Source: an optimization exercise on an open RTL-to-GDS flow (aim: small area, a short achievable clock period and few clock cycles). Production flows keep margins and buffers that such runs may drop. At most, simulation tests tie the RTL to the original design; equivalence was not proved. Some runs may be left out. An edit can pass the tests and still lose a function that they never use. Only the layout flow was run in runs 2 to 11; the RTL was not checked for function there.

$ cat run.sh
#!/bin/bash
# synth_recipe.tcl (not shown) runs the flow's synth.tcl, then flattens the netlist and writes it again
# the make line also repeats each setting of config.mk as NAME=value (left out here)
make -C /OpenROAD-flow-scripts/flow DESIGN_CONFIG=/design/flow/config.mk WORK_HOME=/design/flow/orfs CLKGATE_MAP_FILE= SYNTH_SCRIPT=/design/flow/synth_recipe.tcl finish
$ cat config.mk
export PLATFORM = sky130hd
export DESIGN_NAME = copyEngine
export DESIGN_NICKNAME = copyEngine
export VERILOG_FILES = /design/flow/design.v
export SDC_FILE = /design/flow/constraint.sdc
export NUM_CORES = 4
export LEC_CHECK = 0
export CAP_MARGIN = 20
export CORE_MARGIN = 2
export CORE_UTILIZATION = 40
export SLEW_MARGIN = 20
$ cat constraint.sdc
create_clock -name core_clock -period 10.0 [get_ports {clk}]
set_input_delay 2.0000 -clock core_clock [delete_from_list [all_inputs] [get_ports {clk}]]
set_output_delay 2.0000 -clock core_clock [all_outputs]
set_load 0.01 [all_outputs]
$ cat design.v
module copyEngine  #(
    parameter DATA_WIDTH       = 64,
    parameter ADDR_WIDTH       = 32,
    parameter LEN              = 16,
    parameter FULL_WORD_SIZE   = DATA_WIDTH / 8
) (
    input                             rstn,
    input                             clk,
    input                             src_dw_sel_i, 
    input                             dst_dw_sel_i, 
    input                             copy_i,
    input                             set_i,
    input        [7:0]                setVal_i,
    input                             flush_i,
    input        [LEN-1:0]            len_i,
    input        [ADDR_WIDTH-1:0]     src_i,
    input        [ADDR_WIDTH-1:0]     dst_i,
    output logic                      done_o,
    output logic                      mem_re_r,
    output logic [ADDR_WIDTH-1:0]     mem_rad_r,
    input                             mem_rreq_rdy,
    input        [DATA_WIDTH-1:0]     mem_rdat,
    input                             mem_rdat_rdy,
    output logic [FULL_WORD_SIZE-1:0] mem_bwe_r,
    output logic [ADDR_WIDTH-1:0]     mem_wad_r,
    output logic [DATA_WIDTH-1:0]     mem_wdat_r,
    input                             mem_wreq_rdy,
    output logic                      flush_r,
    output logic [ADDR_WIDTH-1:0]     cmd_adr_r,
    input                             cmd_rdy
);
    localparam int WORD_SIZE = FULL_WORD_SIZE / 2;
    localparam int RD_FIFO_DW = 32;
    localparam int RD_FIFO_AW = 4;
    localparam int BYTE_SHIFT = $clog2(FULL_WORD_SIZE);
    localparam int LOG_BYTE_SHIFT = $clog2(BYTE_SHIFT);
    localparam int ALIGN_BUF_SIZE = 2*RD_FIFO_DW;
    localparam int ALIGN_BUF_SIZE_BYTES = ALIGN_BUF_SIZE / 8;
    localparam int LOG_ALIGN_BUF_SIZE = $clog2(ALIGN_BUF_SIZE);
    localparam int LOG_ALIGN_BUF_SIZE_BYTES = $clog2(ALIGN_BUF_SIZE_BYTES);
    localparam int FULL_WRITE_MASK = {FULL_WORD_SIZE {1'b1}};
    localparam int WRITE_MASK = {WORD_SIZE {1'b1}};
    localparam int WRITE_FIRST=0;
    localparam int WRITE_MIDDLE=1;
    localparam int WRITE_LAST=2;
    localparam int WRITE_SKIP=3;  
    logic [BYTE_SHIFT-1:0]              srcShift, srcShift_r;
    logic [BYTE_SHIFT-1:0]              dstShift, dstShift_r;
    logic [BYTE_SHIFT:0]                readNum;
    logic [BYTE_SHIFT:0]                writeNum;
    logic [LOG_ALIGN_BUF_SIZE_BYTES:0]  readNum_s1;
    logic                               cmdBusy, cmdBusy_r;
    logic                               flush;
    logic [ADDR_WIDTH-1:0]              cmd_adr;
    logic                               rdBusy, rdBusy_r, wrBusy, wrBusy_r;
    logic [LEN-1:0]                     rdCnt, rdCnt_r, wrCnt, wrCnt_r;
    logic [ADDR_WIDTH-1:0]              srcPtr, srcPtr_r, dstPtr, dstPtr_r;
    logic [ALIGN_BUF_SIZE-1:0]          alignBuf_r, alignBuf;
    logic                               memset_run, memset_run_r;
    logic [7:0]                         memset_val, memset_val_r;
    logic                               rstall, wstall;
    logic                               firstRead_req, firstRead_req_r, firstRead_vld, firstRead_vld_r;
    logic                               firstWrite, firstWrite_r;
    logic [1:0]                         writeCase;
    logic [LOG_ALIGN_BUF_SIZE_BYTES:0]  bufNum, bufNum_r;
    logic [FULL_WORD_SIZE-1:0]          mem_bwe, bwe;
    logic [ADDR_WIDTH-1:0]              mem_wad;
    logic [DATA_WIDTH-1:0]              mem_wdat;
    logic                               mem_re;
    logic [ADDR_WIDTH-1:0]              mem_rad;
    logic                               rdfifo_reserve;
    logic                               rdfifo_we;
    logic                               rdfifo_re;
    logic [RD_FIFO_DW-1:0]              rdfifo_wdat;
    logic [RD_FIFO_DW-1:0]              rdfifo_rdat;
    logic                               rdfifo_rrdy;
    logic                               rdfifo_wrdy;
    logic                               almost_full;
    logic                               src_dw_sel, src_dw_sel_r; 
    logic                               dst_dw_sel, dst_dw_sel_r; 
    logic [LOG_BYTE_SHIFT:0]            src_word_size, src_word_size_r;
    logic [LOG_BYTE_SHIFT:0]            dst_word_size, dst_word_size_r;
    assign rdfifo_wdat =  src_dw_sel_r ? {mem_rdat[55:48], mem_rdat[39:32], mem_rdat[23:16], mem_rdat[7:0]} : mem_rdat[31:0];
    reserve_fifo #(
        .DW     (RD_FIFO_DW),
        .AW     (RD_FIFO_AW)
    ) rdfifo (
        .rstn            (rstn),
        .clk             (clk),
        .rd_en           (rdfifo_re),
        .reserve_en      (rdfifo_reserve),
        .dout            (rdfifo_rdat),
        .wr_en           (rdfifo_we),
        .din             (rdfifo_wdat),
        .wrdy            (rdfifo_wrdy),
        .rrdy            (rdfifo_rrdy)
    );
    always @(posedge clk or negedge rstn) begin
        if (~rstn) begin
            alignBuf_r <= 0;
            mem_re_r <= 0;
            mem_rad_r <= 0;
            mem_bwe_r <= 0;
            mem_wad_r <= 0;
            mem_wdat_r <= 0;
            {memset_run_r, memset_val_r, rdCnt_r, wrCnt_r, rdBusy_r, wrBusy_r, alignBuf_r, bufNum_r, srcShift_r, dstShift_r,
            firstWrite_r, firstRead_req_r, firstRead_vld_r, srcPtr_r, dstPtr_r, src_dw_sel_r,
            dst_dw_sel_r} <= 0;
            flush_r <= 0;
            cmd_adr_r <= 0;
            cmdBusy_r <= 0;
        end
        else begin
            alignBuf_r <= alignBuf;
            mem_re_r <= mem_re;
            mem_rad_r <= mem_rad;
            mem_bwe_r <= mem_bwe;
            mem_wad_r <= mem_wad;
            mem_wdat_r <= mem_wdat;
            {memset_run_r, memset_val_r, rdCnt_r, wrCnt_r, rdBusy_r, wrBusy_r, alignBuf_r, bufNum_r, srcShift_r, dstShift_r,  firstWrite_r, firstRead_req_r, firstRead_vld_r, srcPtr_r, dstPtr_r, src_dw_sel_r, dst_dw_sel_r} <=
                {memset_run, memset_val, rdCnt, wrCnt, rdBusy, wrBusy, alignBuf, bufNum, srcShift, dstShift, firstWrite, firstRead_req, firstRead_vld, srcPtr, dstPtr, src_dw_sel, dst_dw_sel};
            flush_r <= flush;
            cmd_adr_r <= cmd_adr;
            cmdBusy_r <= cmdBusy;
        end
    end
    always @(*) begin
        {memset_run, memset_val, rdCnt, wrCnt, rdBusy, wrBusy, alignBuf, bufNum, srcShift, dstShift, firstWrite, firstRead_req, firstRead_vld, srcPtr, dstPtr, src_dw_sel, dst_dw_sel}=
            {memset_run_r, memset_val_r, rdCnt_r, wrCnt_r, rdBusy_r, wrBusy_r, alignBuf_r, bufNum_r, srcShift_r, dstShift_r, firstWrite_r, firstRead_req_r, firstRead_vld_r, srcPtr_r, dstPtr_r, src_dw_sel_r, dst_dw_sel_r} ;
        {writeNum, rdfifo_re, bwe} = 0;
        writeCase = WRITE_SKIP;  
        cmdBusy = cmdBusy_r;
        cmd_adr = cmd_adr_r;
        flush = flush_r;
        if (~rdBusy_r && ~wrBusy_r && ~cmdBusy_r && (mem_bwe_r==0) && (copy_i || set_i || flush_i)) begin  
            srcShift = src_dw_sel_i ? (src_i & 7) : (src_i & 3);
            dstShift = dst_dw_sel_i ? (dst_i & 7) : (dst_i & 3);
            srcPtr = src_i;
            dstPtr = dst_i;
            rdCnt = len_i;
            wrCnt = len_i;
            firstRead_req = 1;
            firstRead_vld = 1;
            firstWrite = 1;
            rdBusy = copy_i;
            wrBusy = (copy_i || set_i);
            memset_run = set_i & ~copy_i;
            memset_val = setVal_i;
            src_dw_sel = src_dw_sel_i;
            dst_dw_sel = dst_dw_sel_i;
            cmdBusy = flush_i;
            cmd_adr = dst_i;
            flush = flush_i;
        end
        if (flush_r && cmd_rdy) begin
            cmdBusy = 0;
            cmd_adr = 0;
            flush = 0;
        end
            if(firstWrite_r==1) begin  
                if (dst_dw_sel_r) begin 
                    writeNum = (((FULL_WORD_SIZE-dstShift_r) / 2) > wrCnt_r) ? (wrCnt_r*2) : (FULL_WORD_SIZE-dstShift_r); 
                    writeCase = ((wrCnt_r <= WORD_SIZE) && ((writeNum/2)==wrCnt_r)) ? WRITE_LAST : WRITE_FIRST;
                end
                else begin
                    writeNum = ((WORD_SIZE-dstShift_r) > wrCnt_r) ? wrCnt_r : (WORD_SIZE-dstShift_r); 
                    writeCase = ((wrCnt_r <= WORD_SIZE) && (writeNum==wrCnt_r)) ? WRITE_LAST : WRITE_FIRST;
                end
                for (int b=0; b<FULL_WORD_SIZE; b++) begin
                    if (b < writeNum) bwe[dstShift_r + b] = 1;
                end
            end
            else if((wrCnt_r<=WORD_SIZE) && wrBusy_r) begin  
                bwe = shift_right_mask(WORD_SIZE-wrCnt_r, dst_dw_sel_r);          
                writeNum = dst_dw_sel_r ? (wrCnt_r*2) : wrCnt_r;
                writeCase = WRITE_LAST;
            end
            else begin
                bwe = dst_dw_sel_r ? {FULL_WORD_SIZE {1'b1}} : {WORD_SIZE {1'b1}};
                writeNum = dst_dw_sel_r ? FULL_WORD_SIZE : WORD_SIZE;
                writeCase = WRITE_MIDDLE;
            end
        rstall = (mem_rreq_rdy && rdBusy_r && rdfifo_wrdy) ? 0 : 1;
        wstall = (mem_wreq_rdy && wrBusy_r && (((bufNum_r>=writeNum && ~dst_dw_sel_r)) || (bufNum_r>=(writeNum/2) && dst_dw_sel_r))) ? 0 : 1;
        readNum = (firstRead_req_r && src_dw_sel_r) ? (FULL_WORD_SIZE - srcShift_r)/2 :
                  (firstRead_req_r && ~src_dw_sel_r) ? (WORD_SIZE - srcShift_r) :
                                                        WORD_SIZE;          
        mem_re = mem_re_r;
        mem_rad = mem_rad_r;
        if (~rstall) begin
            firstRead_req = 0;
            rdCnt = (rdCnt_r >= readNum) ? (rdCnt_r - readNum) : 0;
            rdBusy = (rdCnt==0) ? 0 : 1;
            srcPtr = srcPtr_r + (src_dw_sel_r ? readNum*2 : readNum);
            mem_re = 1;
            mem_rad = src_dw_sel_r ? (srcPtr_r >> BYTE_SHIFT) : (srcPtr_r >> (BYTE_SHIFT-1));
        end
        else if (mem_rreq_rdy) begin
            mem_re = 0;
        end
        rdfifo_reserve = mem_rreq_rdy & mem_re_r;
        rdfifo_we = mem_rdat_rdy; 
            if(~wstall) begin
                if (writeCase==WRITE_LAST) begin
                    bufNum = 0;
                    alignBuf = 0;
                end
                else if (dst_dw_sel) begin
                    bufNum -= (writeNum / 2);                  
                    alignBuf >>= (writeNum*4);          
                end
                else begin
                    bufNum -= writeNum;                  
                    alignBuf >>= (writeNum*8);          
                end
            end
            else begin
                bwe=0; writeCase=WRITE_SKIP; writeNum=0;  
            end
        readNum_s1 = (firstRead_vld_r && src_dw_sel_r) ? (FULL_WORD_SIZE - srcShift_r)/2 :
                    (firstRead_vld_r && ~src_dw_sel_r) ? (WORD_SIZE - srcShift_r) :
                                                         WORD_SIZE;          
        if(rdfifo_rrdy && ((bufNum+readNum_s1)<ALIGN_BUF_SIZE_BYTES) && ~memset_run_r) begin
            rdfifo_re = 1;
            firstRead_vld = 0;
            if(firstRead_vld_r && src_dw_sel_r) begin
                alignBuf |= (rdfifo_rdat >> (srcShift_r*4));
            end
            else if (firstRead_vld_r) begin
                alignBuf |= (rdfifo_rdat >> (srcShift_r*8));
            end
            else begin  
                alignBuf |= (rdfifo_rdat << (bufNum*8));      
            end
            bufNum += readNum_s1;  
        end
        else if ((bufNum<ALIGN_BUF_SIZE_BYTES) && memset_run_r && (writeCase!=WRITE_LAST)) begin
            alignBuf = {ALIGN_BUF_SIZE_BYTES {memset_val_r}};
            bufNum += (((ALIGN_BUF_SIZE_BYTES - bufNum) > wrCnt_r) ? wrCnt_r : (ALIGN_BUF_SIZE_BYTES - bufNum));
        end
        mem_bwe = mem_bwe_r;
        mem_wad = mem_wad_r;
        mem_wdat = mem_wdat_r;
        if (~wstall) begin
            firstWrite = 0;
            if (dst_dw_sel_r) begin
                dstPtr = dstPtr_r + writeNum;
                dstShift = (dstPtr & 7);
                mem_bwe = bwe;
                mem_wad = dstPtr_r >> BYTE_SHIFT;
                wrCnt = wrCnt_r - writeNum/2;
                if (firstWrite_r) begin
                    mem_wdat = shift_left(alignBuf_r[31:0], dstShift_r, dst_dw_sel_r); 
                end
                else begin
                    mem_wdat = {8'b0, alignBuf_r[31:24], 8'b0, alignBuf_r[23:16], 8'b0, alignBuf_r[15:8], 8'b0, alignBuf_r[7:0]};
                end
            end
            else begin
                dstPtr = dstPtr_r + writeNum;
                dstShift = (dstPtr & 3);
                mem_bwe = bwe;
                mem_wad = dstPtr_r >> (BYTE_SHIFT - 1);
                wrCnt = wrCnt_r - writeNum;
                if (firstWrite_r) begin
                    mem_wdat = shift_left(alignBuf_r[31:0], dstShift_r, dst_dw_sel_r); 
                end
                else begin
                    mem_wdat = alignBuf_r[31:0];
                end
            end
            if(writeCase==WRITE_LAST) begin
                wrBusy = 0;
                memset_run = 0;
            end
        end
        else if (mem_wreq_rdy) begin
            mem_bwe = 0;
        end
        done_o = ~rdBusy_r && ~wrBusy_r && (mem_bwe_r==0) && ~cmdBusy_r;
    end
function [DATA_WIDTH-1:0] shift_left;
    input [31:0]           dat;
    input [BYTE_SHIFT-1:0] shift;
    input                  dw_sel;
    if (dw_sel) begin
        shift_left = 0;
        for (int i=0; i<FULL_WORD_SIZE; i++) begin
            if ((i&1)==0) begin
                shift_left[(i + shift)*8 +: 8] = dat[i*8/2 +: 8];
            end
        end
    end
    else begin
        shift_left = (dat << (8*shift)) & ({{32{1'b0}}, {32{1'b1}}});
    end
endfunction
function [FULL_WORD_SIZE-1:0] shift_right_mask;
    input [BYTE_SHIFT-1:0] shift;
    input                  dw_sel;
    shift_right_mask = dw_sel ? (FULL_WRITE_MASK>>(shift*2)) : (WRITE_MASK>>shift);
endfunction
endmodule
module reserve_fifo#(
    parameter DW = 32,
    parameter AW = 1
)(
    input                   rstn,
    input                   clk,
    input                   reserve_en,
    input                   wr_en,
    input        [DW-1:0]   din,
    input                   rd_en,
    output logic [DW-1:0]   dout,
    output logic            wrdy,
    output logic            rrdy
);
    localparam DEPTH = (1 << AW);
    reg [DW-1:0]   mem[DEPTH];
    logic [AW-1:0] wptr, wptr_r;
    logic [AW-1:0] rptr, rptr_r;
    logic [AW:0]   num, num_r, reserveNum, reserveNum_r;
    logic          we;
    logic vrdy;
    always @(posedge clk or negedge rstn) begin
        if (~rstn) begin
            wptr_r <= 0;
            rptr_r <= 0;
            num_r <= 0;
            reserveNum_r<=0;
        end
        else begin
            wptr_r <= wptr;
            rptr_r <= rptr;
            num_r <= num;
            reserveNum_r<=reserveNum;
        end
    end
    always @(*) begin
        wrdy = (reserveNum_r < (DEPTH-1));
        rrdy = (num_r!=0);
        wptr = wptr_r;
        rptr = rptr_r;
        reserveNum = (reserveNum_r + reserve_en - rd_en);
        num        = num_r        + wr_en      - rd_en;
        we = 0;
        if (wr_en) begin
            wptr = wptr_r + 1;
            we = 1;
        end
        if (rd_en) begin
            rptr = rptr_r + 1;
        end
    end
    always @(posedge clk) begin
        if (we) begin
            mem[wptr_r] <= din;
        end
    end
    assign dout = mem[rptr_r];
endmodule
**Run 1: drive-strength map**

Scale: 1.5 px per um.
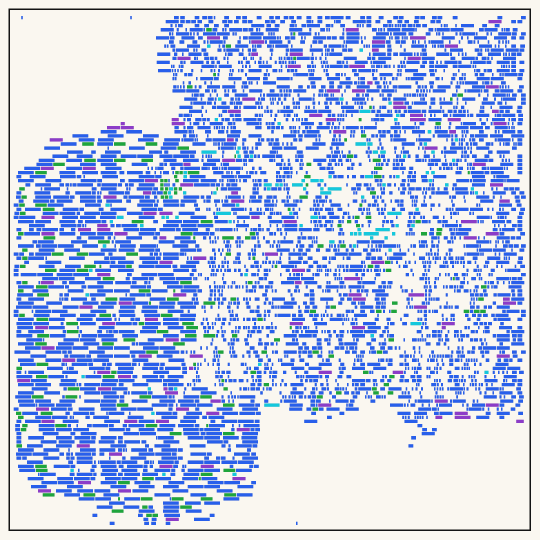
Key: green = _2 cells [cells 205, share 4.5%]; purple = _6 and larger [cells 130, share 2.9%]; cyan = _3 and _4 cells [cells 100, share 2.2%]; blue = _0 and _1 cells [cells 4,077, share 90%]

**Run 1: cell area per tile**

Scale: 1 px per um. The die is cut into 35 by 35 equal tiles; dark purple is low, yellow is high, 0 to 100% covered.
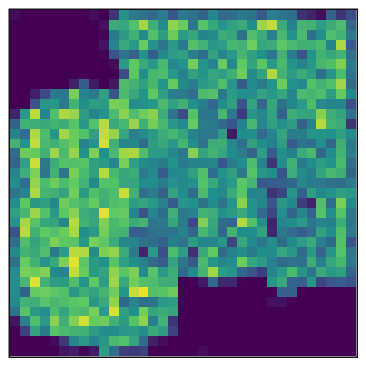
9.6% of the tiles are over 75% full. 18% of the tiles are nearly empty. The densest ninth of the die: middle left.

**Run 1: layout detail**

Window x 72 to 102, y 72 to 102 um. Cells in gray, sequential cells in the stronger gray; small squares are vias.
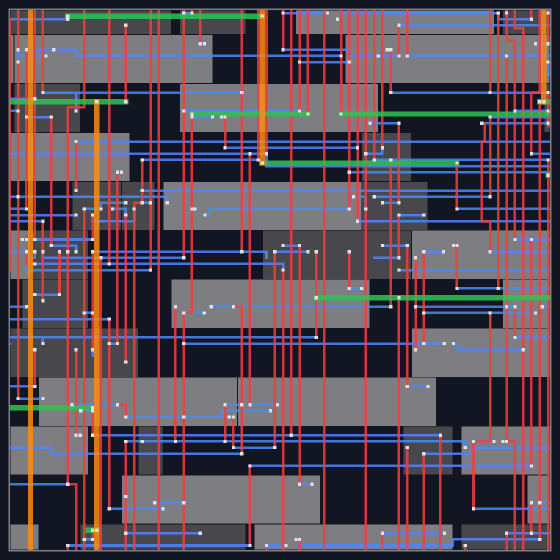
Key: red = metal 2; blue = metal 1; orange = metal 4; green = metal 3
Netlist names of flops here include rdfifo.mem (12). 25 logic cells have their middle in the window. Most frequent: edfxtp_1 (12), mux2i_1 (3). Sequential cells in the window: 12.

[run 1: metal layers]
| layer | track usage | wire length (um) |
|---|---|---|
| met1 | 0.336 | 65000 |
| met2 | 0.392 | 69900 |
| met3 | 0.0342 | 9230 |
| met4 | 0.0727 | 4410 |
| met5 | 0 | 0 |
[run 1: logic make-up after synthesis]
family	Yosys count	synth area share
XOR/XNOR	39	0.00728
multiplexers	446	0.117
flip-flops	880	0.524
adder cells (fa/ha/maj)	92	0.0260
AND/OR/NAND/NOR	1187	0.113
other	1	0.0000800
AO/OA/AOI/OAI	1210	0.175
buffers and inverters	424	0.0372
[run 1: sequential cells by signal, summed over array words and instances, names as in the netlist, 5 cells and up]
| name | count |
|---|---|
| memset_val_r | 8 |
| cmd_adr_r | 32 |
| mem_rad_r | 30 |
| rdfifo.reserveNum_r | 5 |
| dstPtr_r | 32 |
| alignBuf_r | 64 |
| rdfifo.mem | 512 |
| rdCnt_r | 16 |
| mem_wdat_r | 64 |
| srcPtr_r | 32 |
| mem_wad_r | 30 |
| rdfifo.num_r | 5 |
| wrCnt_r | 16 |
| mem_bwe_r | 8 |
==> results.txt, run 1 <==
- The flow ran to the end and the layout has no timing, DRC or antenna violations.
- Unique masters post-synth: 106
- Crit. path cell count: 38
* Reg2Reg Launch Point: dstPtr_r[1]
* Number of vias after detailed routing: 36.3k
- Of the post-synthesis cell area, the dominant cell type holds 0.328.
- Clock slew seen by the registers of the worst setup and hold paths: 60 ps
* Area after DPL: 51,300 sq um
- The first global-routing pass estimated between 200,000 and 250,000 um of wire.
* Maximum clock rate: between 0.1 and 0.15 GHz
* Number of placement rows: 125
- Final weighted congestion in routability-driven placement: 0.951
- Setup repair after global routing missed its margin: false
* X dimension of the die: about 350 um
- The initial antenna violation count came to 1.
- Clock buffer cells: 136
- The synthesized design contains 880 register bits.
* Worst R2R End: bufNum_r[2]
- ClkCell Share: 0.0578
- Overall Global Routing Usage: 0.242
* Number of nets at the end of the flow: 4,686
- Entering global routing, the biggest net connects 144 pins.
* Non-Filler Instances: ~6.0k
- Measured on the final layout, buffering overhead outside the clock network stands at 0.0687.
* Number of fillers in the final layout: 10.6k
- Number of buffers inserted by hold repair at cts: 0
- Tap insertion was completed with 1,524 tapcells.
* Final wirelength: ~150,000 um
- Largest area contributor in the netlist: edfxtp_1
- Sequential cell count of the final layout: 880
- The worst setup path is captured at a register.
- After layout, the worst setup slack is between 700 and 800 ps.
- STA classifies the critical path startpoint as a register.
- Pin placement for this block handled 334 I/O pins.
- The library cell used most frequently in the layout, excluding fill and tap cells, is edfxtp_1.
- Worst R2R Path Depth: 38
* Slack of the worst reg-to-reg path: 730 ps
- In this run the tightest slew margin relative to its limit is 0.246.
- CP Max Fanout: 38
- The largest single stage delay on the critical path is 690 ps.
- Vias per cell: 6.02
* Inserted Clock Buffers: 97
- Inst Count DP: 5,859
* Design area: 54,500 sq um
- Clock tree buffer depth: 3
* Synthesized cell area: 46,900 sq um
- Final ANT Viol Nets: 0
- CTS resizes: 0
* Total of max-cap violations: 0
* Initial drt markers: 3,874
Testbench counts for the RTL of run 1, summed over its fixed seeds: cycles 26,377.
==> run 2: a larger rewrite; changed files in full <==
==> design.v <==
module copyEngine  #(
    parameter DATA_WIDTH       = 64,
    parameter ADDR_WIDTH       = 32,
    parameter LEN              = 16,
    parameter FULL_WORD_SIZE   = DATA_WIDTH / 8
) (
    input                             rstn,
    input                             clk,
    input                             src_dw_sel_i, 
    input                             dst_dw_sel_i, 
    input                             copy_i,
    input                             set_i,
    input        [7:0]                setVal_i,
    input                             flush_i,
    input        [LEN-1:0]            len_i,
    input        [ADDR_WIDTH-1:0]     src_i,
    input        [ADDR_WIDTH-1:0]     dst_i,
    output logic                      done_o,
    output logic                      mem_re_r,
    output logic [ADDR_WIDTH-1:0]     mem_rad_r,
    input                             mem_rreq_rdy,
    input        [DATA_WIDTH-1:0]     mem_rdat,
    input                             mem_rdat_rdy,
    output logic [FULL_WORD_SIZE-1:0] mem_bwe_r,
    output logic [ADDR_WIDTH-1:0]     mem_wad_r,
    output logic [DATA_WIDTH-1:0]     mem_wdat_r,
    input                             mem_wreq_rdy,
    output logic                      flush_r,
    output logic [ADDR_WIDTH-1:0]     cmd_adr_r,
    input                             cmd_rdy
);
    localparam int K  = 4;                
    localparam int PW = $clog2(K);
    logic              idle_r;            
    logic              copy_r;            
    logic              ddw_r;             
    logic              sdw_r;             
    logic [1:0]        os_r, od_r;        
    logic              rfirst_r, wfirst_r, prime_r;
    logic              rrem_r;            
    logic              wbusy_r;           
    logic [LEN-1:0]    rcnt_r, wcnt_r;    
    logic [29:0]       sadr_r;            
    logic [31:0]       dadr_r;            
    logic [3:0]        wm_r;              
    logic [31:0]       wd_r;              
    logic [23:0]       prev_r;            
    logic [PW:0]       resv_r;            
    logic [PW:0]       cnt_r;             
    logic [PW-1:0]     wp_r, rp_r;
    logic [31:0]       fifo_r [K];
    wire acc      = idle_r & (copy_i | set_i | flush_i);
    wire acc_copy = idle_r & copy_i;
    wire acc_wr   = idle_r & (copy_i | set_i);
    wire acc_fl   = idle_r & flush_i & ~copy_i & ~set_i;
    wire       raccept = mem_re_r & mem_rreq_rdy;
    wire [2:0] rk      = rfirst_r ? (3'd4 - {1'b0, os_r}) : 3'd4;
    wire       rmore   = rcnt_r > {{(LEN-3){1'b0}}, rk};
    wire       wv      = |wm_r;
    wire       waccept = wv & mem_wreq_rdy;
    wire       ofree   = ~wv | mem_wreq_rdy;
    wire       fne     = (cnt_r != 0);
    wire       rdone   = ~rrem_r & (resv_r == 0);
    wire       pneed   = copy_r & prime_r & (os_r > od_r);
    wire       hv      = fne | mem_rdat_rdy;
    wire       dok     = ~copy_r | hv | rdone;
    wire       produce = wbusy_r & ~pneed & dok & ofree;
    wire       ppop    = pneed & hv;
    wire       pop     = ppop | (produce & copy_r & hv);
    wire       byp     = pop & ~fne;
    wire [1:0] lo   = wfirst_r ? od_r : 2'd0;
    wire [2:0] wk   = 3'd4 - {1'b0, lo};
    wire       last = wcnt_r <= {{(LEN-3){1'b0}}, wk};
    wire [1:0] hi   = last ? (lo + wcnt_r[1:0] - 2'd1) : 2'd3;
    logic [3:0] mask;
    always_comb
        for (int i = 0; i < 4; i++) mask[i] = (i >= lo) && (i <= hi);
    wire [31:0] rdin = sdw_r ? {mem_rdat[55:48], mem_rdat[39:32], mem_rdat[23:16], mem_rdat[7:0]}
                             : mem_rdat[31:0];
    wire [31:0] head = fne ? fifo_r[rp_r] : rdin;
    wire [1:0]  t    = os_r - od_r - 2'd1;
    wire [55:0] comb7 = {head, prev_r};
    wire [31:0] aligned = comb7[8*t +: 32];
    wire [PW:0] resv_n = resv_r + raccept - pop;
    always_ff @(posedge clk or negedge rstn) begin
        if (~rstn) begin
            idle_r   <= 1'b1;
            copy_r   <= 1'b0;
            mem_re_r <= 1'b0;
            flush_r  <= 1'b0;
            rrem_r   <= 1'b0;
            wbusy_r  <= 1'b0;
            wm_r     <= 4'd0;
            resv_r   <= '0;
            cnt_r    <= '0;
            wp_r     <= '0;
            rp_r     <= '0;
        end
        else begin
            if (acc) begin
                idle_r   <= 1'b0;
                copy_r   <= copy_i;
                mem_re_r <= copy_i;
                rrem_r   <= copy_i;
                wbusy_r  <= copy_i | set_i;
                flush_r  <= flush_i & ~copy_i & ~set_i;
            end
            else begin
                if (flush_r & cmd_rdy) begin
                    flush_r <= 1'b0;
                    idle_r  <= 1'b1;
                end
                if (waccept & ~wbusy_r)
                    idle_r <= 1'b1;
                if (raccept)
                    rrem_r <= rmore;
                mem_re_r <= (raccept ? rmore : rrem_r) & (resv_n < K);
                if (produce & last)
                    wbusy_r <= 1'b0;
            end
            if (produce)
                wm_r <= mask;
            else if (mem_wreq_rdy)
                wm_r <= 4'd0;
            resv_r <= resv_n;
            cnt_r  <= cnt_r + (mem_rdat_rdy & ~byp) - (pop & fne);
            if (mem_rdat_rdy & ~byp) wp_r <= (wp_r == K-1) ? '0 : wp_r + 1'b1;
            if (pop & fne)    rp_r <= (rp_r == K-1) ? '0 : rp_r + 1'b1;
        end
    end
    always_ff @(posedge clk) begin
        if (acc) begin
            sdw_r    <= src_dw_sel_i;
            ddw_r    <= dst_dw_sel_i;
            os_r     <= src_dw_sel_i ? src_i[2:1] : src_i[1:0];
            od_r     <= dst_dw_sel_i ? dst_i[2:1] : dst_i[1:0];
            rfirst_r <= 1'b1;
            wfirst_r <= 1'b1;
            prime_r  <= 1'b1;
            rcnt_r   <= len_i;
            wcnt_r   <= len_i;
            sadr_r   <= src_dw_sel_i ? {1'b0, src_i[31:3]} : src_i[31:2];
            dadr_r   <= acc_fl ? dst_i : dst_dw_sel_i ? {3'b0, dst_i[31:3]} : {2'b0, dst_i[31:2]};
        end
        else begin
            if (raccept) begin
                rfirst_r <= 1'b0;
                rcnt_r   <= rcnt_r - rk;
                sadr_r   <= sadr_r + 1'b1;
            end
            if (ppop)
                prime_r <= 1'b0;
            if (produce) begin
                wfirst_r <= 1'b0;
                prime_r  <= 1'b0;
                wcnt_r   <= wcnt_r - wk;
            end
            if (waccept)
                dadr_r <= dadr_r + 1'b1;
        end
        if (acc & set_i & ~copy_i)
            wd_r <= {4{setVal_i}};
        else if (produce & copy_r)
            wd_r <= aligned;
        if (pop)
            prev_r <= head[31:8];
        if (mem_rdat_rdy & ~byp)
            fifo_r[wp_r] <= rdin;
    end
    assign done_o    = idle_r;
    assign mem_rad_r = {2'b0, sadr_r};
    assign mem_wad_r = dadr_r;
    assign cmd_adr_r = dadr_r;
    assign mem_bwe_r = ddw_r ? {wm_r[3], wm_r[3], wm_r[2], wm_r[2], wm_r[1], wm_r[1], wm_r[0], wm_r[0]}
                             : {4'b0, wm_r};
    assign mem_wdat_r = ddw_r ? {8'b0, wd_r[31:24], 8'b0, wd_r[23:16], 8'b0, wd_r[15:8], 8'b0, wd_r[7:0]}
                              : {32'b0, wd_r};
endmodule
**Run 2: cells colored by class**

Scale: 2 px per um.
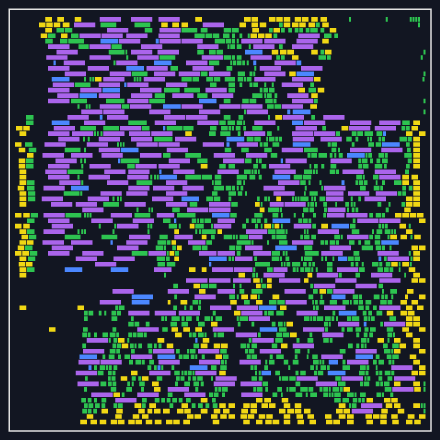
Key: purple = flops [cells 307, share of their area 44%]; yellow = other buffers and delay cells [cells 318, share of their area 15%]; blue = clock drivers and dummy loads [cells 66, share of their area 5.7%]; green = combinational and other logic [cells 960, share of their area 35%]
fraction of standard cell area that is sequential: 0.428
number of placement rows: 75
final cell utilization of the core: 0.506

**Run 2: cell area per tile**

Scale: 2 px per um. The die is cut into 21 by 21 equal tiles; dark purple is low, yellow is high, 0 to 100% covered.
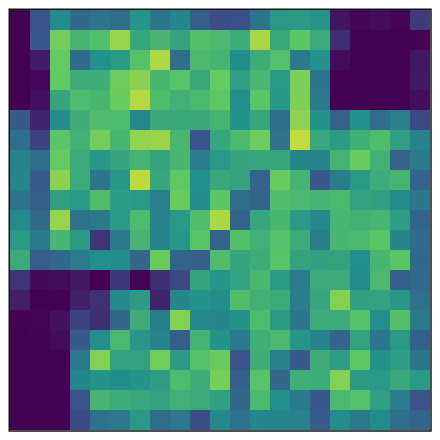
7.9% of the tiles are over 75% full. 9.5% of the tiles are nearly empty. The mean over all tiles is 47%. The fullest tile reaches 91%.
Starting Density: 0.405
Floorplan Core Area: 41,900 sq um

==> run 2 against run 1 <==
- count of clock-buffer cells in the layout down 92
- setup slack better by 4600 ps
- core utilization up 3.8 points
- final cell count down 64%
- still clean on timing, DRC and antenna
- critical endpoint is now mem_re_r
- non-clock buffer count down 70
- largest cell class unchanged
- clock skew down 50 ps
==> results.txt, run 2 <==
- Tap cell count: 539 (-65%)
- The met3 track demand over resource in global routing is 0.0292 (-0.00496).
- Worst R2R Path Depth: 15 (-61%)
- ClkCell Share: 0.0548 (-0.00301)
- Wire length of the first global-routing pass: 67,600 um (-70%)
- The total global routing track utilization is 0.198 (-0.0441).
* Maximum clock rate: 0.215 GHz (+100%)
- Max reg flops: 128 (-75%)
- The placer congestion estimate was 0.820 (-14%).
* Unique masters post-synth: 66 (-38%)
- The DRC violation total after the first TritonRoute iteration is 735 (-81%).
* Synthesized cell area: 17,000 sq um (-64%)
* Clock slew seen by the registers of the worst setup and hold paths: 60 ps (about the same)
- Inserted Clock Buffers: 37 (-62%)
* Final ANT Viol Nets: 0 (unchanged)
* Slack of the worst reg-to-reg path: 6170 ps (+5440 ps)
* Final wirelength: 43,900 um (-70%)
- Sum of met3 wire segment lengths after detailed routing: 2150 um (-77%)
- The wire length on met1 is 19,600 um (-70%).
- The die outline width is 210 um (-39%).
- Top-area cell type share of the netlist area: 0.502 (+0.174)
- The number of max-cap violations came to 0 (unchanged).
* Most common cell after layout, fill and taps aside: clkdlybuf4s50_1
- The via count was 11.7k (-68%).
- Maximum number of pins on one net before global-route repair: 100 (-31%)
- The biggest slice of the area belongs to registers.
- The met1 demand-to-capacity share in global routing came to 0.269 (-0.0662).
- The total of hold buffers inserted after clock tree synthesis is 0 (unchanged).
- The worst setup slack after layout was 5360 ps (+4630 ps).
- After global routing, the most crowded layer is met2.
- For this design, the slowest cell found on the critical path is o21a_2.
- The worst-case clock buffer depth is 3 (unchanged).
- Count of buffering cells on the critical path with inverters included: 3
* Setup repair after global routing missed its margin: false
- Initial antenna violation count: 4 (+3)
- Clock buffer cells: 44 (-68%)
- The largest fanout of any net on the critical path came to 25 (-34%).
- The endpoint identified for the worst register-to-register timing path is mem_re_r.
* Total clock sinks: 307
- The met2 wire length came to 21,200 um (-70%).
* Startpoint kind of the worst setup timing path: input pin
* Status: timing/DRC/antenna clean
- Sequential cell count of the final layout: 307 (-65%)
[run 2: worst max-delay path by stage]
stage / startpoint / to / slack (ps) / cells past startpoint
after floorplan: mem_wreq_rdy / wd_r[0] / 5330 / 4
after global placement: mem_wreq_rdy / mem_re_r / 4450 / 12
after detailed placement: mem_wreq_rdy / mem_re_r / 4460 / 12
after CTS: mem_wreq_rdy / mem_re_r / 5040 / 12
after global routing: mem_wreq_rdy / mem_re_r / 5080 / 12
final: mem_wreq_rdy / mem_re_r / 5360 / 12
[run 2: through the flow]
step	util	instance area, sq um	hold slack, ps	std cells
global placement	0.478	20100	444	2124
detailed placement	0.479	20100	461	2124
finish	0.506	21200	468	2194
floorplan	-	17100	435	1403
global route	0.506	21200	498	2194
CTS	0.506	21200	467	2190
[run 2: kinds of logic after synthesis]
| kind of cell | share of synthesized area |
|---|---|
| fa+ha+maj | 0.0224 |
| xor+xnor | 0.0469 |
| compound gates | 0.0839 |
| buf+inv | 0.0556 |
| other cells | 0.000221 |
| flops | 0.535 |
| mux | 0.141 |
| simple gates | 0.115 |
--- run 3 (changed files replaced; the others as in run 2) ---
removed: run.sh
==> design.v <==
module copyEngine  #(
    parameter DATA_WIDTH       = 64,
    parameter ADDR_WIDTH       = 32,
    parameter LEN              = 16,
    parameter FULL_WORD_SIZE   = DATA_WIDTH / 8
) (
    input                             rstn,
    input                             clk,
    input                             src_dw_sel_i, 
    input                             dst_dw_sel_i, 
    input                             copy_i,
    input                             set_i,
    input        [7:0]                setVal_i,
    input                             flush_i,
    input        [LEN-1:0]            len_i,
    input        [ADDR_WIDTH-1:0]     src_i,
    input        [ADDR_WIDTH-1:0]     dst_i,
    output logic                      done_o,
    output logic                      mem_re_r,
    output logic [ADDR_WIDTH-1:0]     mem_rad_r,
    input                             mem_rreq_rdy,
    input        [DATA_WIDTH-1:0]     mem_rdat,
    input                             mem_rdat_rdy,
    output logic [FULL_WORD_SIZE-1:0] mem_bwe_r,
    output logic [ADDR_WIDTH-1:0]     mem_wad_r,
    output logic [DATA_WIDTH-1:0]     mem_wdat_r,
    input                             mem_wreq_rdy,
    output logic                      flush_r,
    output logic [ADDR_WIDTH-1:0]     cmd_adr_r,
    input                             cmd_rdy
);
    localparam int K  = 4;                
    localparam int PW = $clog2(K);
    logic              idle_r;            
    logic              copy_r;            
    logic              sdw_r, ddw_r;      
    logic [2:0]        sl_r, dl_r;        
    logic              rfirst_r, wfirst_r, prime_r;
    logic              rrem_r;            
    logic              wbusy_r;           
    logic [LEN-1:0]    rcnt_r, wcnt_r;    
    logic [29:0]       sadr_r;            
    logic [29:0]       dadr_r;            
    logic [7:0]        bwe_r;
    logic              wv;                
    logic [7:0]        wd_r [6];          
    logic [23:0]       prev_r;            
    logic [PW:0]       resv_r;            
    logic [PW:0]       cnt_r;             
    logic [PW-1:0]     wp_r, rp_r;
    logic [31:0]       fifo_r [K];
    wire [1:0] os = sdw_r ? sl_r[2:1] : sl_r[1:0];
    wire [1:0] od = ddw_r ? dl_r[2:1] : dl_r[1:0];
    wire       raccept = mem_re_r & mem_rreq_rdy;
    wire [2:0] rk      = rfirst_r ? (3'd4 - {1'b0, os}) : 3'd4;
    wire       rmore   = rcnt_r > {{(LEN-3){1'b0}}, rk};
    wire       fne     = (cnt_r != 0);
    wire       rdone   = ~rrem_r & (resv_r == 0);
    wire       pneed   = copy_r & prime_r & (os > od);
    wire       pr_base = wbusy_r & ~pneed;
    wire       dok_reg = ~copy_r | fne | rdone;
    wire       produce = pr_base & (~wv | mem_wreq_rdy) & (dok_reg | mem_rdat_rdy);
    wire       ppop    = pneed & (fne | mem_rdat_rdy);
    wire       hpop    = copy_r & (fne | mem_rdat_rdy);
    wire       pop     = ppop | (produce & hpop);
    wire       byp     = ~fne;            
    wire [1:0] lo   = wfirst_r ? od : 2'd0;
    wire [2:0] wk   = 3'd4 - {1'b0, lo};
    wire       last = wcnt_r <= {{(LEN-3){1'b0}}, wk};
    wire [1:0] hi   = last ? (lo + wcnt_r[1:0] - 2'd1) : 2'd3;
    logic [3:0] mask;
    always_comb
        for (int i = 0; i < 4; i++) mask[i] = (i >= lo) && (i <= hi);
    wire [7:0] bwe_n = ddw_r ? {mask[3], mask[3], mask[2], mask[2], mask[1], mask[1], mask[0], mask[0]}
                             : {4'b0, mask};
    wire [31:0] rdin = sdw_r ? {mem_rdat[55:48], mem_rdat[39:32], mem_rdat[23:16], mem_rdat[7:0]}
                             : mem_rdat[31:0];
    wire [31:0] head = byp ? rdin : fifo_r[rp_r];
    wire [1:0]  t    = os - od - 2'd1;
    wire [55:0] comb7 = {head, prev_r};
    wire [31:0] al = comb7[8*t +: 32];
    always_ff @(posedge clk or negedge rstn) begin
        if (~rstn) begin
            idle_r   <= 1'b1;
            copy_r   <= 1'b0;
            mem_re_r <= 1'b0;
            flush_r  <= 1'b0;
            rrem_r   <= 1'b0;
            wbusy_r  <= 1'b0;
            bwe_r    <= 8'd0;
            wv       <= 1'b0;
            resv_r   <= '0;
            cnt_r    <= '0;
            wp_r     <= '0;
            rp_r     <= '0;
        end
        else begin
            if (idle_r) begin
                idle_r   <= ~(copy_i | set_i | flush_i);
                copy_r   <= copy_i;
                mem_re_r <= copy_i;
                rrem_r   <= copy_i;
                wbusy_r  <= copy_i | set_i;
                flush_r  <= flush_i;
            end
            else begin
                if (flush_r & cmd_rdy) begin
                    flush_r <= 1'b0;
                    idle_r  <= 1'b1;
                end
                if (wv & mem_wreq_rdy & ~wbusy_r)
                    idle_r <= 1'b1;
                if (raccept)
                    rrem_r <= rmore;
                if (raccept)
                    mem_re_r <= rmore & (resv_r + 1 - pop < K);
                else
                    mem_re_r <= rrem_r & (resv_r - pop < K);
                if (produce & last)
                    wbusy_r <= 1'b0;
            end
            if (produce) begin
                bwe_r <= bwe_n;
                wv    <= 1'b1;
            end
            else if (mem_wreq_rdy) begin
                bwe_r <= 8'd0;
                wv    <= 1'b0;
            end
            resv_r <= resv_r + raccept - pop;
            cnt_r  <= cnt_r + (mem_rdat_rdy & ~(pop & byp)) - (pop & ~byp);
            if (mem_rdat_rdy & ~(pop & byp)) wp_r <= wp_r + 1'b1;
            if (pop & ~byp)                  rp_r <= rp_r + 1'b1;
        end
    end
    always_ff @(posedge clk) begin
        if (idle_r) begin
            sdw_r    <= src_dw_sel_i;
            ddw_r    <= dst_dw_sel_i;
            sl_r     <= src_i[2:0];
            dl_r     <= dst_i[2:0];
            rfirst_r <= 1'b1;
            wfirst_r <= 1'b1;
            prime_r  <= 1'b1;
            rcnt_r   <= len_i;
            wcnt_r   <= len_i;
            sadr_r   <= src_dw_sel_i ? {1'b0, src_i[31:3]} : src_i[31:2];
            dadr_r   <= (dst_dw_sel_i & ~flush_i) ? {1'b0, dst_i[31:3]} : dst_i[31:2];
            wd_r[0]  <= setVal_i;
            wd_r[1]  <= dst_dw_sel_i ? 8'd0 : setVal_i;
            wd_r[2]  <= setVal_i;
            wd_r[3]  <= dst_dw_sel_i ? 8'd0 : setVal_i;
            wd_r[4]  <= setVal_i;
            wd_r[5]  <= setVal_i;
        end
        else begin
            if (raccept) begin
                rfirst_r <= 1'b0;
                rcnt_r   <= rcnt_r - rk;
                sadr_r   <= sadr_r + 1'b1;
            end
            if (ppop)
                prime_r <= 1'b0;
            if (produce) begin
                wfirst_r <= 1'b0;
                prime_r  <= 1'b0;
                wcnt_r   <= wcnt_r - wk;
            end
            if (wv & mem_wreq_rdy)
                dadr_r <= dadr_r + 1'b1;
            if (produce & copy_r) begin
                wd_r[0] <= al[7:0];
                wd_r[1] <= ddw_r ? 8'd0 : al[15:8];
                wd_r[2] <= ddw_r ? al[15:8] : al[23:16];
                wd_r[3] <= ddw_r ? 8'd0 : al[31:24];
                wd_r[4] <= al[23:16];
                wd_r[5] <= al[31:24];
            end
        end
        if (pop)
            prev_r <= head[31:8];
        if (mem_rdat_rdy & ~(pop & byp))
            fifo_r[wp_r] <= rdin;
    end
    assign done_o     = idle_r;
    assign mem_rad_r  = {2'b0, sadr_r};
    assign mem_wad_r  = {2'b0, dadr_r};
    assign cmd_adr_r  = {dadr_r, dl_r[1:0]};
    assign mem_bwe_r  = bwe_r;
    assign mem_wdat_r = {8'd0, wd_r[5], 8'd0, wd_r[4], wd_r[3], wd_r[2], wd_r[1], wd_r[0]};
endmodule
==> flow/run.sh <==
#!/bin/bash
bash standard.sh SETUP_SLACK_MARGIN=7 finish > standard.log 2>&1
==> standard.sh <==
#!/bin/bash
# synth_recipe.tcl (not shown) runs the flow's synth.tcl, then flattens the netlist and writes it again
# the make line also repeats each setting of config.mk as NAME=value (left out here)
make -C /OpenROAD-flow-scripts/flow DESIGN_CONFIG=/design/flow/config.mk WORK_HOME=/design/flow/orfs CLKGATE_MAP_FILE= SYNTH_SCRIPT=/design/flow/synth_recipe.tcl "${@:-finish}"
**Run 3: cell placement**

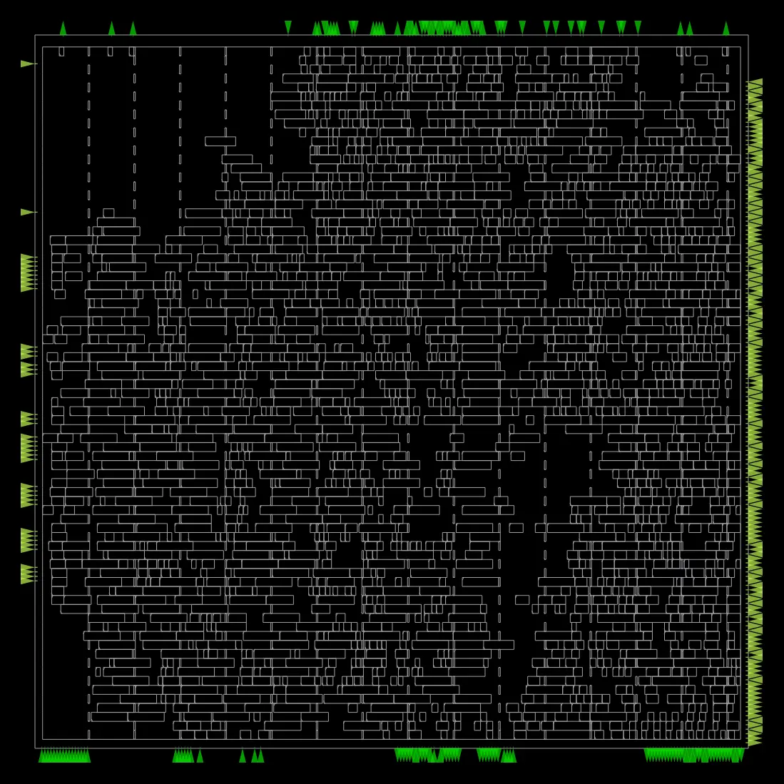
final cell utilization of the core: 0.556
Floorplan Core Area: 44,200 sq um
Non-Filler Instances: 2,576

**Run 3: cells colored by class**

Scale: 2 px per um.
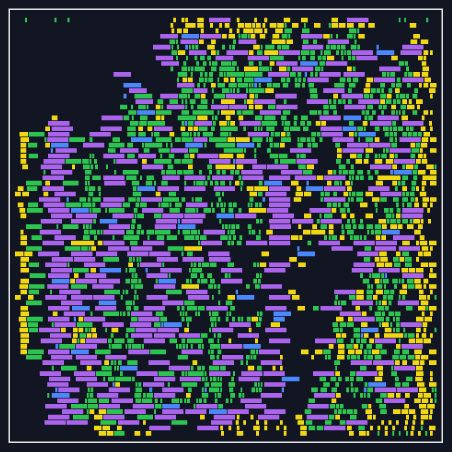
Key: purple = flops [cells 326, share of their area 40%]; blue = clock drivers and dummy loads [cells 68, share of their area 4.8%]; green = combinational and other logic [cells 1,083, share of their area 36%]; yellow = other buffers and delay cells [cells 506, share of their area 19%]
fraction of standard cell area that is sequential: 0.392
number of placement rows: 77
design area: 24,600 sq um

==> run 3 against run 2 <==
- synthesized cell count rose by 9.4%
- sequential share of layout area down 3.6 points
- first-iteration DRC count rose by 68%
- count of clock-buffer cells in the layout increased by 3
- non-clock buffer count grew 188
- register-to-register slack better by 570 ps
- flip-flop and latch count grew 19
- highest routed layer is now met5
==> results.txt, run 3 <==
* Setup total negative slack: 0 ps
- Most common cell after layout, fill and taps aside: edfxtp_1
- In this run the worst setup path begins at mem_wreq_rdy.
- Clock tree buffer depth: 3 (unchanged)
- The initial antenna violation count is 2 (-2).
- The count of buffering cells on the critical path with inverters included came to 4 (+1).
* Post-route setup slack: 6630 ps (+1270 ps)
- The die covers 46,600 sq um.
* Starting Density: 0.406 (+0.000758)
- Max reg flops: 128 (unchanged)
- The pin count of the biggest net entering global routing came to 60 (-40%).
- STA classifies the critical path endpoint as a register.
* Final wirelength: 56,700 um (+29%)
* Top-area cell type share of the netlist area: 0.502 (about the same)
* Final slew viol count: 0
- Met2 WL: 26,200 um (+24%)
* Total of max-cap violations: 0 (unchanged)
* Initial drt markers: 1,236 (+68%)
- Setup repair after global routing could not meet its margin everywhere.
- Startpoint kind of the worst setup timing path: input pin
* Total clock sinks: 326 (+6.2%)
- The maximum frequency from static timing analysis is 0.297 GHz (+38%).
- The total global routing track utilization was 0.235 (+0.0377).
* Worst R2R End: cnt_r[2]
* Mean post-synth cell area: 11.8 sq um
- Synthesized cell area: 17,900 sq um (+5.6%)
- The wire length on met1 was 23,300 um (+19%).
- The largest fanout of any net on the critical path came to 2 (-92%).
- The run finished with no timing, DRC or antenna violations.
- The remaining antenna violation count after routing is 0 (unchanged).
* Inserted Clock Buffers: 37 (unchanged)
- The number of placed instances with taps included was 2,306 (+8.6%).
- In this run the most used layer during global routing was met2.
- Met2 Resource Use GR: 0.377
* Wire length of the first global-routing pass: 83,600 um (+24%)
* Sum of met3 wire segment lengths after detailed routing: 4840 um (+130%)
* X dimension of the die: 216 um (+2.7%)
- Hold Crit Depth: 2
- The worst reg-to-reg path cell count came to 16 (+1).
- The placer congestion estimate is 0.901 (+9.9%).
* Unique masters post-synth: 69 (+4.5%)
- The clock slew seen by the registers of the worst setup and hold paths came to 60 ps (about the same).
- The met1 demand-to-capacity share in global routing is 0.307 (+0.0372).
- Last element of the critical path: cnt_r[2]
* Hold Worst Slack: 484 ps (+16.1 ps)
- The slack of the worst reg-to-reg path came to 6740 ps (+570 ps).
- Number of vias after detailed routing: 14.0k (+20%)
- Number of buffers inserted by hold repair at cts: 0 (unchanged)
- Critical-path top delay cell: fa_2
* Met3 routing resource usage after global routing: 0.0588 (+0.0296)
- The number of gates on the worst path with buffers counted is 13 (+1).
[run 3: layout make-up]
type / instances / area (sq um) / area share
Clock buffer: 47 / 963 / 0.0392
Antenna cell: 1 / 2.50 / 0.000102
Timing Repair Buffer: 506 / 4520 / 0.184
Sequential cell: 326 / 9650 / 0.392
Clock inverter: 21 / 170 / 0.00692
Multi-Input combinational cell: 1018 / 8250 / 0.335
Timing Repair inverter: 5 / 38.8 / 0.00158
Inverter: 60 / 264 / 0.0107
Tap cell: 592 / 741 / 0.0301
[run 3: cell families after synthesis]
kind of cell             share of synthesized area
AO/OA/AOI/OAI                               0.0914
XOR/XNOR                                    0.0424
adder cells (fa/ha/maj)                     0.0219
buffers and inverters                       0.0538
flip-flops                                   0.538
multiplexers                                 0.135
other                                     0.000209
AND/OR/NAND/NOR                              0.118
--- run 4 (changed files replaced; the others as in run 3) ---
removed: flow/run.sh
removed: standard.sh
==> design.v <==
module copyEngine  #(
    parameter DATA_WIDTH       = 64,
    parameter ADDR_WIDTH       = 32,
    parameter LEN              = 16,
    parameter FULL_WORD_SIZE   = DATA_WIDTH / 8
) (
    input                             rstn,
    input                             clk,
    input                             src_dw_sel_i, 
    input                             dst_dw_sel_i, 
    input                             copy_i,
    input                             set_i,
    input        [7:0]                setVal_i,
    input                             flush_i,
    input        [LEN-1:0]            len_i,
    input        [ADDR_WIDTH-1:0]     src_i,
    input        [ADDR_WIDTH-1:0]     dst_i,
    output logic                      done_o,
    output logic                      mem_re_r,
    output logic [ADDR_WIDTH-1:0]     mem_rad_r,
    input                             mem_rreq_rdy,
    input        [DATA_WIDTH-1:0]     mem_rdat,
    input                             mem_rdat_rdy,
    output logic [FULL_WORD_SIZE-1:0] mem_bwe_r,
    output logic [ADDR_WIDTH-1:0]     mem_wad_r,
    output logic [DATA_WIDTH-1:0]     mem_wdat_r,
    input                             mem_wreq_rdy,
    output logic                      flush_r,
    output logic [ADDR_WIDTH-1:0]     cmd_adr_r,
    input                             cmd_rdy
);
    localparam int K  = 4;                
    localparam int PW = $clog2(K);
    logic              idle_r;            
    logic              copy_r;            
    logic              sdw_r, ddw_r;      
    logic [2:0]        sl_r, dl_r;        
    logic              pgt_r;             
    logic [1:0]        t_r;               
    logic              rfirst_r, wfirst_r, prime_r;
    logic              rrem_r;            
    logic              wbusy_r;           
    logic [LEN-1:0]    rcnt_r, wcnt_r;    
    logic [29:0]       sadr_r;            
    logic [29:0]       dadr_r;            
    logic              wv_r;              
    logic [7:0]        bwe_r;
    logic [7:0]        wd_r [6];          
    logic [23:0]       prev_r;            
    logic [K-1:0]      resv_r;            
    logic [PW:0]       wp_r, rp_r;        
    logic [31:0]       fifo_r [K];
    wire [1:0] os = sdw_r ? sl_r[2:1] : sl_r[1:0];
    wire [1:0] od = ddw_r ? dl_r[2:1] : dl_r[1:0];
    wire       raccept = mem_re_r & mem_rreq_rdy;
    wire [2:0] rk      = rfirst_r ? (3'd4 - {1'b0, os}) : 3'd4;
    wire       rmore   = rcnt_r > {{(LEN-3){1'b0}}, rk};
    wire       fne     = (wp_r != rp_r);
    wire       rdone   = ~rrem_r & ~resv_r[0];
    wire       pneed   = copy_r & prime_r & pgt_r;
    wire       pr_base = wbusy_r & ~pneed;
    wire       dok_reg = ~copy_r | fne | rdone;
    wire       hv      = fne | mem_rdat_rdy;
    wire       produce = pr_base & (~wv_r | mem_wreq_rdy) & (dok_reg | mem_rdat_rdy);
    wire       ppop    = pneed & hv;
    wire       pop     = ppop | (produce & copy_r & hv);
    wire       fpush   = mem_rdat_rdy & (fne | ~pop);
    wire       fpop    = pop & fne;
    wire [1:0] lo   = wfirst_r ? od : 2'd0;
    wire [2:0] wk   = 3'd4 - {1'b0, lo};
    wire       last = wcnt_r <= {{(LEN-3){1'b0}}, wk};
    wire [1:0] hi   = last ? (lo + wcnt_r[1:0] - 2'd1) : 2'd3;
    logic [3:0] mask;
    always_comb
        for (int i = 0; i < 4; i++) mask[i] = (i >= lo) && (i <= hi);
    wire [7:0] bwe_n = ddw_r ? {mask[3], mask[3], mask[2], mask[2], mask[1], mask[1], mask[0], mask[0]}
                             : {4'b0, mask};
    wire [31:0] rdin = sdw_r ? {mem_rdat[55:48], mem_rdat[39:32], mem_rdat[23:16], mem_rdat[7:0]}
                             : mem_rdat[31:0];
    wire [55:0] cf = {fifo_r[rp_r[PW-1:0]], prev_r};
    wire [55:0] cr = {rdin, prev_r};
    wire [31:0] alf = cf[8*t_r +: 32];
    wire [31:0] alr = cr[8*t_r +: 32];
    wire [31:0] al  = fne ? alf : alr;
    wire [31:0] head = fne ? fifo_r[rp_r[PW-1:0]] : rdin;
    always_ff @(posedge clk or negedge rstn) begin
        if (~rstn) begin
            idle_r   <= 1'b1;
            copy_r   <= 1'b0;
            mem_re_r <= 1'b0;
            flush_r  <= 1'b0;
            rrem_r   <= 1'b0;
            wbusy_r  <= 1'b0;
            wv_r     <= 1'b0;
            bwe_r    <= 8'd0;
            resv_r   <= '0;
            wp_r     <= '0;
            rp_r     <= '0;
        end
        else begin
            if (idle_r) begin
                idle_r   <= ~(copy_i | set_i | flush_i);
                copy_r   <= copy_i;
                mem_re_r <= copy_i;
                rrem_r   <= copy_i;
                wbusy_r  <= copy_i | set_i;
                flush_r  <= flush_i;
            end
            else begin
                if (flush_r & cmd_rdy) begin
                    flush_r <= 1'b0;
                    idle_r  <= 1'b1;
                end
                if (wv_r & mem_wreq_rdy & ~wbusy_r)
                    idle_r <= 1'b1;
                if (raccept)
                    rrem_r <= rmore;
                if (raccept)
                    mem_re_r <= rmore & (pop ? ~resv_r[K-1] : ~resv_r[K-2]);
                else
                    mem_re_r <= rrem_r & (pop | ~resv_r[K-1]);
                if (produce & last)
                    wbusy_r <= 1'b0;
            end
            if (produce) begin
                bwe_r <= bwe_n;
                wv_r  <= 1'b1;
            end
            else if (mem_wreq_rdy) begin
                bwe_r <= 8'd0;
                wv_r  <= 1'b0;
            end
            if (raccept & ~pop)
                resv_r <= {resv_r[K-2:0], 1'b1};
            else if (~raccept & pop)
                resv_r <= {1'b0, resv_r[K-1:1]};
            if (fpush) wp_r <= wp_r + 1'b1;
            if (fpop)  rp_r <= rp_r + 1'b1;
        end
    end
    always_ff @(posedge clk) begin
        pgt_r <= os > od;
        t_r   <= os - od - 2'd1;
        if (idle_r) begin
            sdw_r    <= src_dw_sel_i;
            ddw_r    <= dst_dw_sel_i;
            sl_r     <= src_i[2:0];
            dl_r     <= dst_i[2:0];
            rfirst_r <= 1'b1;
            wfirst_r <= 1'b1;
            prime_r  <= 1'b1;
            rcnt_r   <= len_i;
            wcnt_r   <= len_i;
            sadr_r   <= src_dw_sel_i ? {1'b0, src_i[31:3]} : src_i[31:2];
            dadr_r   <= (dst_dw_sel_i & ~flush_i) ? {1'b0, dst_i[31:3]} : dst_i[31:2];
            wd_r[0]  <= setVal_i;
            wd_r[1]  <= dst_dw_sel_i ? 8'd0 : setVal_i;
            wd_r[2]  <= setVal_i;
            wd_r[3]  <= dst_dw_sel_i ? 8'd0 : setVal_i;
            wd_r[4]  <= setVal_i;
            wd_r[5]  <= setVal_i;
        end
        else begin
            if (raccept) begin
                rfirst_r <= 1'b0;
                rcnt_r   <= rcnt_r - rk;
                sadr_r   <= sadr_r + 1'b1;
            end
            if (ppop)
                prime_r <= 1'b0;
            if (produce) begin
                wfirst_r <= 1'b0;
                prime_r  <= 1'b0;
                wcnt_r   <= wcnt_r - wk;
            end
            if (wv_r & mem_wreq_rdy)
                dadr_r <= dadr_r + 1'b1;
            if (produce & copy_r) begin
                wd_r[0] <= al[7:0];
                wd_r[1] <= ddw_r ? 8'd0 : al[15:8];
                wd_r[2] <= ddw_r ? al[15:8] : al[23:16];
                wd_r[3] <= ddw_r ? 8'd0 : al[31:24];
                wd_r[4] <= al[23:16];
                wd_r[5] <= al[31:24];
            end
        end
        if (pop)
            prev_r <= head[31:8];
        if (fpush)
            fifo_r[wp_r[PW-1:0]] <= rdin;
    end
    assign done_o     = idle_r;
    assign mem_rad_r  = {2'b0, sadr_r};
    assign mem_wad_r  = {2'b0, dadr_r};
    assign cmd_adr_r  = {dadr_r, dl_r[1:0]};
    assign mem_bwe_r  = bwe_r;
    assign mem_wdat_r = {8'd0, wd_r[5], 8'd0, wd_r[4], wd_r[3], wd_r[2], wd_r[1], wd_r[0]};
endmodule
==> run.sh <==
#!/bin/bash
# synth_recipe.tcl (not shown) runs the flow's synth.tcl, then flattens the netlist and writes it again
# the make line also repeats each setting of config.mk as NAME=value (left out here)
make -C /OpenROAD-flow-scripts/flow DESIGN_CONFIG=/design/flow/config.mk WORK_HOME=/design/flow/orfs CLKGATE_MAP_FILE= SYNTH_SCRIPT=/design/flow/synth_recipe.tcl finish
**Run 4: cell placement**

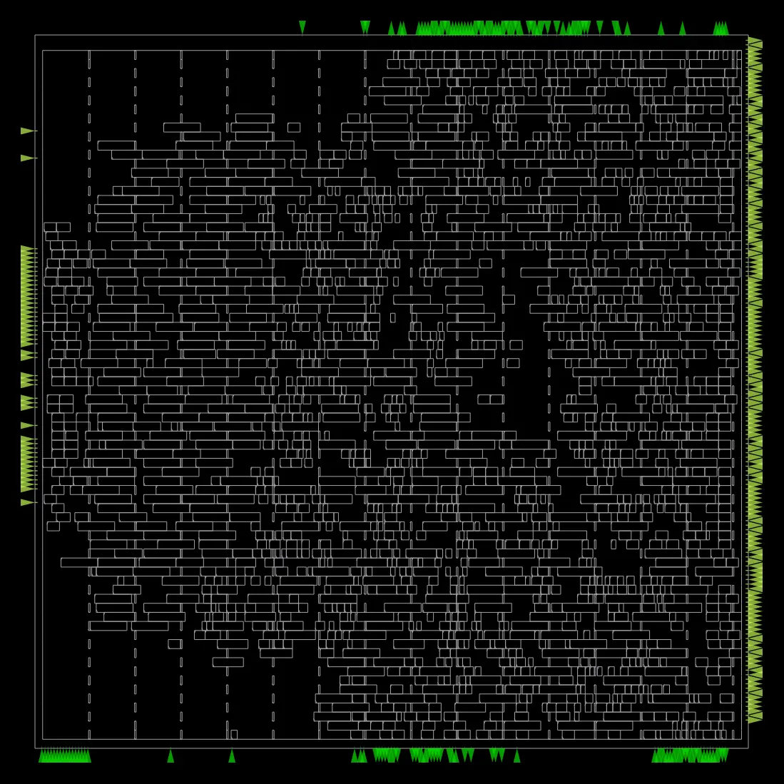
tap cell count: 585
Non-Filler Instances: 2,308
sequential cell count of the final layout: 329
fraction of standard cell area that is sequential: 0.439
Floorplan Core Area: 43,400 sq um

**Run 4: drive-strength map**

Scale: 2 px per um.
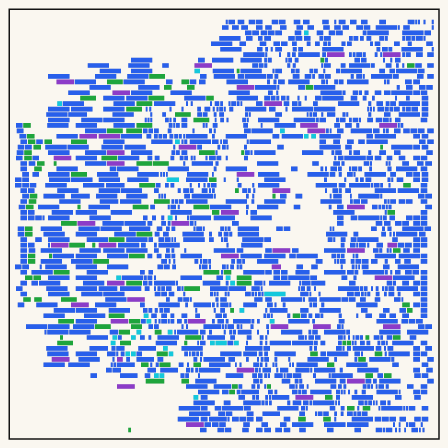
Key: blue = _0 and _1 cells [cells 1,528, share 89%]; green = _2 cells [cells 117, share 6.8%]; purple = _6 and larger [cells 45, share 2.6%]; cyan = _3 and _4 cells [cells 32, share 1.9%]

==> run 4 against run 3 <==
- core utilization down 4.7 points
- die area down 1.6%
- non-clock buffer count down 186
- count of clock-buffer cells in the layout up 2
- synthesized cell count down 4.7%
- clock skew down 15 ps
- setup slack worse by 770 ps
- critical path type is now reg -> out
- largest cell class unchanged
- highest routed layer unchanged
==> results.txt, run 4 <==
- Total clock sinks: 329 (+0.92%)
- The remaining antenna violation count after routing came to 0 (unchanged).
- Non-clock inverter count in the final layout: 52 (-20%)
- Unique masters post-synth: 64 (-7.2%)
- Multi-input gate area in the final layout: 7100 sq um (-14%)
- Worst slew margin relative to its limit: 0.335
- Final weighted congestion in routability-driven placement: 0.876 (-2.8%)
* Number of vias after detailed routing: 12.6k (-10%)
- ClkCell Share: 0.0552 (+0.00918)
- The worst-case clock buffer depth was 3 (unchanged).
* Slack of the worst reg-to-reg path: 6430 ps (-310 ps)
* Inserted Clock Buffers: 39 (+5.4%)
* Max reg flops: 128 (unchanged)
- The DRC violation total after the first TritonRoute iteration came to 854 (-31%).
* Setup total negative slack: 0 ps (unchanged)
* Design area: 22,100 sq um (-10%)
- The area of the die came to 45,800 sq um (-1.6%).
- The die outline width was 214 um (-0.78%).
- The fraction of area in multi-input gates came to 0.321 (-0.0142).
* Non-clock buffer total of the final layout: 320 (-37%)
- The number of max-cap violations came to 0 (unchanged).
- Count of buffering cells on the critical path with inverters included: 1 (-3)
- Setup repair after global routing missed its margin: false
* Non-clock buffer area fraction after layout: 0.142 (-0.0418)
- In the final design, more cell area goes to registers than to any other class.
- The antenna cell count is 1 (unchanged).
* Critical-path top delay cell: dfstp_4
- Maximum clock rate: 0.241 GHz (-19%)
- Top-area cell type share of the netlist area: 0.510 (+0.00811)
- Synthesized cell area: 17,700 sq um (-1.6%)
- The initial cell density of the core is 0.407 (+0.00146).
- The most critical setup path has its startpoint at idle_r.
- The register area is 9710 sq um (+0.64%).
* Clock buffer cells: 49 (+4.3%)
- The run finished with no timing, DRC or antenna violations.
- Hold Crit Depth: 2 (unchanged)
* Number of placement rows: 76 (-1.3%)
- The wire length of the first global-routing pass was 73,800 um (-12%).
- Most common cell after layout, fill and taps aside: edfxtp_1
- Number of buffers inserted by hold repair at cts: 0 (unchanged)
* Number of combinational gates with multiple inputs: 951 (-6.6%)
- Mean post-synth cell area: 12.2 sq um (+3.2%)
- Final wirelength: 48,500 um (-14%)
- The worst reg-to-reg path cell count was 11 (-5).
- Maximum number of pins on one net before global-route repair: 78 (+30%)
- STA classifies the critical path startpoint as a register.
- The worst setup path is captured at a primary output.
* Initial antenna violation count: 1 (-1)
[run 4: routing by layer]
metal	track usage	routed length (um)
met1	0.283	21500
met2	0.338	22700
met3	0.0452	3390
met4	0.0521	905
met5	0	18
[run 4: stage by stage]
step	util	worst slack, ps	instances	hold WS (ps)
after floorplan	-	3520	1464	440
after global placement	0.482	5400	2237	455
after detailed placement	0.482	5410	2237	466
after CTS	0.510	5810	2307	474
after global routing	0.510	5780	2307	507
final	0.510	5860	2308	469
[run 4: worst max-delay path by stage]
stage                             to  slack, ps  cells after the start
after floorplan           wd_r[0][0]       3520                      5
after global placement    dadr_r[17]       5400                      5
after detailed placement  dadr_r[13]       5410                      5
after CTS                     done_o       5810                      1
after global routing          done_o       5780                      1
final                         done_o       5860                      1
[run 4: cell families after synthesis]
| group | share of synthesized area |
|---|---|
| fa+ha+maj | 0.0171 |
| simple gates | 0.104 |
| mux | 0.126 |
| other cells | 0.000212 |
| xor+xnor | 0.0427 |
| flops | 0.550 |
| buf+inv | 0.0532 |
| compound gates | 0.107 |
[run 4: worst min-delay path: cells and delay by family (launching register included)]
kind / cells / cell delay (ps)
flops: 1 / 320
simple gates: 2 / 100
==> inputs of run 5 (changes only) <==
==> flow/run.sh (new file) <==
#!/bin/bash
bash standard.sh "BUFFER_PORTS_ARGS=-buffer_cell sky130_fd_sc_hd__buf_2" SETUP_SLACK_MARGIN=7 finish > standard.log 2>&1
==> standard.sh (new file) <==
#!/bin/bash
# synth_recipe.tcl (not shown) runs the flow's synth.tcl, then flattens the netlist and writes it again
# the make line also repeats each setting of config.mk as NAME=value (left out here)
make -C /OpenROAD-flow-scripts/flow DESIGN_CONFIG=/design/flow/config.mk WORK_HOME=/design/flow/orfs CLKGATE_MAP_FILE= SYNTH_SCRIPT=/design/flow/synth_recipe.tcl "${@:-finish}"
removed: run.sh
**Run 5: layout detail**

Window x 39 to 69, y 39 to 69 um. Cells in gray, sequential cells in the stronger gray; small squares are vias.
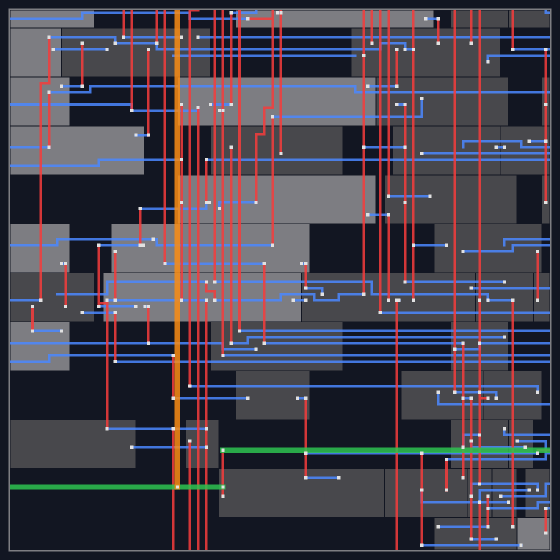
Key: orange = metal 4; red = metal 2; blue = metal 1; green = metal 3
31 logic cells have their middle in the window. Sequential cells in the window: 5. Most frequent: edfxtp_1 (5), buf_12 (4). Netlist names of flops here include fifo_r (5).

**Run 5: cell placement**

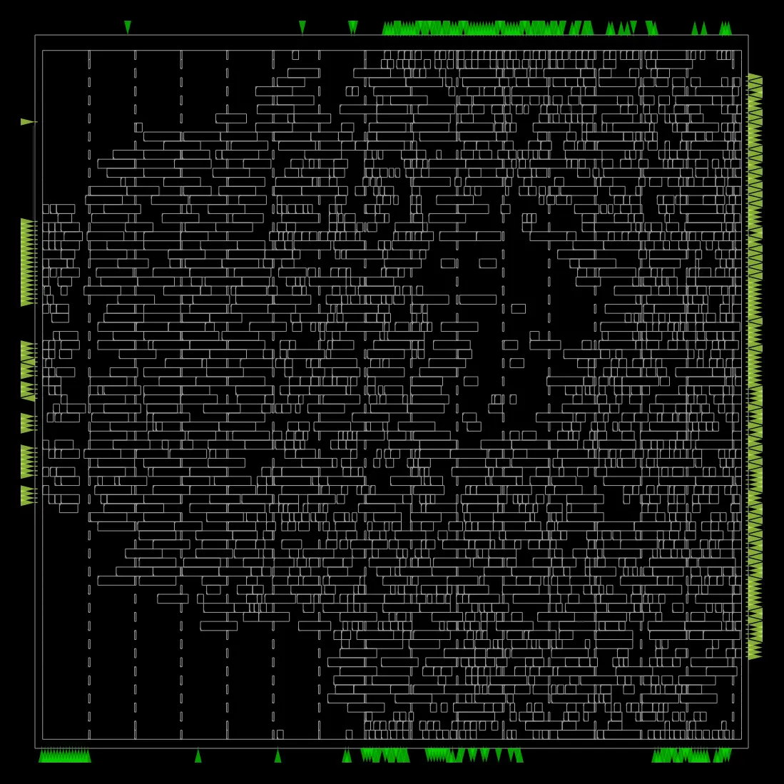
number of fillers in the final layout: 3,785
final cell utilization of the core: 0.513

==> run 5 against run 4 <==
- count of clock-buffer cells in the layout stayed put
- register-to-register slack better by 660 ps
- die area stayed put
- sequential share of layout area is 0.31 points lower
- flip-flop and latch count stayed put
- setup slack better by 830 ps
- clock skew is 3.7 ps higher
- synthesized cell count stayed put
- hold slack worse by 1.2 ps
- cell area is 0.71% higher
- critical endpoint unchanged
==> results.txt, run 5 <==
- STA classifies the critical path endpoint as a primary output.
- The standard cell core area is 43,400 sq um (unchanged).
- Number of buffers inserted by hold repair at cts: 0 (unchanged)
- Final ANT Viol Nets: 0 (unchanged)
* Starting Density: 0.407 (unchanged)
* Startpoint kind of the worst setup timing path: register
- Hold Crit Depth: 2 (unchanged)
- Synthesized cell area: 17,700 sq um (unchanged)
- Leaving out fill and tap cells, the most frequent cell in the layout is edfxtp_1.
- Clock buffer cells: 49 (unchanged)
- The via count came to 13.3k (+6.0%).
- The number of inverters outside the clock class in the layout is 53 (+1.9%).
* ClkCell Share: 0.0579 (+0.00264)
- The flow ran to the end and the layout has no timing, DRC or antenna violations.
- The adder-cell share of the synthesized area is 0.0171 (unchanged).
- Crit. path cell count: 1 (unchanged)
- Fraction of area in multi-input gates: 0.339 (+0.0181)
- Initial drt markers: 1,093 (+28%)
- Inserted Clock Buffers: 40 (+2.6%)
- The slack of the worst reg-to-reg path came to 7090 ps (+660 ps).
- The number of multi-input logic gates is 959 (+0.84%).
* Setup total negative slack: 0 ps (unchanged)
- The compound-gate portion of the synthesized area came to 0.107 (unchanged).
- On the critical path, the stage with the largest delay is an instance of dfstp_4.
- Sequential cell count of the final layout: 329 (unchanged)
- Max reg flops: 128 (unchanged)
- The area of the die came to 45,800 sq um (unchanged).
* Share of synthesized cell area in and, or, nand and nor gates: 0.104 (unchanged)
* Multi-input gate area in the final layout: 7550 sq um (+6.4%)
- In this run the worst setup path begins at idle_r.
- The mean cell area of the mapped netlist came to 12.2 sq um (unchanged).
* Clock tree buffer depth: 3 (unchanged)
- Unique masters post-synth: 64 (unchanged)
* Number of placement rows: 76 (unchanged)
* Worst slew margin relative to its limit: 0.350 (+0.0146)
- The worst reg-to-reg path cell count came to 11 (unchanged).
* Count of buffering cells on the critical path with inverters included: 1 (unchanged)
- By area, registers come first.
- Fraction of standard cell area that is sequential: 0.436 (-0.00311)
==> run 5: cell counts after synthesis <==
Identical to the previous run, type by type.
==> run 5: repair_timing <==
item | CTS | global route
cloned | 8 | 2
buffers inserted | 82 | 30
gates resized for setup | 62 | 43
endpoints found under the setup margin | 498 | 341
pin swaps | 11 | 9
==> run 5: layer usage <==
metal  global-route usage  routed length (um)  vias to the layer above
met5                    0                  23                        -
met4               0.0845                1680                        4
met3               0.0410                3510                       91
met2                0.347               24100                      543
met1                0.282               21600                     6509
li1                     -                   -                     6183
==> run 5: per-stage QoR <==
stage | instance area, sq um | hold slack, ps | setup WS (ps) | cells
6_report | 22300 | 468 | 6690 | 2429
5_1_grt | 22300 | 510 | 6660 | 2428
4_1_cts | 21800 | 468 | 6660 | 2393
3_5_place_dp | 19500 | 458 | 6040 | 2230
3_3_place_gp | 19500 | 456 | 6050 | 2230
2_1_floorplan | 18000 | 440 | 6230 | 1464
==> inputs of run 6 (changes only) <==
==> flow/run.sh (replaced) <==
#!/bin/bash
bash standard.sh "BUFFER_PORTS_ARGS=-buffer_cell sky130_fd_sc_hd__buf_1" SETUP_SLACK_MARGIN=7 TNS_END_PERCENT=10 finish > standard.log 2>&1
**Run 6: cell placement**

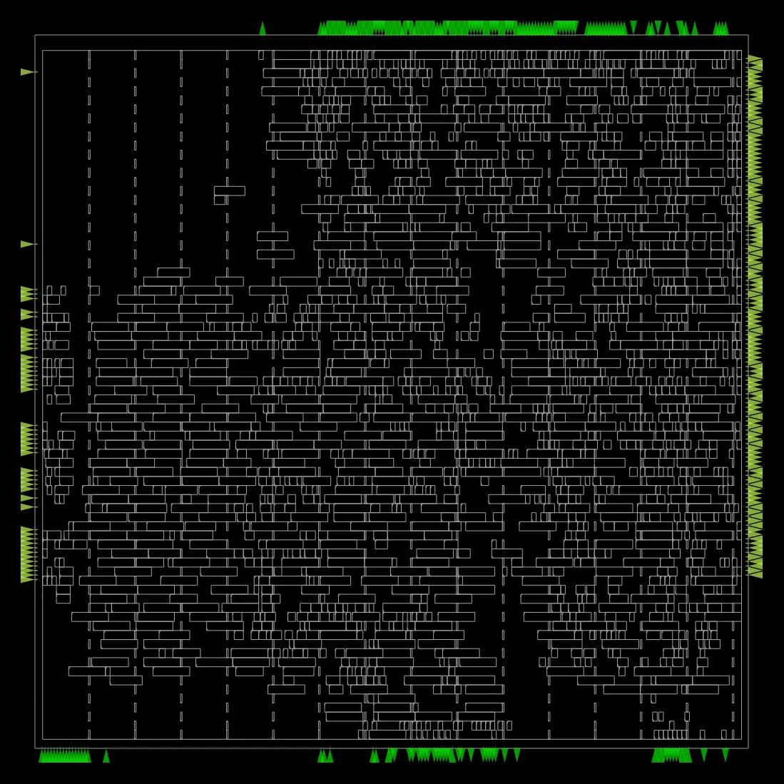
Non-Filler Instances: 2,340
final cell utilization of the core: 0.480
fraction of standard cell area that is sequential: 0.467
number of fillers in the final layout: 3,935
number of placement rows: 76

**Run 6: cells colored by class**

Scale: 2 px per um.
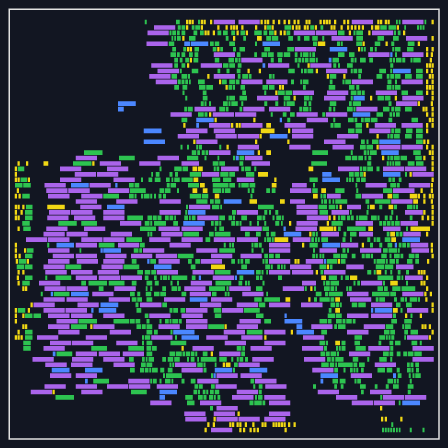
Key: green = combinational and other logic [cells 1,011, share of their area 38%]; purple = flops [cells 329, share of their area 48%]; blue = clock drivers and dummy loads [cells 72, share of their area 6.3%]; yellow = other buffers and delay cells [cells 340, share of their area 7.8%]

==> run 6 against run 5 <==
- still clean on timing, DRC and antenna
- non-clock buffer count decreased by 86
- final cell count fell by 3.7%
- fmax down 0.55%
- hold slack worse by 3.1 ps
- flip-flop and latch count unchanged
- sequential share of layout area is 3.1 points higher
- clock skew shrank 2.2 ps
- count of clock-buffer cells in the layout decreased by 3
- critical path type unchanged
- highest routed layer unchanged
==> results.txt, run 6 <==
- The initial cell density of the core came to 0.407 (unchanged).
- The number of multi-input logic gates is 958 (-0.10%).
- Post-Synthesis Cells: 1,445
* Worst slew margin relative to its limit: 0.441 (+0.0915)
* Sequential cell count of the final layout: 329 (unchanged)
- The library cell used most frequently in the layout, excluding fill and tap cells, is edfxtp_1.
* Top cell class by occupied area: registers
- The run finished with no timing, DRC or antenna violations.
- Number of vias after detailed routing: 12.9k (-2.9%)
- The global routing stage identified its most utilized layer as met2.
* CTS resizes: 22 (-65%)
* Synthesized cell area: 17,700 sq um (unchanged)
- The number of buffers created by CTS is 39 (-2.5%).
- Inst Count DP: 2,234 (+0.18%)
- Buffers inserted by post-CTS timing repair: 7 (-91%)
* Count of buffering cells on the critical path with inverters included: 1 (unchanged)
* Kind of end point of the critical path: primary output
* Setup total negative slack: 0 ps (unchanged)
- The worst-case clock buffer depth is 3 (unchanged).
- The number of clock-tree buffers in the layout came to 46 (-6.1%).
- Critical-path top delay cell: dfstp_4
* GRT met1 Usage: 0.282 (about the same)
- The area fraction of clock buffers and clock inverters is 0.0605 (+0.00256).
- Met3 routing resource usage after global routing: 0.0447 (+0.00369)
* Setup CP Type: reg -> out
- Post-place setup slack: 5780 ps (-262 ps)
- Startpoint kind of the worst setup timing path: register
- Number of buffers inserted by hold repair at cts: 0 (unchanged)
* Sum of met3 wire segment lengths after detailed routing: 3720 um (+5.8%)
- The multi-input logic area is 7330 sq um (-2.9%).
- Final ANT Viol Nets: 0 (unchanged)
- By count the netlist is led by edfxtp_1 (300), nand2_1 (128), mux2i_1 (69).
- The mean cell area of the mapped netlist is 12.2 sq um (unchanged).
- The DRC violation total after the first TritonRoute iteration came to 1,065 (-2.6%).
- The wire length on met1 was 21,400 um (-1.0%).
* Floorplan Core Area: 43,400 sq um (unchanged)
* Unique masters post-synth: 64 (unchanged)
* Area of the die: 45,800 sq um (unchanged)
* Fraction of area in multi-input gates: 0.352 (+0.0131)
- Largest family of logic cells by synthesized area: multiplexers
- The number of inverters outside the clock class in the layout was 53 (unchanged).
- Met2 WL: 23,900 um (-1.0%)
- Uppermost routed layer: met5
* Share of synthesized cell area in and, or, nand and nor gates: 0.104 (unchanged)
* Post-route setup slack: 6670 ps (-18.3 ps)
* Met2 Resource Use GR: 0.339 (-0.00779)
- Post-synthesis compound-gate area fraction: 0.107 (unchanged)
- Max reg flops: 128 (unchanged)
run 6: cell counts after synthesis:
No cell type changed its count.
run 6: metrics by stage:
step | instance area (sq um) | hold slack, ps
5_1_grt | 20800 | 516
3_3_place_gp | 19000 | 450
2_1_floorplan | 17800 | 440
6_report | 20800 | 465
3_5_place_dp | 19000 | 462
4_1_cts | 20400 | 470
run 6: worst paths after layout:
| path | start | to | slack [ps] | depth (start not counted) |
|---|---|---|---|---|
| worst max-delay path | idle_r | done_o | 6670 | 1 |
| worst min-delay path | rfirst_r | rfirst_r | 460 | 2 |
| worst max register to register | idle_r | mem_re_r | 6910 | 8 |
| worst min register to register | rfirst_r | rfirst_r | 460 | 2 |
| max in group asynchronous | rstn | idle_r | 8240 | 2 |
| min in group asynchronous | rstn | wp_r[2] | 1440 | 2 |
==> inputs of run 7 (changes only) <==
--- a/design.v
+++ b/design.v
@@ -32,12 +32,15 @@
     localparam int K  = 4;                
     localparam int PW = $clog2(K);
     logic              idle_r;            
+    logic              busy_r;            
     logic              copy_r;            
     logic              sdw_r, ddw_r;      
-    logic [2:0]        sl_r, dl_r;        
+    logic [1:0]        os_r, od_r;        
+    logic [1:0]        ro_r, wo_r;        
+    logic [1:0]        dl_r;              
     logic              pgt_r;             
     logic [1:0]        t_r;               
-    logic              rfirst_r, wfirst_r, prime_r;
+    logic              prime_r;
     logic              rrem_r;            
     logic              wbusy_r;           
     logic [LEN-1:0]    rcnt_r, wcnt_r;    
@@ -50,11 +53,10 @@
     logic [K-1:0]      resv_r;            
     logic [PW:0]       wp_r, rp_r;        
     logic [31:0]       fifo_r [K];
-    wire [1:0] os = sdw_r ? sl_r[2:1] : sl_r[1:0];
-    wire [1:0] od = ddw_r ? dl_r[2:1] : dl_r[1:0];
     wire       raccept = mem_re_r & mem_rreq_rdy;
-    wire [2:0] rk      = rfirst_r ? (3'd4 - {1'b0, os}) : 3'd4;
-    wire       rmore   = rcnt_r > {{(LEN-3){1'b0}}, rk};
+    wire [2:0] rsum    = {1'b0, rcnt_r[1:0]} + {1'b0, ro_r};
+    wire       rmore   = (rcnt_r[LEN-1:3] != 0) | ({1'b0, rcnt_r[2:0]} + {2'b0, ro_r} > 4'd4);
+    wire [LEN-1:0] rcnt_n = {rsum[2] ? rcnt_r[LEN-1:2] : rcnt_r[LEN-1:2] - 1'b1, rsum[1:0]};
     wire       fne     = (wp_r != rp_r);
     wire       rdone   = ~rrem_r & ~resv_r[0];
     wire       pneed   = copy_r & prime_r & pgt_r;
@@ -66,10 +68,11 @@
     wire       pop     = ppop | (produce & copy_r & hv);
     wire       fpush   = mem_rdat_rdy & (fne | ~pop);
     wire       fpop    = pop & fne;
-    wire [1:0] lo   = wfirst_r ? od : 2'd0;
-    wire [2:0] wk   = 3'd4 - {1'b0, lo};
-    wire       last = wcnt_r <= {{(LEN-3){1'b0}}, wk};
-    wire [1:0] hi   = last ? (lo + wcnt_r[1:0] - 2'd1) : 2'd3;
+    wire [1:0] lo   = wo_r;
+    wire [2:0] wsum = {1'b0, wcnt_r[1:0]} + {1'b0, lo};
+    wire       last = (wcnt_r[LEN-1:3] == 0) & ({1'b0, wcnt_r[2:0]} + {2'b0, lo} <= 4'd4);
+    wire [1:0] hi   = last ? (wsum[1:0] - 2'd1) : 2'd3;
+    wire [LEN-1:0] wcnt_n = {wsum[2] ? wcnt_r[LEN-1:2] : wcnt_r[LEN-1:2] - 1'b1, wsum[1:0]};
     logic [3:0] mask;
     always_comb
         for (int i = 0; i < 4; i++) mask[i] = (i >= lo) && (i <= hi);
@@ -86,6 +89,7 @@
     always_ff @(posedge clk or negedge rstn) begin
         if (~rstn) begin
             idle_r   <= 1'b1;
+            busy_r   <= 1'b0;
             copy_r   <= 1'b0;
             mem_re_r <= 1'b0;
             flush_r  <= 1'b0;
@@ -100,6 +104,7 @@
         else begin
             if (idle_r) begin
                 idle_r   <= ~(copy_i | set_i | flush_i);
+                busy_r   <= copy_i | set_i | flush_i;
                 copy_r   <= copy_i;
                 mem_re_r <= copy_i;
                 rrem_r   <= copy_i;
@@ -110,9 +115,12 @@
                 if (flush_r & cmd_rdy) begin
                     flush_r <= 1'b0;
                     idle_r  <= 1'b1;
+                    busy_r  <= 1'b0;
                 end
-                if (wv_r & mem_wreq_rdy & ~wbusy_r)
+                if (wv_r & mem_wreq_rdy & ~wbusy_r) begin
                     idle_r <= 1'b1;
+                    busy_r <= 1'b0;
+                end
                 if (raccept)
                     rrem_r <= rmore;
                 if (raccept)
@@ -139,15 +147,16 @@
         end
     end
     always_ff @(posedge clk) begin
-        pgt_r <= os > od;
-        t_r   <= os - od - 2'd1;
+        pgt_r <= os_r > od_r;
+        t_r   <= os_r - od_r - 2'd1;
         if (idle_r) begin
             sdw_r    <= src_dw_sel_i;
             ddw_r    <= dst_dw_sel_i;
-            sl_r     <= src_i[2:0];
-            dl_r     <= dst_i[2:0];
-            rfirst_r <= 1'b1;
-            wfirst_r <= 1'b1;
+            os_r     <= src_dw_sel_i ? src_i[2:1] : src_i[1:0];
+            od_r     <= dst_dw_sel_i ? dst_i[2:1] : dst_i[1:0];
+            ro_r     <= src_dw_sel_i ? src_i[2:1] : src_i[1:0];
+            wo_r     <= dst_dw_sel_i ? dst_i[2:1] : dst_i[1:0];
+            dl_r     <= dst_i[1:0];
             prime_r  <= 1'b1;
             rcnt_r   <= len_i;
             wcnt_r   <= len_i;
@@ -162,16 +171,16 @@
         end
         else begin
             if (raccept) begin
-                rfirst_r <= 1'b0;
-                rcnt_r   <= rcnt_r - rk;
+                ro_r     <= 2'd0;
+                rcnt_r   <= rcnt_n;
                 sadr_r   <= sadr_r + 1'b1;
             end
             if (ppop)
                 prime_r <= 1'b0;
             if (produce) begin
-                wfirst_r <= 1'b0;
+                wo_r     <= 2'd0;
                 prime_r  <= 1'b0;
-                wcnt_r   <= wcnt_r - wk;
+                wcnt_r   <= wcnt_n;
             end
             if (wv_r & mem_wreq_rdy)
                 dadr_r <= dadr_r + 1'b1;
@@ -189,7 +198,7 @@
         if (fpush)
             fifo_r[wp_r[PW-1:0]] <= rdin;
     end
-    assign done_o     = idle_r;
+    assign done_o     = ~busy_r;
     assign mem_rad_r  = {2'b0, sadr_r};
     assign mem_wad_r  = {2'b0, dadr_r};
     assign cmd_adr_r  = {dadr_r, dl_r[1:0]};
**Run 7: layout detail**

Window x 38 to 68, y 38 to 68 um. Cells in gray, sequential cells in the stronger gray; small squares are vias.
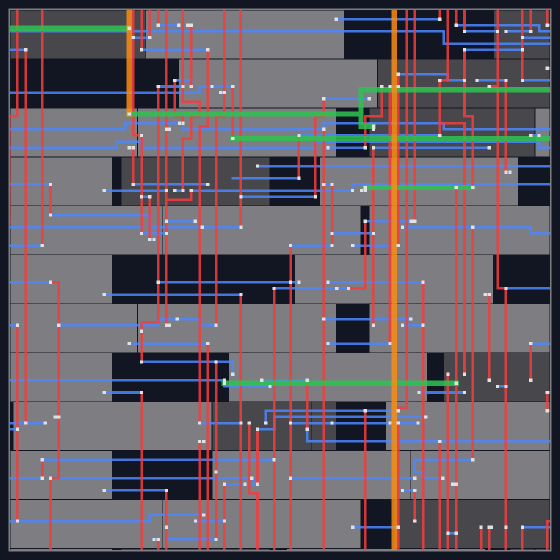
Key: blue = metal 1; green = metal 3; red = metal 2; orange = metal 4
Netlist names of flops here include fifo_r (23). Sequential cells in the window: 23. 32 logic cells have their middle in the window. Most frequent: edfxtp_1 (23).

**Run 7: cell area per tile**

Scale: 2 px per um. The die is cut into 21 by 21 equal tiles; dark purple is low, yellow is high, 0 to 100% covered.
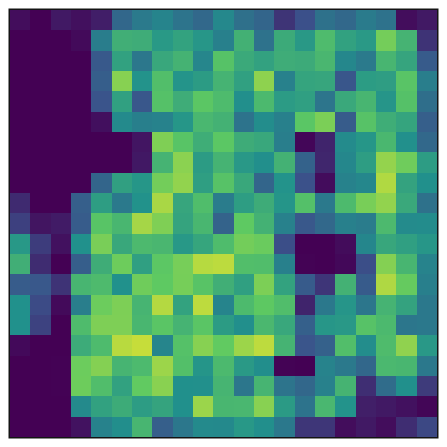
14% of the tiles are nearly empty. The mean over all tiles is 44%. 12% of the tiles are over 75% full. The emptiest ninth of the die: upper left. The fullest tile reaches 91%.

==> run 7 against run 6 <==
- critical endpoint is now cmd_adr_r[8]
- count of clock-buffer cells in the layout rose by 5
- synthesized area fell by 0.55%
- global-route usage rose by 0.11 points
- routed wire length rose by 2.0%
- largest cell class unchanged
- sequential share of layout area rose by 0.063 points
- first-iteration DRC count rose by 8.4%
==> results.txt, run 7 <==
* Setup CP Type: reg -> out
- The remaining antenna violation count after routing is 0 (unchanged).
- ClkCell Share: 0.0578 (-0.00264)
- Non-Filler Instances: 2,315 (-1.1%)
- The fraction of area in multi-input gates was 0.347 (-0.00540).
- Non-clock inverter count in the final layout: 47 (-11%)
- Most frequent cells after synthesis: edfxtp_1 (304), nand2_1 (91), nor2_1 (85)
- The sum of negative setup slack was 0 ps (unchanged).
- The number of buffers created by CTS is 37 (-5.1%).
- The multi-input logic area was 7280 sq um (-0.61%).
* Inst Count DP: 2,179 (-2.5%)
* Status: timing/DRC/antenna clean
- Hold Worst Slack: 513 ps (+48.4 ps)
- The via count is 12.9k (-0.44%).
- The met2 wire length was 24,200 um (+1.6%).
- The standard cell core area is 43,200 sq um (-0.44%).
- The compound-gate portion of the synthesized area came to 0.0998 (-0.00675).
- The standard cell area after detailed placement was 18,900 sq um (-0.62%).
- Area of the die: 45,600 sq um (-0.54%)
* Met3 routing resource usage after global routing: 0.0372 (-0.00748)
- The sequential share of cell area came to 0.468 (+0.000634).
* Sequential cell count of the final layout: 332 (+0.91%)
- On the critical path, the stage with the largest delay is an instance of edfxtp_1.
- The number of clock-tree buffers in the layout is 51 (+11%).
- Number of buffers inserted by hold repair at cts: 0 (unchanged)
-- run 7: cell count changes in the layout (fill, tap and decap cells not counted), sizes merged, moves of 9 or more --
cell | previous run | this run
buf | 339 | 354
o211ai | 17 | 8
clkbuf | 47 | 63
o21ai | 63 | 75
a31oi | 25 | 13
clkinv | 23 | 11
nand2 | 128 | 91
nor2 | 67 | 85
-- run 7: repair_timing --
action                                  4_1_cts  5_1_grt
gates resized for setup                      14       66
pin swaps                                     5       13
cloned                                        5        6
endpoints found under the setup margin      470      443
buffers inserted                              4       50
-- run 7: final timing paths --
kind,endpoint,from,depth (start not counted)
max,cmd_adr_r[8],dadr_r[6],1
min,busy_r,busy_r,1
max reg2reg,wd_r[3][4],wp_r[2],5
min reg2reg,busy_r,busy_r,1
max in group asynchronous,idle_r,rstn,2
min in group asynchronous,busy_r,rstn,2
==> inputs of run 8 (changes only) <==
==> flow/run.sh (replaced) <==
#!/bin/bash
bash standard.sh "BUFFER_PORTS_ARGS=-buffer_cell sky130_fd_sc_hd__buf_1" SETUP_SLACK_MARGIN=7 TNS_END_PERCENT=10 "CTS_ARGS=-sink_clustering_enable -repair_clock_nets -dont_use_dummy_load" finish > standard.log 2>&1
--- a/config.mk
+++ b/config.mk
@@ -7,5 +7,5 @@
 export LEC_CHECK = 0
 export CAP_MARGIN = 20
 export CORE_MARGIN = 2
-export CORE_UTILIZATION = 40
+export CORE_UTILIZATION = 65
 export SLEW_MARGIN = 20
**Run 8: drive-strength map**

Scale: 3 px per um.
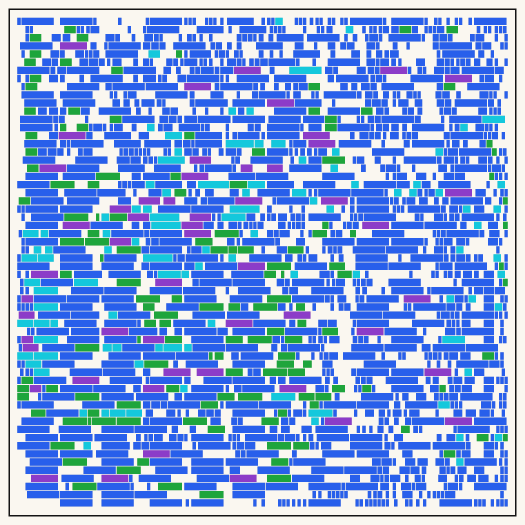
Key: cyan = _3 and _4 cells [cells 102, share 6.0%]; blue = _0 and _1 cells [cells 1,394, share 83%]; green = _2 cells [cells 138, share 8.2%]; purple = _6 and larger [cells 53, share 3.1%]

**Run 8: cells colored by class**

Scale: 3 px per um.
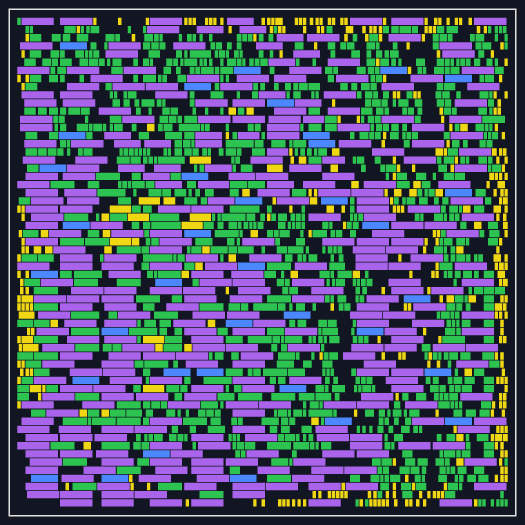
Key: yellow = other buffers and delay cells [cells 361, share of their area 8.8%]; green = combinational and other logic [cells 958, share of their area 38%]; purple = flops [cells 332, share of their area 49%]; blue = clock drivers [cells 36, share of their area 4.5%]
number of placement rows: 60
design area: 20,500 sq um
final cell utilization of the core: 0.768
fraction of standard cell area that is sequential: 0.479
Floorplan Core Area: 26,700 sq um

==> run 8 against run 7 <==
- clock skew grew 11 ps
- register-to-register slack hardly changed
- setup slack improved by 85 ps
- die area decreased by 38%
- via count is 0.62% higher
- critical path depth stayed put
- flip-flop and latch count unchanged
- global-route usage is 10 points higher
- critical endpoint is now mem_rad_r[4]
==> results.txt, run 8 <==
- Among all stages on the critical path, the largest delay is contributed by edfxtp_1.
- Total clock sinks: 332
- H-tree depth: 2
- The number of cells on the worst hold path is 2 (+1).
- The number of placed instances with taps included is 1,937 (-11%).
- Last element of the critical path: mem_rad_r[4]
* Number of flops mapped to enable cells by yosys: 304
* Status: timing/DRC/antenna clean
- The worst reg-to-reg path cell count is 5 (unchanged).
- Final slew viol count: 0
- The total of hold buffers inserted after clock tree synthesis was 0 (unchanged).
- Most frequent cells after synthesis: edfxtp_1 (304), nand2_1 (91), nor2_1 (85)
- HP Start: resv_r[1]
* Non-Filler Instances: 2,034 (-12%)
- The final-layout worst hold slack is 509 ps (-4.20 ps).
- The kind of cell with the highest combined delay along the critical path is flip-flops.
- Placed wire-length estimate after detailed placement: 29,900 um
- After synthesis, the cell types taking the most area are edfxtp_1 (52%), mux2i_1 (4.4%), mux4_2 (4.1%).
- Inserted Clock Buffers: 36 (-2.7%)
- Async set-or-reset flop fraction in the synthesized netlist: 0.0723
- Slew at the pin closest to its max-slew limit: 1070 ps
- The critical path is of the reg -> out type.
- Setup total negative slack: 0 ps (unchanged)
* Number of nets at the end of the flow: 1,872
- Overall Global Routing Usage: 0.313
- X dimension of the die: 168 um
* Area after DPL: 18,600 sq um (-1.6%)
- Synthesized cell area: about 18,000 sq um
- Timing startpoint of the critical path: sadr_r[4]
* Clock latency (worst-skew pair): 520 ps
* Hold Path Sink: resv_r[1]
- Final ANT Viol Nets: 0 (unchanged)
* Number of vias after detailed routing: 13.0k (+0.62%)
- The number of gates on the worst path with buffers counted was 1 (unchanged).
- The endpoint identified for the worst register-to-register timing path is wd_r[5][7].
- The startpoint identified for the worst register-to-register timing path is wp_r[1].
- The area of the die came to 28,300 sq um (-38%).
## run 8: cell types whose count changed in the layout (fill, tap and decap cells not counted), moves of 4 or more
cell,delta
clkbuf_1,-12
buf_4,-7
mux2_2,-7
mux2_4,+7
clkinv_2,-6
a41oi_1,-5
a41oi_2,+5
clkbuf_2,-5
bufinv_16,-4
## run 8: logic make-up after synthesis
logic type,Yosys count,synth area share
AOI/OAI and AO/OA,270,0.0998
xor gates and xnor gates,82,0.0445
adders and majority gates,20,0.0151
buffers and inverters,178,0.0530
DFF,332,0.559
muxes,171,0.132
other,1,0.000214
and+or+nand+nor,341,0.0971
## run 8: area by class of cell
type / count / area (sq um)
diodes: 6 / 15.0
clock buffers: 36 / 901
fillers: 1763 / 6200
inverters: 46 / 184
multi-input cells: 911 / 7390
flip-flops and latches: 332 / 9820
well taps: 341 / 427
repair buffers: 361 / 1780
repair inverters: 1 / 7.51
## run 8: what timing repair did
item	CTS	global route
setup endpoints to repair	488	431
resized for setup	32	94
setup buffers	15	32
gates cloned	7	1
pin swaps	8	30
## run 8: metal layers
layer,routed length [um],track usage,up-vias
met5,0,0,-
met4,1860,0.139,0
met3,4380,0.0654,133
met2,21800,0.491,760
met1,17900,0.427,6237
li1,-,-,5831
==> inputs of run 9 (changes only) <==
--- a/design.v
+++ b/design.v
@@ -36,14 +36,14 @@
     logic              copy_r;            
     logic              sdw_r, ddw_r;      
     logic [1:0]        os_r, od_r;        
-    logic [1:0]        ro_r, wo_r;        
+    logic [1:0]        wo_r;              
     logic [1:0]        dl_r;              
     logic              pgt_r;             
     logic [1:0]        t_r;               
     logic              prime_r;
-    logic              rrem_r;            
+    logic              dneg_r;            
     logic              wbusy_r;           
-    logic [LEN-1:0]    rcnt_r, wcnt_r;    
+    logic [LEN-1:0]    wcnt_r;            
     logic [29:0]       sadr_r;            
     logic [29:0]       dadr_r;            
     logic              wv_r;              
@@ -54,11 +54,14 @@
     logic [PW:0]       wp_r, rp_r;        
     logic [31:0]       fifo_r [K];
     wire       raccept = mem_re_r & mem_rreq_rdy;
-    wire [2:0] rsum    = {1'b0, rcnt_r[1:0]} + {1'b0, ro_r};
-    wire       rmore   = (rcnt_r[LEN-1:3] != 0) | ({1'b0, rcnt_r[2:0]} + {2'b0, ro_r} > 4'd4);
-    wire [LEN-1:0] rcnt_n = {rsum[2] ? rcnt_r[LEN-1:2] : rcnt_r[LEN-1:2] - 1'b1, rsum[1:0]};
+    wire       wbig    = wcnt_r[LEN-1:5] != 0;                         
+    wire [3:0] wn      = ({1'b0, wcnt_r[4:0]} + {4'b0, wo_r} + 6'd3) >> 2;
+    wire [3:0] pw      = wn + {3'b0, prime_r & pgt_r} - {3'b0, dneg_r};
+    wire [2:0] nresv   = {2'b0, resv_r[0]} + {2'b0, resv_r[1]} + {2'b0, resv_r[2]} + {2'b0, resv_r[3]};
+    wire       rrem    = copy_r & wbusy_r & (wbig | (pw > {1'b0, nresv}));
+    wire       rmore   = copy_r & wbusy_r & (wbig | (pw > {1'b0, nresv} + 4'd1));
     wire       fne     = (wp_r != rp_r);
-    wire       rdone   = ~rrem_r & ~resv_r[0];
+    wire       rdone   = ~rrem & ~resv_r[0];
     wire       pneed   = copy_r & prime_r & pgt_r;
     wire       pr_base = wbusy_r & ~pneed;
     wire       dok_reg = ~copy_r | fne | rdone;
@@ -86,6 +89,12 @@
     wire [31:0] alr = cr[8*t_r +: 32];
     wire [31:0] al  = fne ? alf : alr;
     wire [31:0] head = fne ? fifo_r[rp_r[PW-1:0]] : rdin;
+    wire [1:0] os_i = src_dw_sel_i ? src_i[2:1] : src_i[1:0];
+    wire [1:0] od_i = dst_dw_sel_i ? dst_i[2:1] : dst_i[1:0];
+    wire [2:0] ls_i = {1'b0, os_i} + {1'b0, len_i[1:0]};
+    wire [2:0] ld_i = {1'b0, od_i} + {1'b0, len_i[1:0]};
+    wire [1:0] cs_i = (ls_i == 0) ? 2'd0 : (ls_i <= 4) ? 2'd1 : 2'd2;
+    wire [1:0] cd_i = (ld_i == 0) ? 2'd0 : (ld_i <= 4) ? 2'd1 : 2'd2;
     always_ff @(posedge clk or negedge rstn) begin
         if (~rstn) begin
             idle_r   <= 1'b1;
@@ -93,7 +102,6 @@
             copy_r   <= 1'b0;
             mem_re_r <= 1'b0;
             flush_r  <= 1'b0;
-            rrem_r   <= 1'b0;
             wbusy_r  <= 1'b0;
             wv_r     <= 1'b0;
             bwe_r    <= 8'd0;
@@ -107,7 +115,6 @@
                 busy_r   <= copy_i | set_i | flush_i;
                 copy_r   <= copy_i;
                 mem_re_r <= copy_i;
-                rrem_r   <= copy_i;
                 wbusy_r  <= copy_i | set_i;
                 flush_r  <= flush_i;
             end
@@ -122,11 +129,9 @@
                     busy_r <= 1'b0;
                 end
                 if (raccept)
-                    rrem_r <= rmore;
-                if (raccept)
                     mem_re_r <= rmore & (pop ? ~resv_r[K-1] : ~resv_r[K-2]);
                 else
-                    mem_re_r <= rrem_r & (pop | ~resv_r[K-1]);
+                    mem_re_r <= rrem & (pop | ~resv_r[K-1]);
                 if (produce & last)
                     wbusy_r <= 1'b0;
             end
@@ -147,18 +152,17 @@
         end
     end
     always_ff @(posedge clk) begin
-        pgt_r <= os_r > od_r;
         t_r   <= os_r - od_r - 2'd1;
         if (idle_r) begin
             sdw_r    <= src_dw_sel_i;
             ddw_r    <= dst_dw_sel_i;
-            os_r     <= src_dw_sel_i ? src_i[2:1] : src_i[1:0];
-            od_r     <= dst_dw_sel_i ? dst_i[2:1] : dst_i[1:0];
-            ro_r     <= src_dw_sel_i ? src_i[2:1] : src_i[1:0];
-            wo_r     <= dst_dw_sel_i ? dst_i[2:1] : dst_i[1:0];
+            os_r     <= os_i;
+            od_r     <= od_i;
+            pgt_r    <= os_i > od_i;
+            dneg_r   <= ({1'b0, cs_i} - {1'b0, os_i > od_i} - {1'b0, cd_i}) == 3'b111;
+            wo_r     <= od_i;
             dl_r     <= dst_i[1:0];
             prime_r  <= 1'b1;
-            rcnt_r   <= len_i;
             wcnt_r   <= len_i;
             sadr_r   <= src_dw_sel_i ? {1'b0, src_i[31:3]} : src_i[31:2];
             dadr_r   <= (dst_dw_sel_i & ~flush_i) ? {1'b0, dst_i[31:3]} : dst_i[31:2];
@@ -171,8 +175,6 @@
         end
         else begin
             if (raccept) begin
-                ro_r     <= 2'd0;
-                rcnt_r   <= rcnt_n;
                 sadr_r   <= sadr_r + 1'b1;
             end
             if (ppop)
**Run 9: cells colored by class**

Scale: 3 px per um.
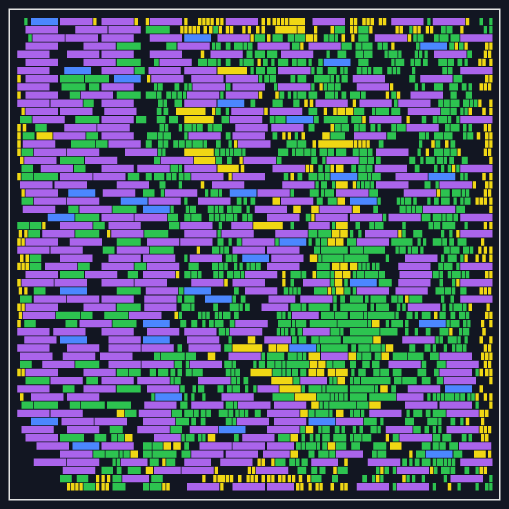
Key: yellow = other buffers and delay cells [cells 372, share of their area 10%]; green = combinational and other logic [cells 956, share of their area 36%]; purple = flops [cells 314, share of their area 49%]; blue = clock drivers [cells 34, share of their area 4.5%]
design area: 19,400 sq um
number of placement rows: 58

**Run 9: drive-strength map**

Scale: 3 px per um.
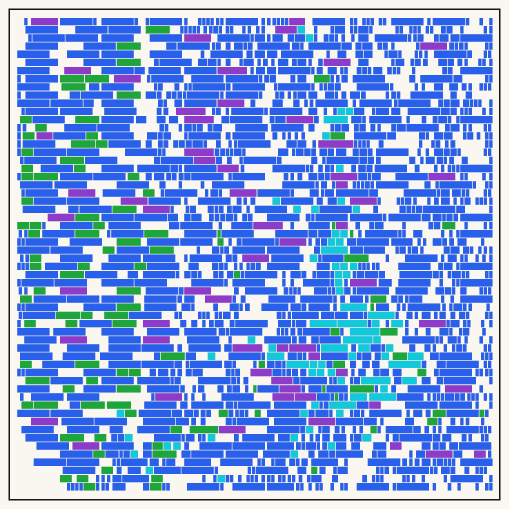
Key: cyan = _3 and _4 cells [cells 74, share 4.4%]; green = _2 cells [cells 104, share 6.2%]; blue = _0 and _1 cells [cells 1,439, share 86%]; purple = _6 and larger [cells 59, share 3.5%]

==> run 9 against run 8 <==
- highest routed layer is now met5
- hold slack lost 54 ps
- critical path depth grew 19
- flip-flop and latch count shrank 18
- core utilization grew 0.65 points
- fmax shrank 25%
- final cell count shrank 1.1%
- largest cell class unchanged
- routed wire length shrank 8.5%
==> results.txt, run 9 <==
- The remaining antenna violation count after routing was 0 (unchanged).
* Non-Filler Instances: 2,011 (-1.1%)
- Setup CP Type: in -> reg
- Number of combinational gates with multiple inputs: 899 (-1.3%)
- The worst reg-to-reg path cell count came to 15 (+10).
- The well-tap cell count is 330 (-3.2%).
* Top cell class by occupied area: registers
- Number of antenna repair diodes: 5 (-1)
* Final cell utilization of the core: 0.774 (+0.00648)
- The clock latency of the later-clocked register in the worst-skew pair is 510 ps (about the same).
- Number of buffers inserted by hold repair at cts: 0 (unchanged)
- The fraction of synthesis flops using an asynchronous set or reset pin was 0.0732 (+0.000959).
- Clock buffer cells: 34 (-5.6%)
- Reg2Reg Launch Point: wcnt_r[1]
- Following the worst setup path forward leads to its endpoint at os_r[0].
- Critical-path top delay cell: mux2i_4
* Hold Crit Depth: 1 (-1)
- Counting instances in the post-synthesis netlist gives the leading cell types as edfxtp_1 (288), nand2_1 (147), nor2_1 (99).
- Crit. path cell count: 20 (+19)
* Total area of sequential cells: 9290 sq um (-5.4%)
- Status: timing/DRC/antenna clean
- Grouping stages by cell kind, the critical path spends the most delay in buffers and inverters.
- After synthesis, the cell types taking the most area are edfxtp_1 (53%), mux4_2 (4.4%), nand2_1 (3.4%).
- Total clock sinks: 314 (-5.4%)
- The sequential share of cell area was 0.479 (+0.000709).
- Buffers inserted by post-CTS timing repair: 41 (+26)
- Slew at the pin closest to its max-slew limit: 995 ps (-73.8 ps)
- Number of vias after detailed routing: 12.3k (-4.9%)
- ClkCell Share: 0.0439 (about the same)
- Non-clock buffer area fraction after layout: 0.101 (+0.0147)
- Setup total negative slack: 0 ps (unchanged)
- X dimension of the die: 163 um (-3.2%)
- H-tree depth: 2 (unchanged)
- The startpoint identified for the worst hold timing path is od_r[1].
- Timing startpoint of the critical path: src_dw_sel_i
- The worst register-to-register path ends at wd_r[4][7].
- Area of the die: 26,600 sq um (-6.3%)
- The standard cell core area is 25,000 sq um (-6.3%).
- Area after DPL: 17,600 sq um (-5.5%)
## run 9: cell count changes after synthesis, moves of 13 or more
cell and delta:
and2_1 -13, nand2_1 +56, a21oi_1 +13, o31ai_1 -18, o22ai_1 +19, ha_1 +16, mux2i_1 -30, nor2_1 +14
nand4_1 -19, edfxtp_1 -16
## run 9: kinds of logic (layout without fill, tap and decap cells)
group / count (synthesis) / in the layout / synth area share
compound gates: 246 / 246 / 0.0905
xor+xnor: 81 / 81 / 0.0432
fa+ha+maj: 43 / 43 / 0.0362
buf+inv: 172 / 463 / 0.0522
flops: 314 / 314 / 0.565
mux: 123 / 123 / 0.103
other cells: 1 / 25 / 0.000228
simple gates: 386 / 386 / 0.110
## run 9: routing by layer
layer  wire length [um]  share of wire  vias to the layer above  GRT usage
met5                 11        0.00026                        -          0
met4               1700          0.040                        2      0.132
met3               3100          0.074                      116     0.0479
met2              21600           0.51                      612      0.538
met1              15600           0.37                     6013      0.396
li1                   -              -                     5581          -
==> inputs of run 10 (changes only) <==
==> flow/run.sh (replaced) <==
#!/bin/bash
bash standard.sh "BUFFER_PORTS_ARGS=-buffer_cell sky130_fd_sc_hd__buf_1" SETUP_SLACK_MARGIN=7 TNS_END_PERCENT=10 finish > standard.log 2>&1
--- a/config.mk
+++ b/config.mk
@@ -7,5 +7,5 @@
 export LEC_CHECK = 0
 export CAP_MARGIN = 20
 export CORE_MARGIN = 2
-export CORE_UTILIZATION = 65
+export CORE_UTILIZATION = 40
 export SLEW_MARGIN = 20
**Run 10: drive-strength map**

Scale: 2 px per um.
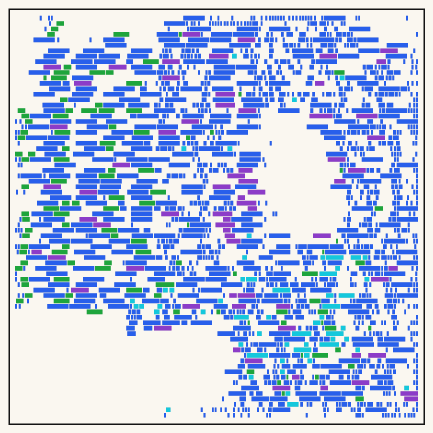
Key: purple = _6 and larger [cells 68, share 4.0%]; blue = _0 and _1 cells [cells 1,453, share 86%]; cyan = _3 and _4 cells [cells 55, share 3.3%]; green = _2 cells [cells 110, share 6.5%]
design area: 19,700 sq um
non-clock buffer total of the final layout: 350

**Run 10: cell area per tile**

Scale: 2 px per um. The die is cut into 21 by 21 equal tiles; dark purple is low, yellow is high, 0 to 100% covered.
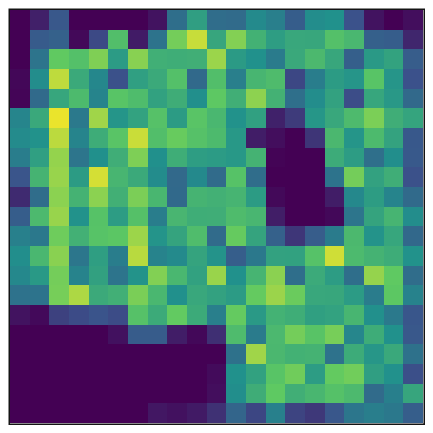
The fullest tile reaches 97%. The emptiest ninth of the die: lower left. The mean over all tiles is 45%.
final cell utilization of the core: 0.486
Starting Density: 0.404

==> run 10 against run 9 <==
- still clean on timing, DRC and antenna
- largest cell class unchanged
- die area is 61% higher
- critical path depth is 10 lower
- cell area rose by 1.8%
- highest routed layer is now met4
==> results.txt, run 10 <==
- Slew at the pin closest to its max-slew limit: 926 ps (-68.8 ps)
- H-tree depth: 2 (unchanged)
- The clock latency of the later-clocked register in the worst-skew pair was 550 ps (+40 ps).
- Floorplan Core Area: 40,600 sq um (+62%)
- The flow ran to the end and the layout has no timing, DRC or antenna violations.
* Total area of sequential cells: 9290 sq um (unchanged)
- ClkCell Share: 0.0602 (+0.0163)
- Number of placement rows: 74 (+28%)
* Setup CP Type: in -> reg
- Top cell class by occupied area: registers
* Most frequent cells after synthesis: edfxtp_1 (288), nand2_1 (147), nor2_1 (99)
- Fraction of standard cell area that is sequential: 0.471 (-0.00845)
- Cells taking the most area after synthesis: edfxtp_1 (53%), mux4_2 (4.4%), nand2_1 (3.4%)
* Reg2Reg Launch Point: wo_r[1]
* Setup total negative slack: 0 ps (unchanged)
- The total of hold buffers inserted after clock tree synthesis was 0 (unchanged).
- The number of clock sinks was 314 (unchanged).
- Async set-or-reset flop fraction in the synthesized netlist: 0.0732 (unchanged)
* X dimension of the die: 207 um (+27%)
- Area of the die: 42,700 sq um (+61%)
- Tap cell count: 532 (+61%)
- Area after DPL: 17,900 sq um (+1.6%)
- Non-clock buffer area fraction after layout: 0.0909 (-0.0104)
- Number of combinational gates with multiple inputs: 899 (unchanged)
- Number of vias after detailed routing: 11.8k (-4.1%)
- The startpoint identified for the worst hold timing path is prime_r.
[run 10: cell counts after synthesis]
Identical to the previous run, type by type.
[run 10: final timing paths]
kind,slack [ps],to,cells after the start
setup / recovery,5910,dneg_r,10
hold / removal,470,prime_r,1
setup reg to reg,5970,wd_r[2][0],15
hold reg to reg,470,prime_r,1
max in group asynchronous,8270,idle_r,2
min in group asynchronous,1440,wp_r[2],2
[run 10: cell families after synthesis]
family                     share of synthesized area
AOI/OAI and AO/OA                             0.0905
xor gates and xnor gates                      0.0432
adders and majority gates                     0.0362
buffers and inverters                         0.0522
DFF                                            0.565
muxes                                          0.103
other                                       0.000228
and+or+nand+nor                                0.110
[run 10: worst max-delay path: stages]
cell	delay [ps]
clkbuf_4	190
mux2i_1	530
fa_1	530
nand2b_1	90
ha_1	120
inv_1	50
fa_2	350
fa_1	430
nand2_1	70
nor2_1	30
[run 10: metal layers]
metal	share of wire	global-route usage	vias to the layer above	wire length, um
met5	0	0	-	0
met4	0.030	0.0750	0	1370
met3	0.059	0.0367	68	2640
met2	0.50	0.357	405	22400
met1	0.41	0.262	5781	18600
li1	-	-	5562	-
==> run 11: too many edits to list; what changed since run 10 <==
design.v: 209 -> 238 lines; modules unchanged: 0
  copyEngine: edited, 209 -> 238 lines
==> flow/run.sh (replaced) <==
#!/bin/bash
bash standard.sh "BUFFER_PORTS_ARGS=-buffer_cell sky130_fd_sc_hd__buf_1" SETUP_SLACK_MARGIN=7 TNS_END_PERCENT=10 "CTS_ARGS=-sink_clustering_enable -repair_clock_nets -dont_use_dummy_load" finish > standard.log 2>&1
--- a/config.mk
+++ b/config.mk
@@ -8,4 +8,4 @@
 export CAP_MARGIN = 20
 export CORE_MARGIN = 2
-export CORE_UTILIZATION = 40
+export CORE_UTILIZATION = 65
 export SLEW_MARGIN = 20
**Run 11: layout detail**

Window x 26 to 56, y 26 to 56 um. Cells in gray, sequential cells in the stronger gray; small squares are vias.
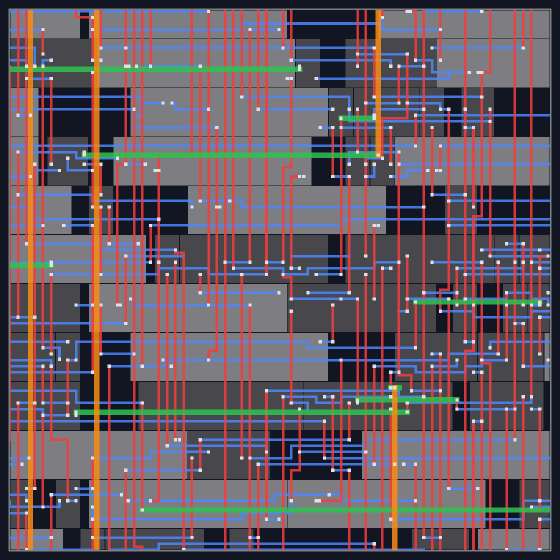
Key: orange = metal 4; green = metal 3; red = metal 2; blue = metal 1
Netlist names of flops here include fifo_r (12), prev_r (3). 48 logic cells have their middle in the window. Sequential cells in the window: 15. Most frequent: edfxtp_1 (15), nand2_1 (12).

**Run 11: cells colored by class**

Scale: 3 px per um.
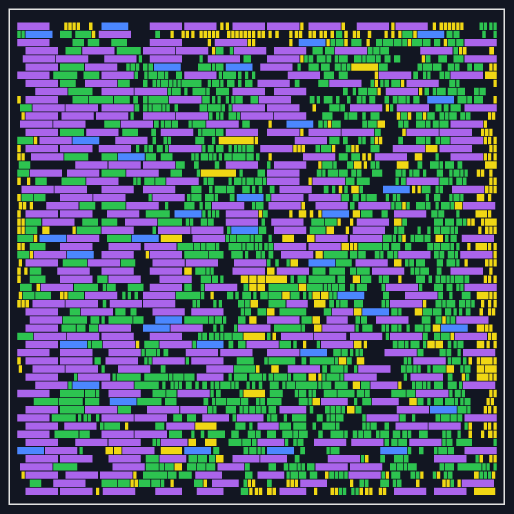
Key: purple = flops [cells 316, share of their area 48%]; yellow = other buffers and delay cells [cells 365, share of their area 9.8%]; blue = clock drivers [cells 34, share of their area 4.4%]; green = combinational and other logic [cells 1,018, share of their area 38%]
design area: 19,800 sq um
fraction of standard cell area that is sequential: 0.473

==> run 11 against run 10 <==
- still clean on timing, DRC and antenna
- global-route usage increased by 11 points
- synthesized area increased by 1.9%
- count of clock-buffer cells in the layout decreased by 13
- non-clock buffer count increased by 15
- sequential share of layout area increased by 0.18 points
- cell area increased by 0.11%
- critical endpoint is now dneg
- largest cell class unchanged
==> results.txt, run 11 <==
- The via count came to 12.7k (+7.8%).
- The share of the synthesized netlist area taken by xor and xnor gates came to 0.0413 (-0.00187).
- Met3 routing resource usage after global routing: 0.0580 (+0.0213)
* Area after DPL: 17,800 sq um (-0.17%)
- The run finished with no timing, DRC or antenna violations.
- The wire length on met1 was 16,800 um (-9.5%).
* Area share of fa/ha/maj cells after synthesis: 0.0252 (-0.0110)
- The clock latency of the later-clocked register in the worst-skew pair was 510 ps (-40 ps).
- The startpoint identified for the worst register-to-register timing path is os_r[1].
- Hold Path Sink: wp_r[2]
- Starting Density: 0.663 (+0.259)
- Number of buffers inserted by hold repair at cts: 0 (unchanged)
* X dimension of the die: 165 um (-20%)
* Critical path's largest stage delay: 320 ps (-210 ps)
* Setup total negative slack: 0 ps (unchanged)
- Slew at the pin closest to its max-slew limit: 990 ps (+64.2 ps)
- Count of buffering cells on the critical path with inverters included: 3 (+1)
- Total clock sinks: 316 (+0.64%)
* Number of placement rows: 58 (-22%)
* Post-synthesis mux area share: 0.111 (+0.00873)
- Worst path top cell family by delay: multiplexers
- The met1 demand-to-capacity share in global routing came to 0.408 (+0.146).
- Sorting the synthesized cells by area gives the leading types as edfxtp_1 (52%), nand2_1 (5.4%), mux4_2 (4.3%).
* Share of synthesized cell area in and, or, nand and nor gates: 0.126 (+0.0159)
- Worst R2R Path Depth: 13 (-2)
- Worst R2R End: mem_re_r
- HP Start: wp_r[2]
- Most frequent cell on the critical path: mux2_4
- Post-synthesis compound-gate area fraction: 0.0882 (-0.00232)
- Uppermost routed layer: met4
- The standard cell core area was 25,300 sq um (-38%).
- Walking the worst path, the cells encountered are buf_12, mux2_4, and2_4, a21oi_4, buf_6, ha_4, inv_2, mux2_4, o22ai_2, o211ai_1, o31ai_1.
* Setup CP Type: in -> reg
- Hold Crit Depth: 1 (unchanged)
* Met2 Resource Use GR: 0.537 (+0.180)
* Slack of the worst reg-to-reg path: 6840 ps (+870 ps)
- Last element of the critical path: dneg
* Sum of met3 wire segment lengths after detailed routing: 3410 um (+29%)
- Critical-path top delay cell: mux2_4
run 11: changes by cell type after synthesis, sizes merged, moves of 8 or more:
cell	delta
o21ai	-24
o211ai	+15
nand2	+92
a22oi	+14
inv	-17
nor2	-13
nand4	+8
o21bai	+8
o22ai	-25
a31oi	+9
run 11: worst reg2reg max path, cell delays in order (launching register included):
cell	delay, ps
edfxtp_1	460
ha_4	330
nor2b_2	130
o211ai_1	90
buf_4	160
fa_2	360
inv_2	70
fa_1	460
ha_4	240
nor2b_4	120
o21ai_1	110
a32oi_1	90
o311ai_1	290
a21oi_1	130
run 11: repair_timing:
item,in CTS,in global routing
buffers inserted,20,31
gates cloned,7,0
pin swaps,19,7
resized for setup,62,99
endpoints found under the setup margin,451,391
run 11: area by class of cell:
type / count / area (sq um)
Antenna cell: 5 / 12.5
Timing Repair inverter: 1 / 7.51
Inverter: 40 / 154
Fill cell: 1608 / 5500
Tap cell: 330 / 413
Clock buffer: 34 / 851
Timing Repair Buffer: 365 / 1890
Sequential cell: 316 / 9340
Multi-Input combinational cell: 977 / 7090
==> inputs of run 12 (changes only) <==
--- a/design.v
+++ b/design.v
@@ -113,12 +113,9 @@
                              : {4'b0, mask};
     wire [31:0] rdin = sdw_r ? {mem_rdat[55:48], mem_rdat[39:32], mem_rdat[23:16], mem_rdat[7:0]}
                              : mem_rdat[31:0];
-    wire [55:0] cf = {fifo_r[rp_r[PW-1:0]], prev_r};
-    wire [55:0] cr = {rdin, prev_r};
-    wire [31:0] alf = cf[8*t +: 32];
-    wire [31:0] alr = cr[8*t +: 32];
-    wire [31:0] al  = fne ? alf : alr;
     wire [31:0] head = fne ? fifo_r[rp_r[PW-1:0]] : rdin;
+    wire [55:0] cw   = {head, prev_r};
+    wire [31:0] al   = cw[8*t +: 32];
     wire [1:0] os_i  = src_dw_sel_i ? src_i[2:1] : src_i[1:0];
     wire [1:0] od_i  = dst_dw_sel_i ? dst_i[2:1] : dst_i[1:0];
     wire [3:0] wce_i = wce(len_i[1:0], od_i);
==> flow/run.sh (replaced) <==
#!/bin/bash
bash standard.sh "BUFFER_PORTS_ARGS=-buffer_cell sky130_fd_sc_hd__buf_1" SETUP_SLACK_MARGIN=7 TNS_END_PERCENT=10 "CTS_ARGS=-sink_clustering_enable -repair_clock_nets -dont_use_dummy_load -buf_list {sky130_fd_sc_hd__clkbuf_4 sky130_fd_sc_hd__clkbuf_8}" finish > standard.log 2>&1
**Run 12: layout detail**

Window x 26 to 56, y 26 to 56 um. Cells in gray, sequential cells in the stronger gray; small squares are vias.
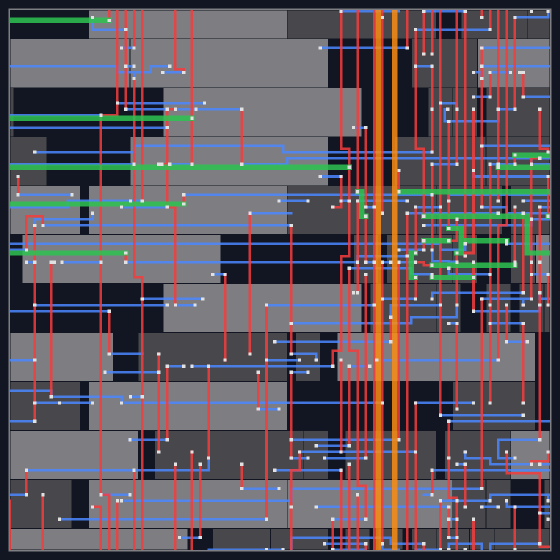
Key: green = metal 3; orange = metal 4; blue = metal 1; red = metal 2
Netlist names of flops here include fifo_r (12). 44 logic cells have their middle in the window. Sequential cells in the window: 14. Most frequent: edfxtp_1 (13), nand2_1 (11), mux2i_1 (7).

**Run 12: cell placement**

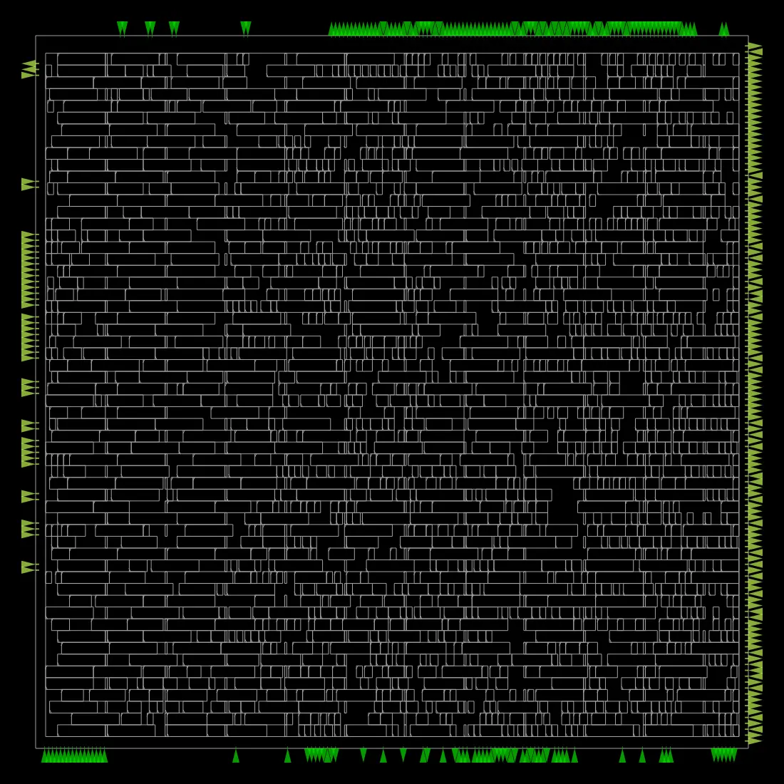
sequential cell count of the final layout: 316
fraction of standard cell area that is sequential: 0.484

==> run 12 against run 11 <==
- core utilization shrank 1.8 points
- setup slack gained 78 ps
- count of clock-buffer cells in the layout rose by 16
- flip-flop and latch count unchanged
- synthesized cell count is the same
- largest cell class unchanged
==> results.txt, run 12 <==
- Path type of the worst min-delay path: reg -> reg
- Clock tree buffer depth: 3
- The critical path goes through clkbuf_8, mux2_2, mux2i_4, mux2_2, o22ai_1, o211ai_1, o31ai_1.
- The standard cell core area came to 25,300 sq um (unchanged).
- Total clock sinks: 316 (unchanged)
- The multi-input logic area came to 6940 sq um (-2.1%).
* Critical-path top delay cell: mux2_2
- Routed metal-1 wirelength: 16,500 um (-2.0%)
- The via count was 12.5k (-1.9%).
- The count of buffering cells on the critical path with inverters included is 1 (-2).
* Status: timing/DRC/antenna clean
* Slack of the worst reg-to-reg path: 6830 ps (about the same)
* Port Buffer Count: 297
* Critical path's largest stage delay: 410 ps (+90 ps)
- Met2 WL: around 22,000 um
- Starting Density: 0.663 (unchanged)
- Signal routing reaches up to met4.
- The filler cell count in the final layout came to 1,701 (+5.8%).
* Cells taking the most area after synthesis: edfxtp_1 (52%), nand2_1 (5.4%), mux4_2 (4.3%)
- Clock-pin slew was measured on the worst setup and hold paths at about 60 ps.
* Met3 routing resource usage after global routing: 0.0565 (-0.00151)
- The routing usage on met2 came to 0.525 (-0.0124).
- Sum of met3 wire segment lengths after detailed routing: 3200 um (-6.2%)
- Worst R2R Path Depth: 13 (unchanged)
* X dimension of the die: 165 um (unchanged)
- The transition time of the tightest slew-check pin came to 1020 ps (+25.0 ps).
* Xor and xnor fraction of the mapped netlist area: 0.0413 (unchanged)
* Worst R2R End: mem_re_r
- Worst path top cell family by delay: multiplexers
- Final cell utilization of the core: 0.764
- The number of buffers inserted by post-CTS setup repair came to 27 (+35%).
* Area after DPL: 17,800 sq um (about the same)
- The worst hold path begins at rp_r[2].
* Clock latency (worst-skew pair): 570 ps (+60 ps)
- The total of hold buffers inserted after clock tree synthesis was 0 (unchanged).
- The count of standard-cell rows came to 58 (unchanged).
- Most frequent cells after synthesis: edfxtp_1 (288), nand2_1 (239), nor2_1 (86)
- Initial drt markers: around 1.2k
* GRT met1 Usage: 0.394 (-0.0138)
* Share of synthesized cell area in and, or, nand and nor gates: 0.126 (unchanged)
* Reg2Reg Launch Point: os_r[1]
- CTS resizes: 52 (-16%)
- After detailed routing, the total wire length is 43,600 um.
- Most frequent cell on the critical path: mux2_2
- Design area: 19,300 sq um (-2.3%)
* Setup total negative slack: 0 ps (unchanged)
* Area share of fa/ha/maj cells after synthesis: 0.0252 (unchanged)
- Using the TritonRoute via totals, the vias-per-cell ratio works out to 6.05.
- Data arrival at the endpoint of the critical path: 3690 ps
- Hold Path Sink: rp_r[2]
- Setup CP Type: in -> reg
- The compound-gate portion of the synthesized area came to 0.0882 (unchanged).
Testbench counts for the RTL of run 12, summed over its fixed seeds: cycles 24,235.
==> run 12: cell types whose count changed after synthesis <==
| cell | change |
|---|---|
| clkbuf_1 | +1 |
| buf_1 | -1 |
==> run 12: layout make-up <==
cell class              count  share of cell area
inverters                  40             0.00797
clock buffers              50              0.0356
repair inverters            1            0.000389
diodes                      1            0.000130
multi-input cells         974               0.360
well taps                 330              0.0214
flip-flops and latches    316               0.484
repair buffers            354              0.0911
==> run 12: how the worst max path moves through the flow <==
stage	cells after the start	start	slack, ps	to
3_3_place_gp	7	src_dw_sel_i	5590	dneg
6_report	7	src_dw_sel_i	6780	dneg
2_1_floorplan	5	mem_wreq_rdy	6250	wd_r[0][0]
4_1_cts	1	dadr_r[23]	6780	cmd_adr_r[25]
5_1_grt	13	os_r[1]	6640	mem_re_r
3_5_place_dp	7	src_dw_sel_i	5550	dneg
==> run 12: per-stage QoR <==
step	instances	hold WS, ps
finish	2066	488
global route	2066	507
CTS	2050	491
detailed placement	1969	484
global placement	1969	475
floorplan	1453	448

## separate check: timing with driven ports
Ports are ideal in the flow. The routed layouts listed here were re-timed in OpenROAD.
Step 1: set_driving_cell puts a clkbuf_16 on clk and a buf_2 on each other input, an assumption about the parent block.
Step 2 moves the port delays by t, midway between the first and last clock arrival at a register: inputs arrive t later, outputs are due t later. That takes back most of the time a late clock gives input paths.
a / b / c = ideal / step 1 / step 2; a / b = the first two.
run	shift t [ns]	setup WS [ns]	worst data-port slew with drivers (ns)
run 1	0.750	0.733 / 0.733 / 0.733	0.12
run 2	0.606	5.359 / 5.345 / 4.739	0.09
run 3	0.620	6.628 / 6.597 / 6.023	0.11
run 4	0.585	5.857 / 5.806 / 5.407	0.10
run 5	0.615	6.690 / 6.635 / 6.447	0.09
run 6	0.615	6.671 / 6.619 / 6.164	0.11
run 7	0.595	6.747 / 6.687 / 6.227	0.12
run 8	0.555	6.832 / 6.781 / 6.320	0.10
run 9	0.549	5.764 / 5.768 / 5.219	0.11
run 10	0.593	5.906 / 5.907 / 5.315	0.09
run 11	0.538	6.701 / 6.700 / 6.161	0.11
run 12	0.595	6.780 / 6.739 / 6.194	0.08
After both steps every run listed still meets setup and hold. The setup slack of run 2, which loses most, moves by -0.014 ns with the drivers and by -0.620 ns with both steps.
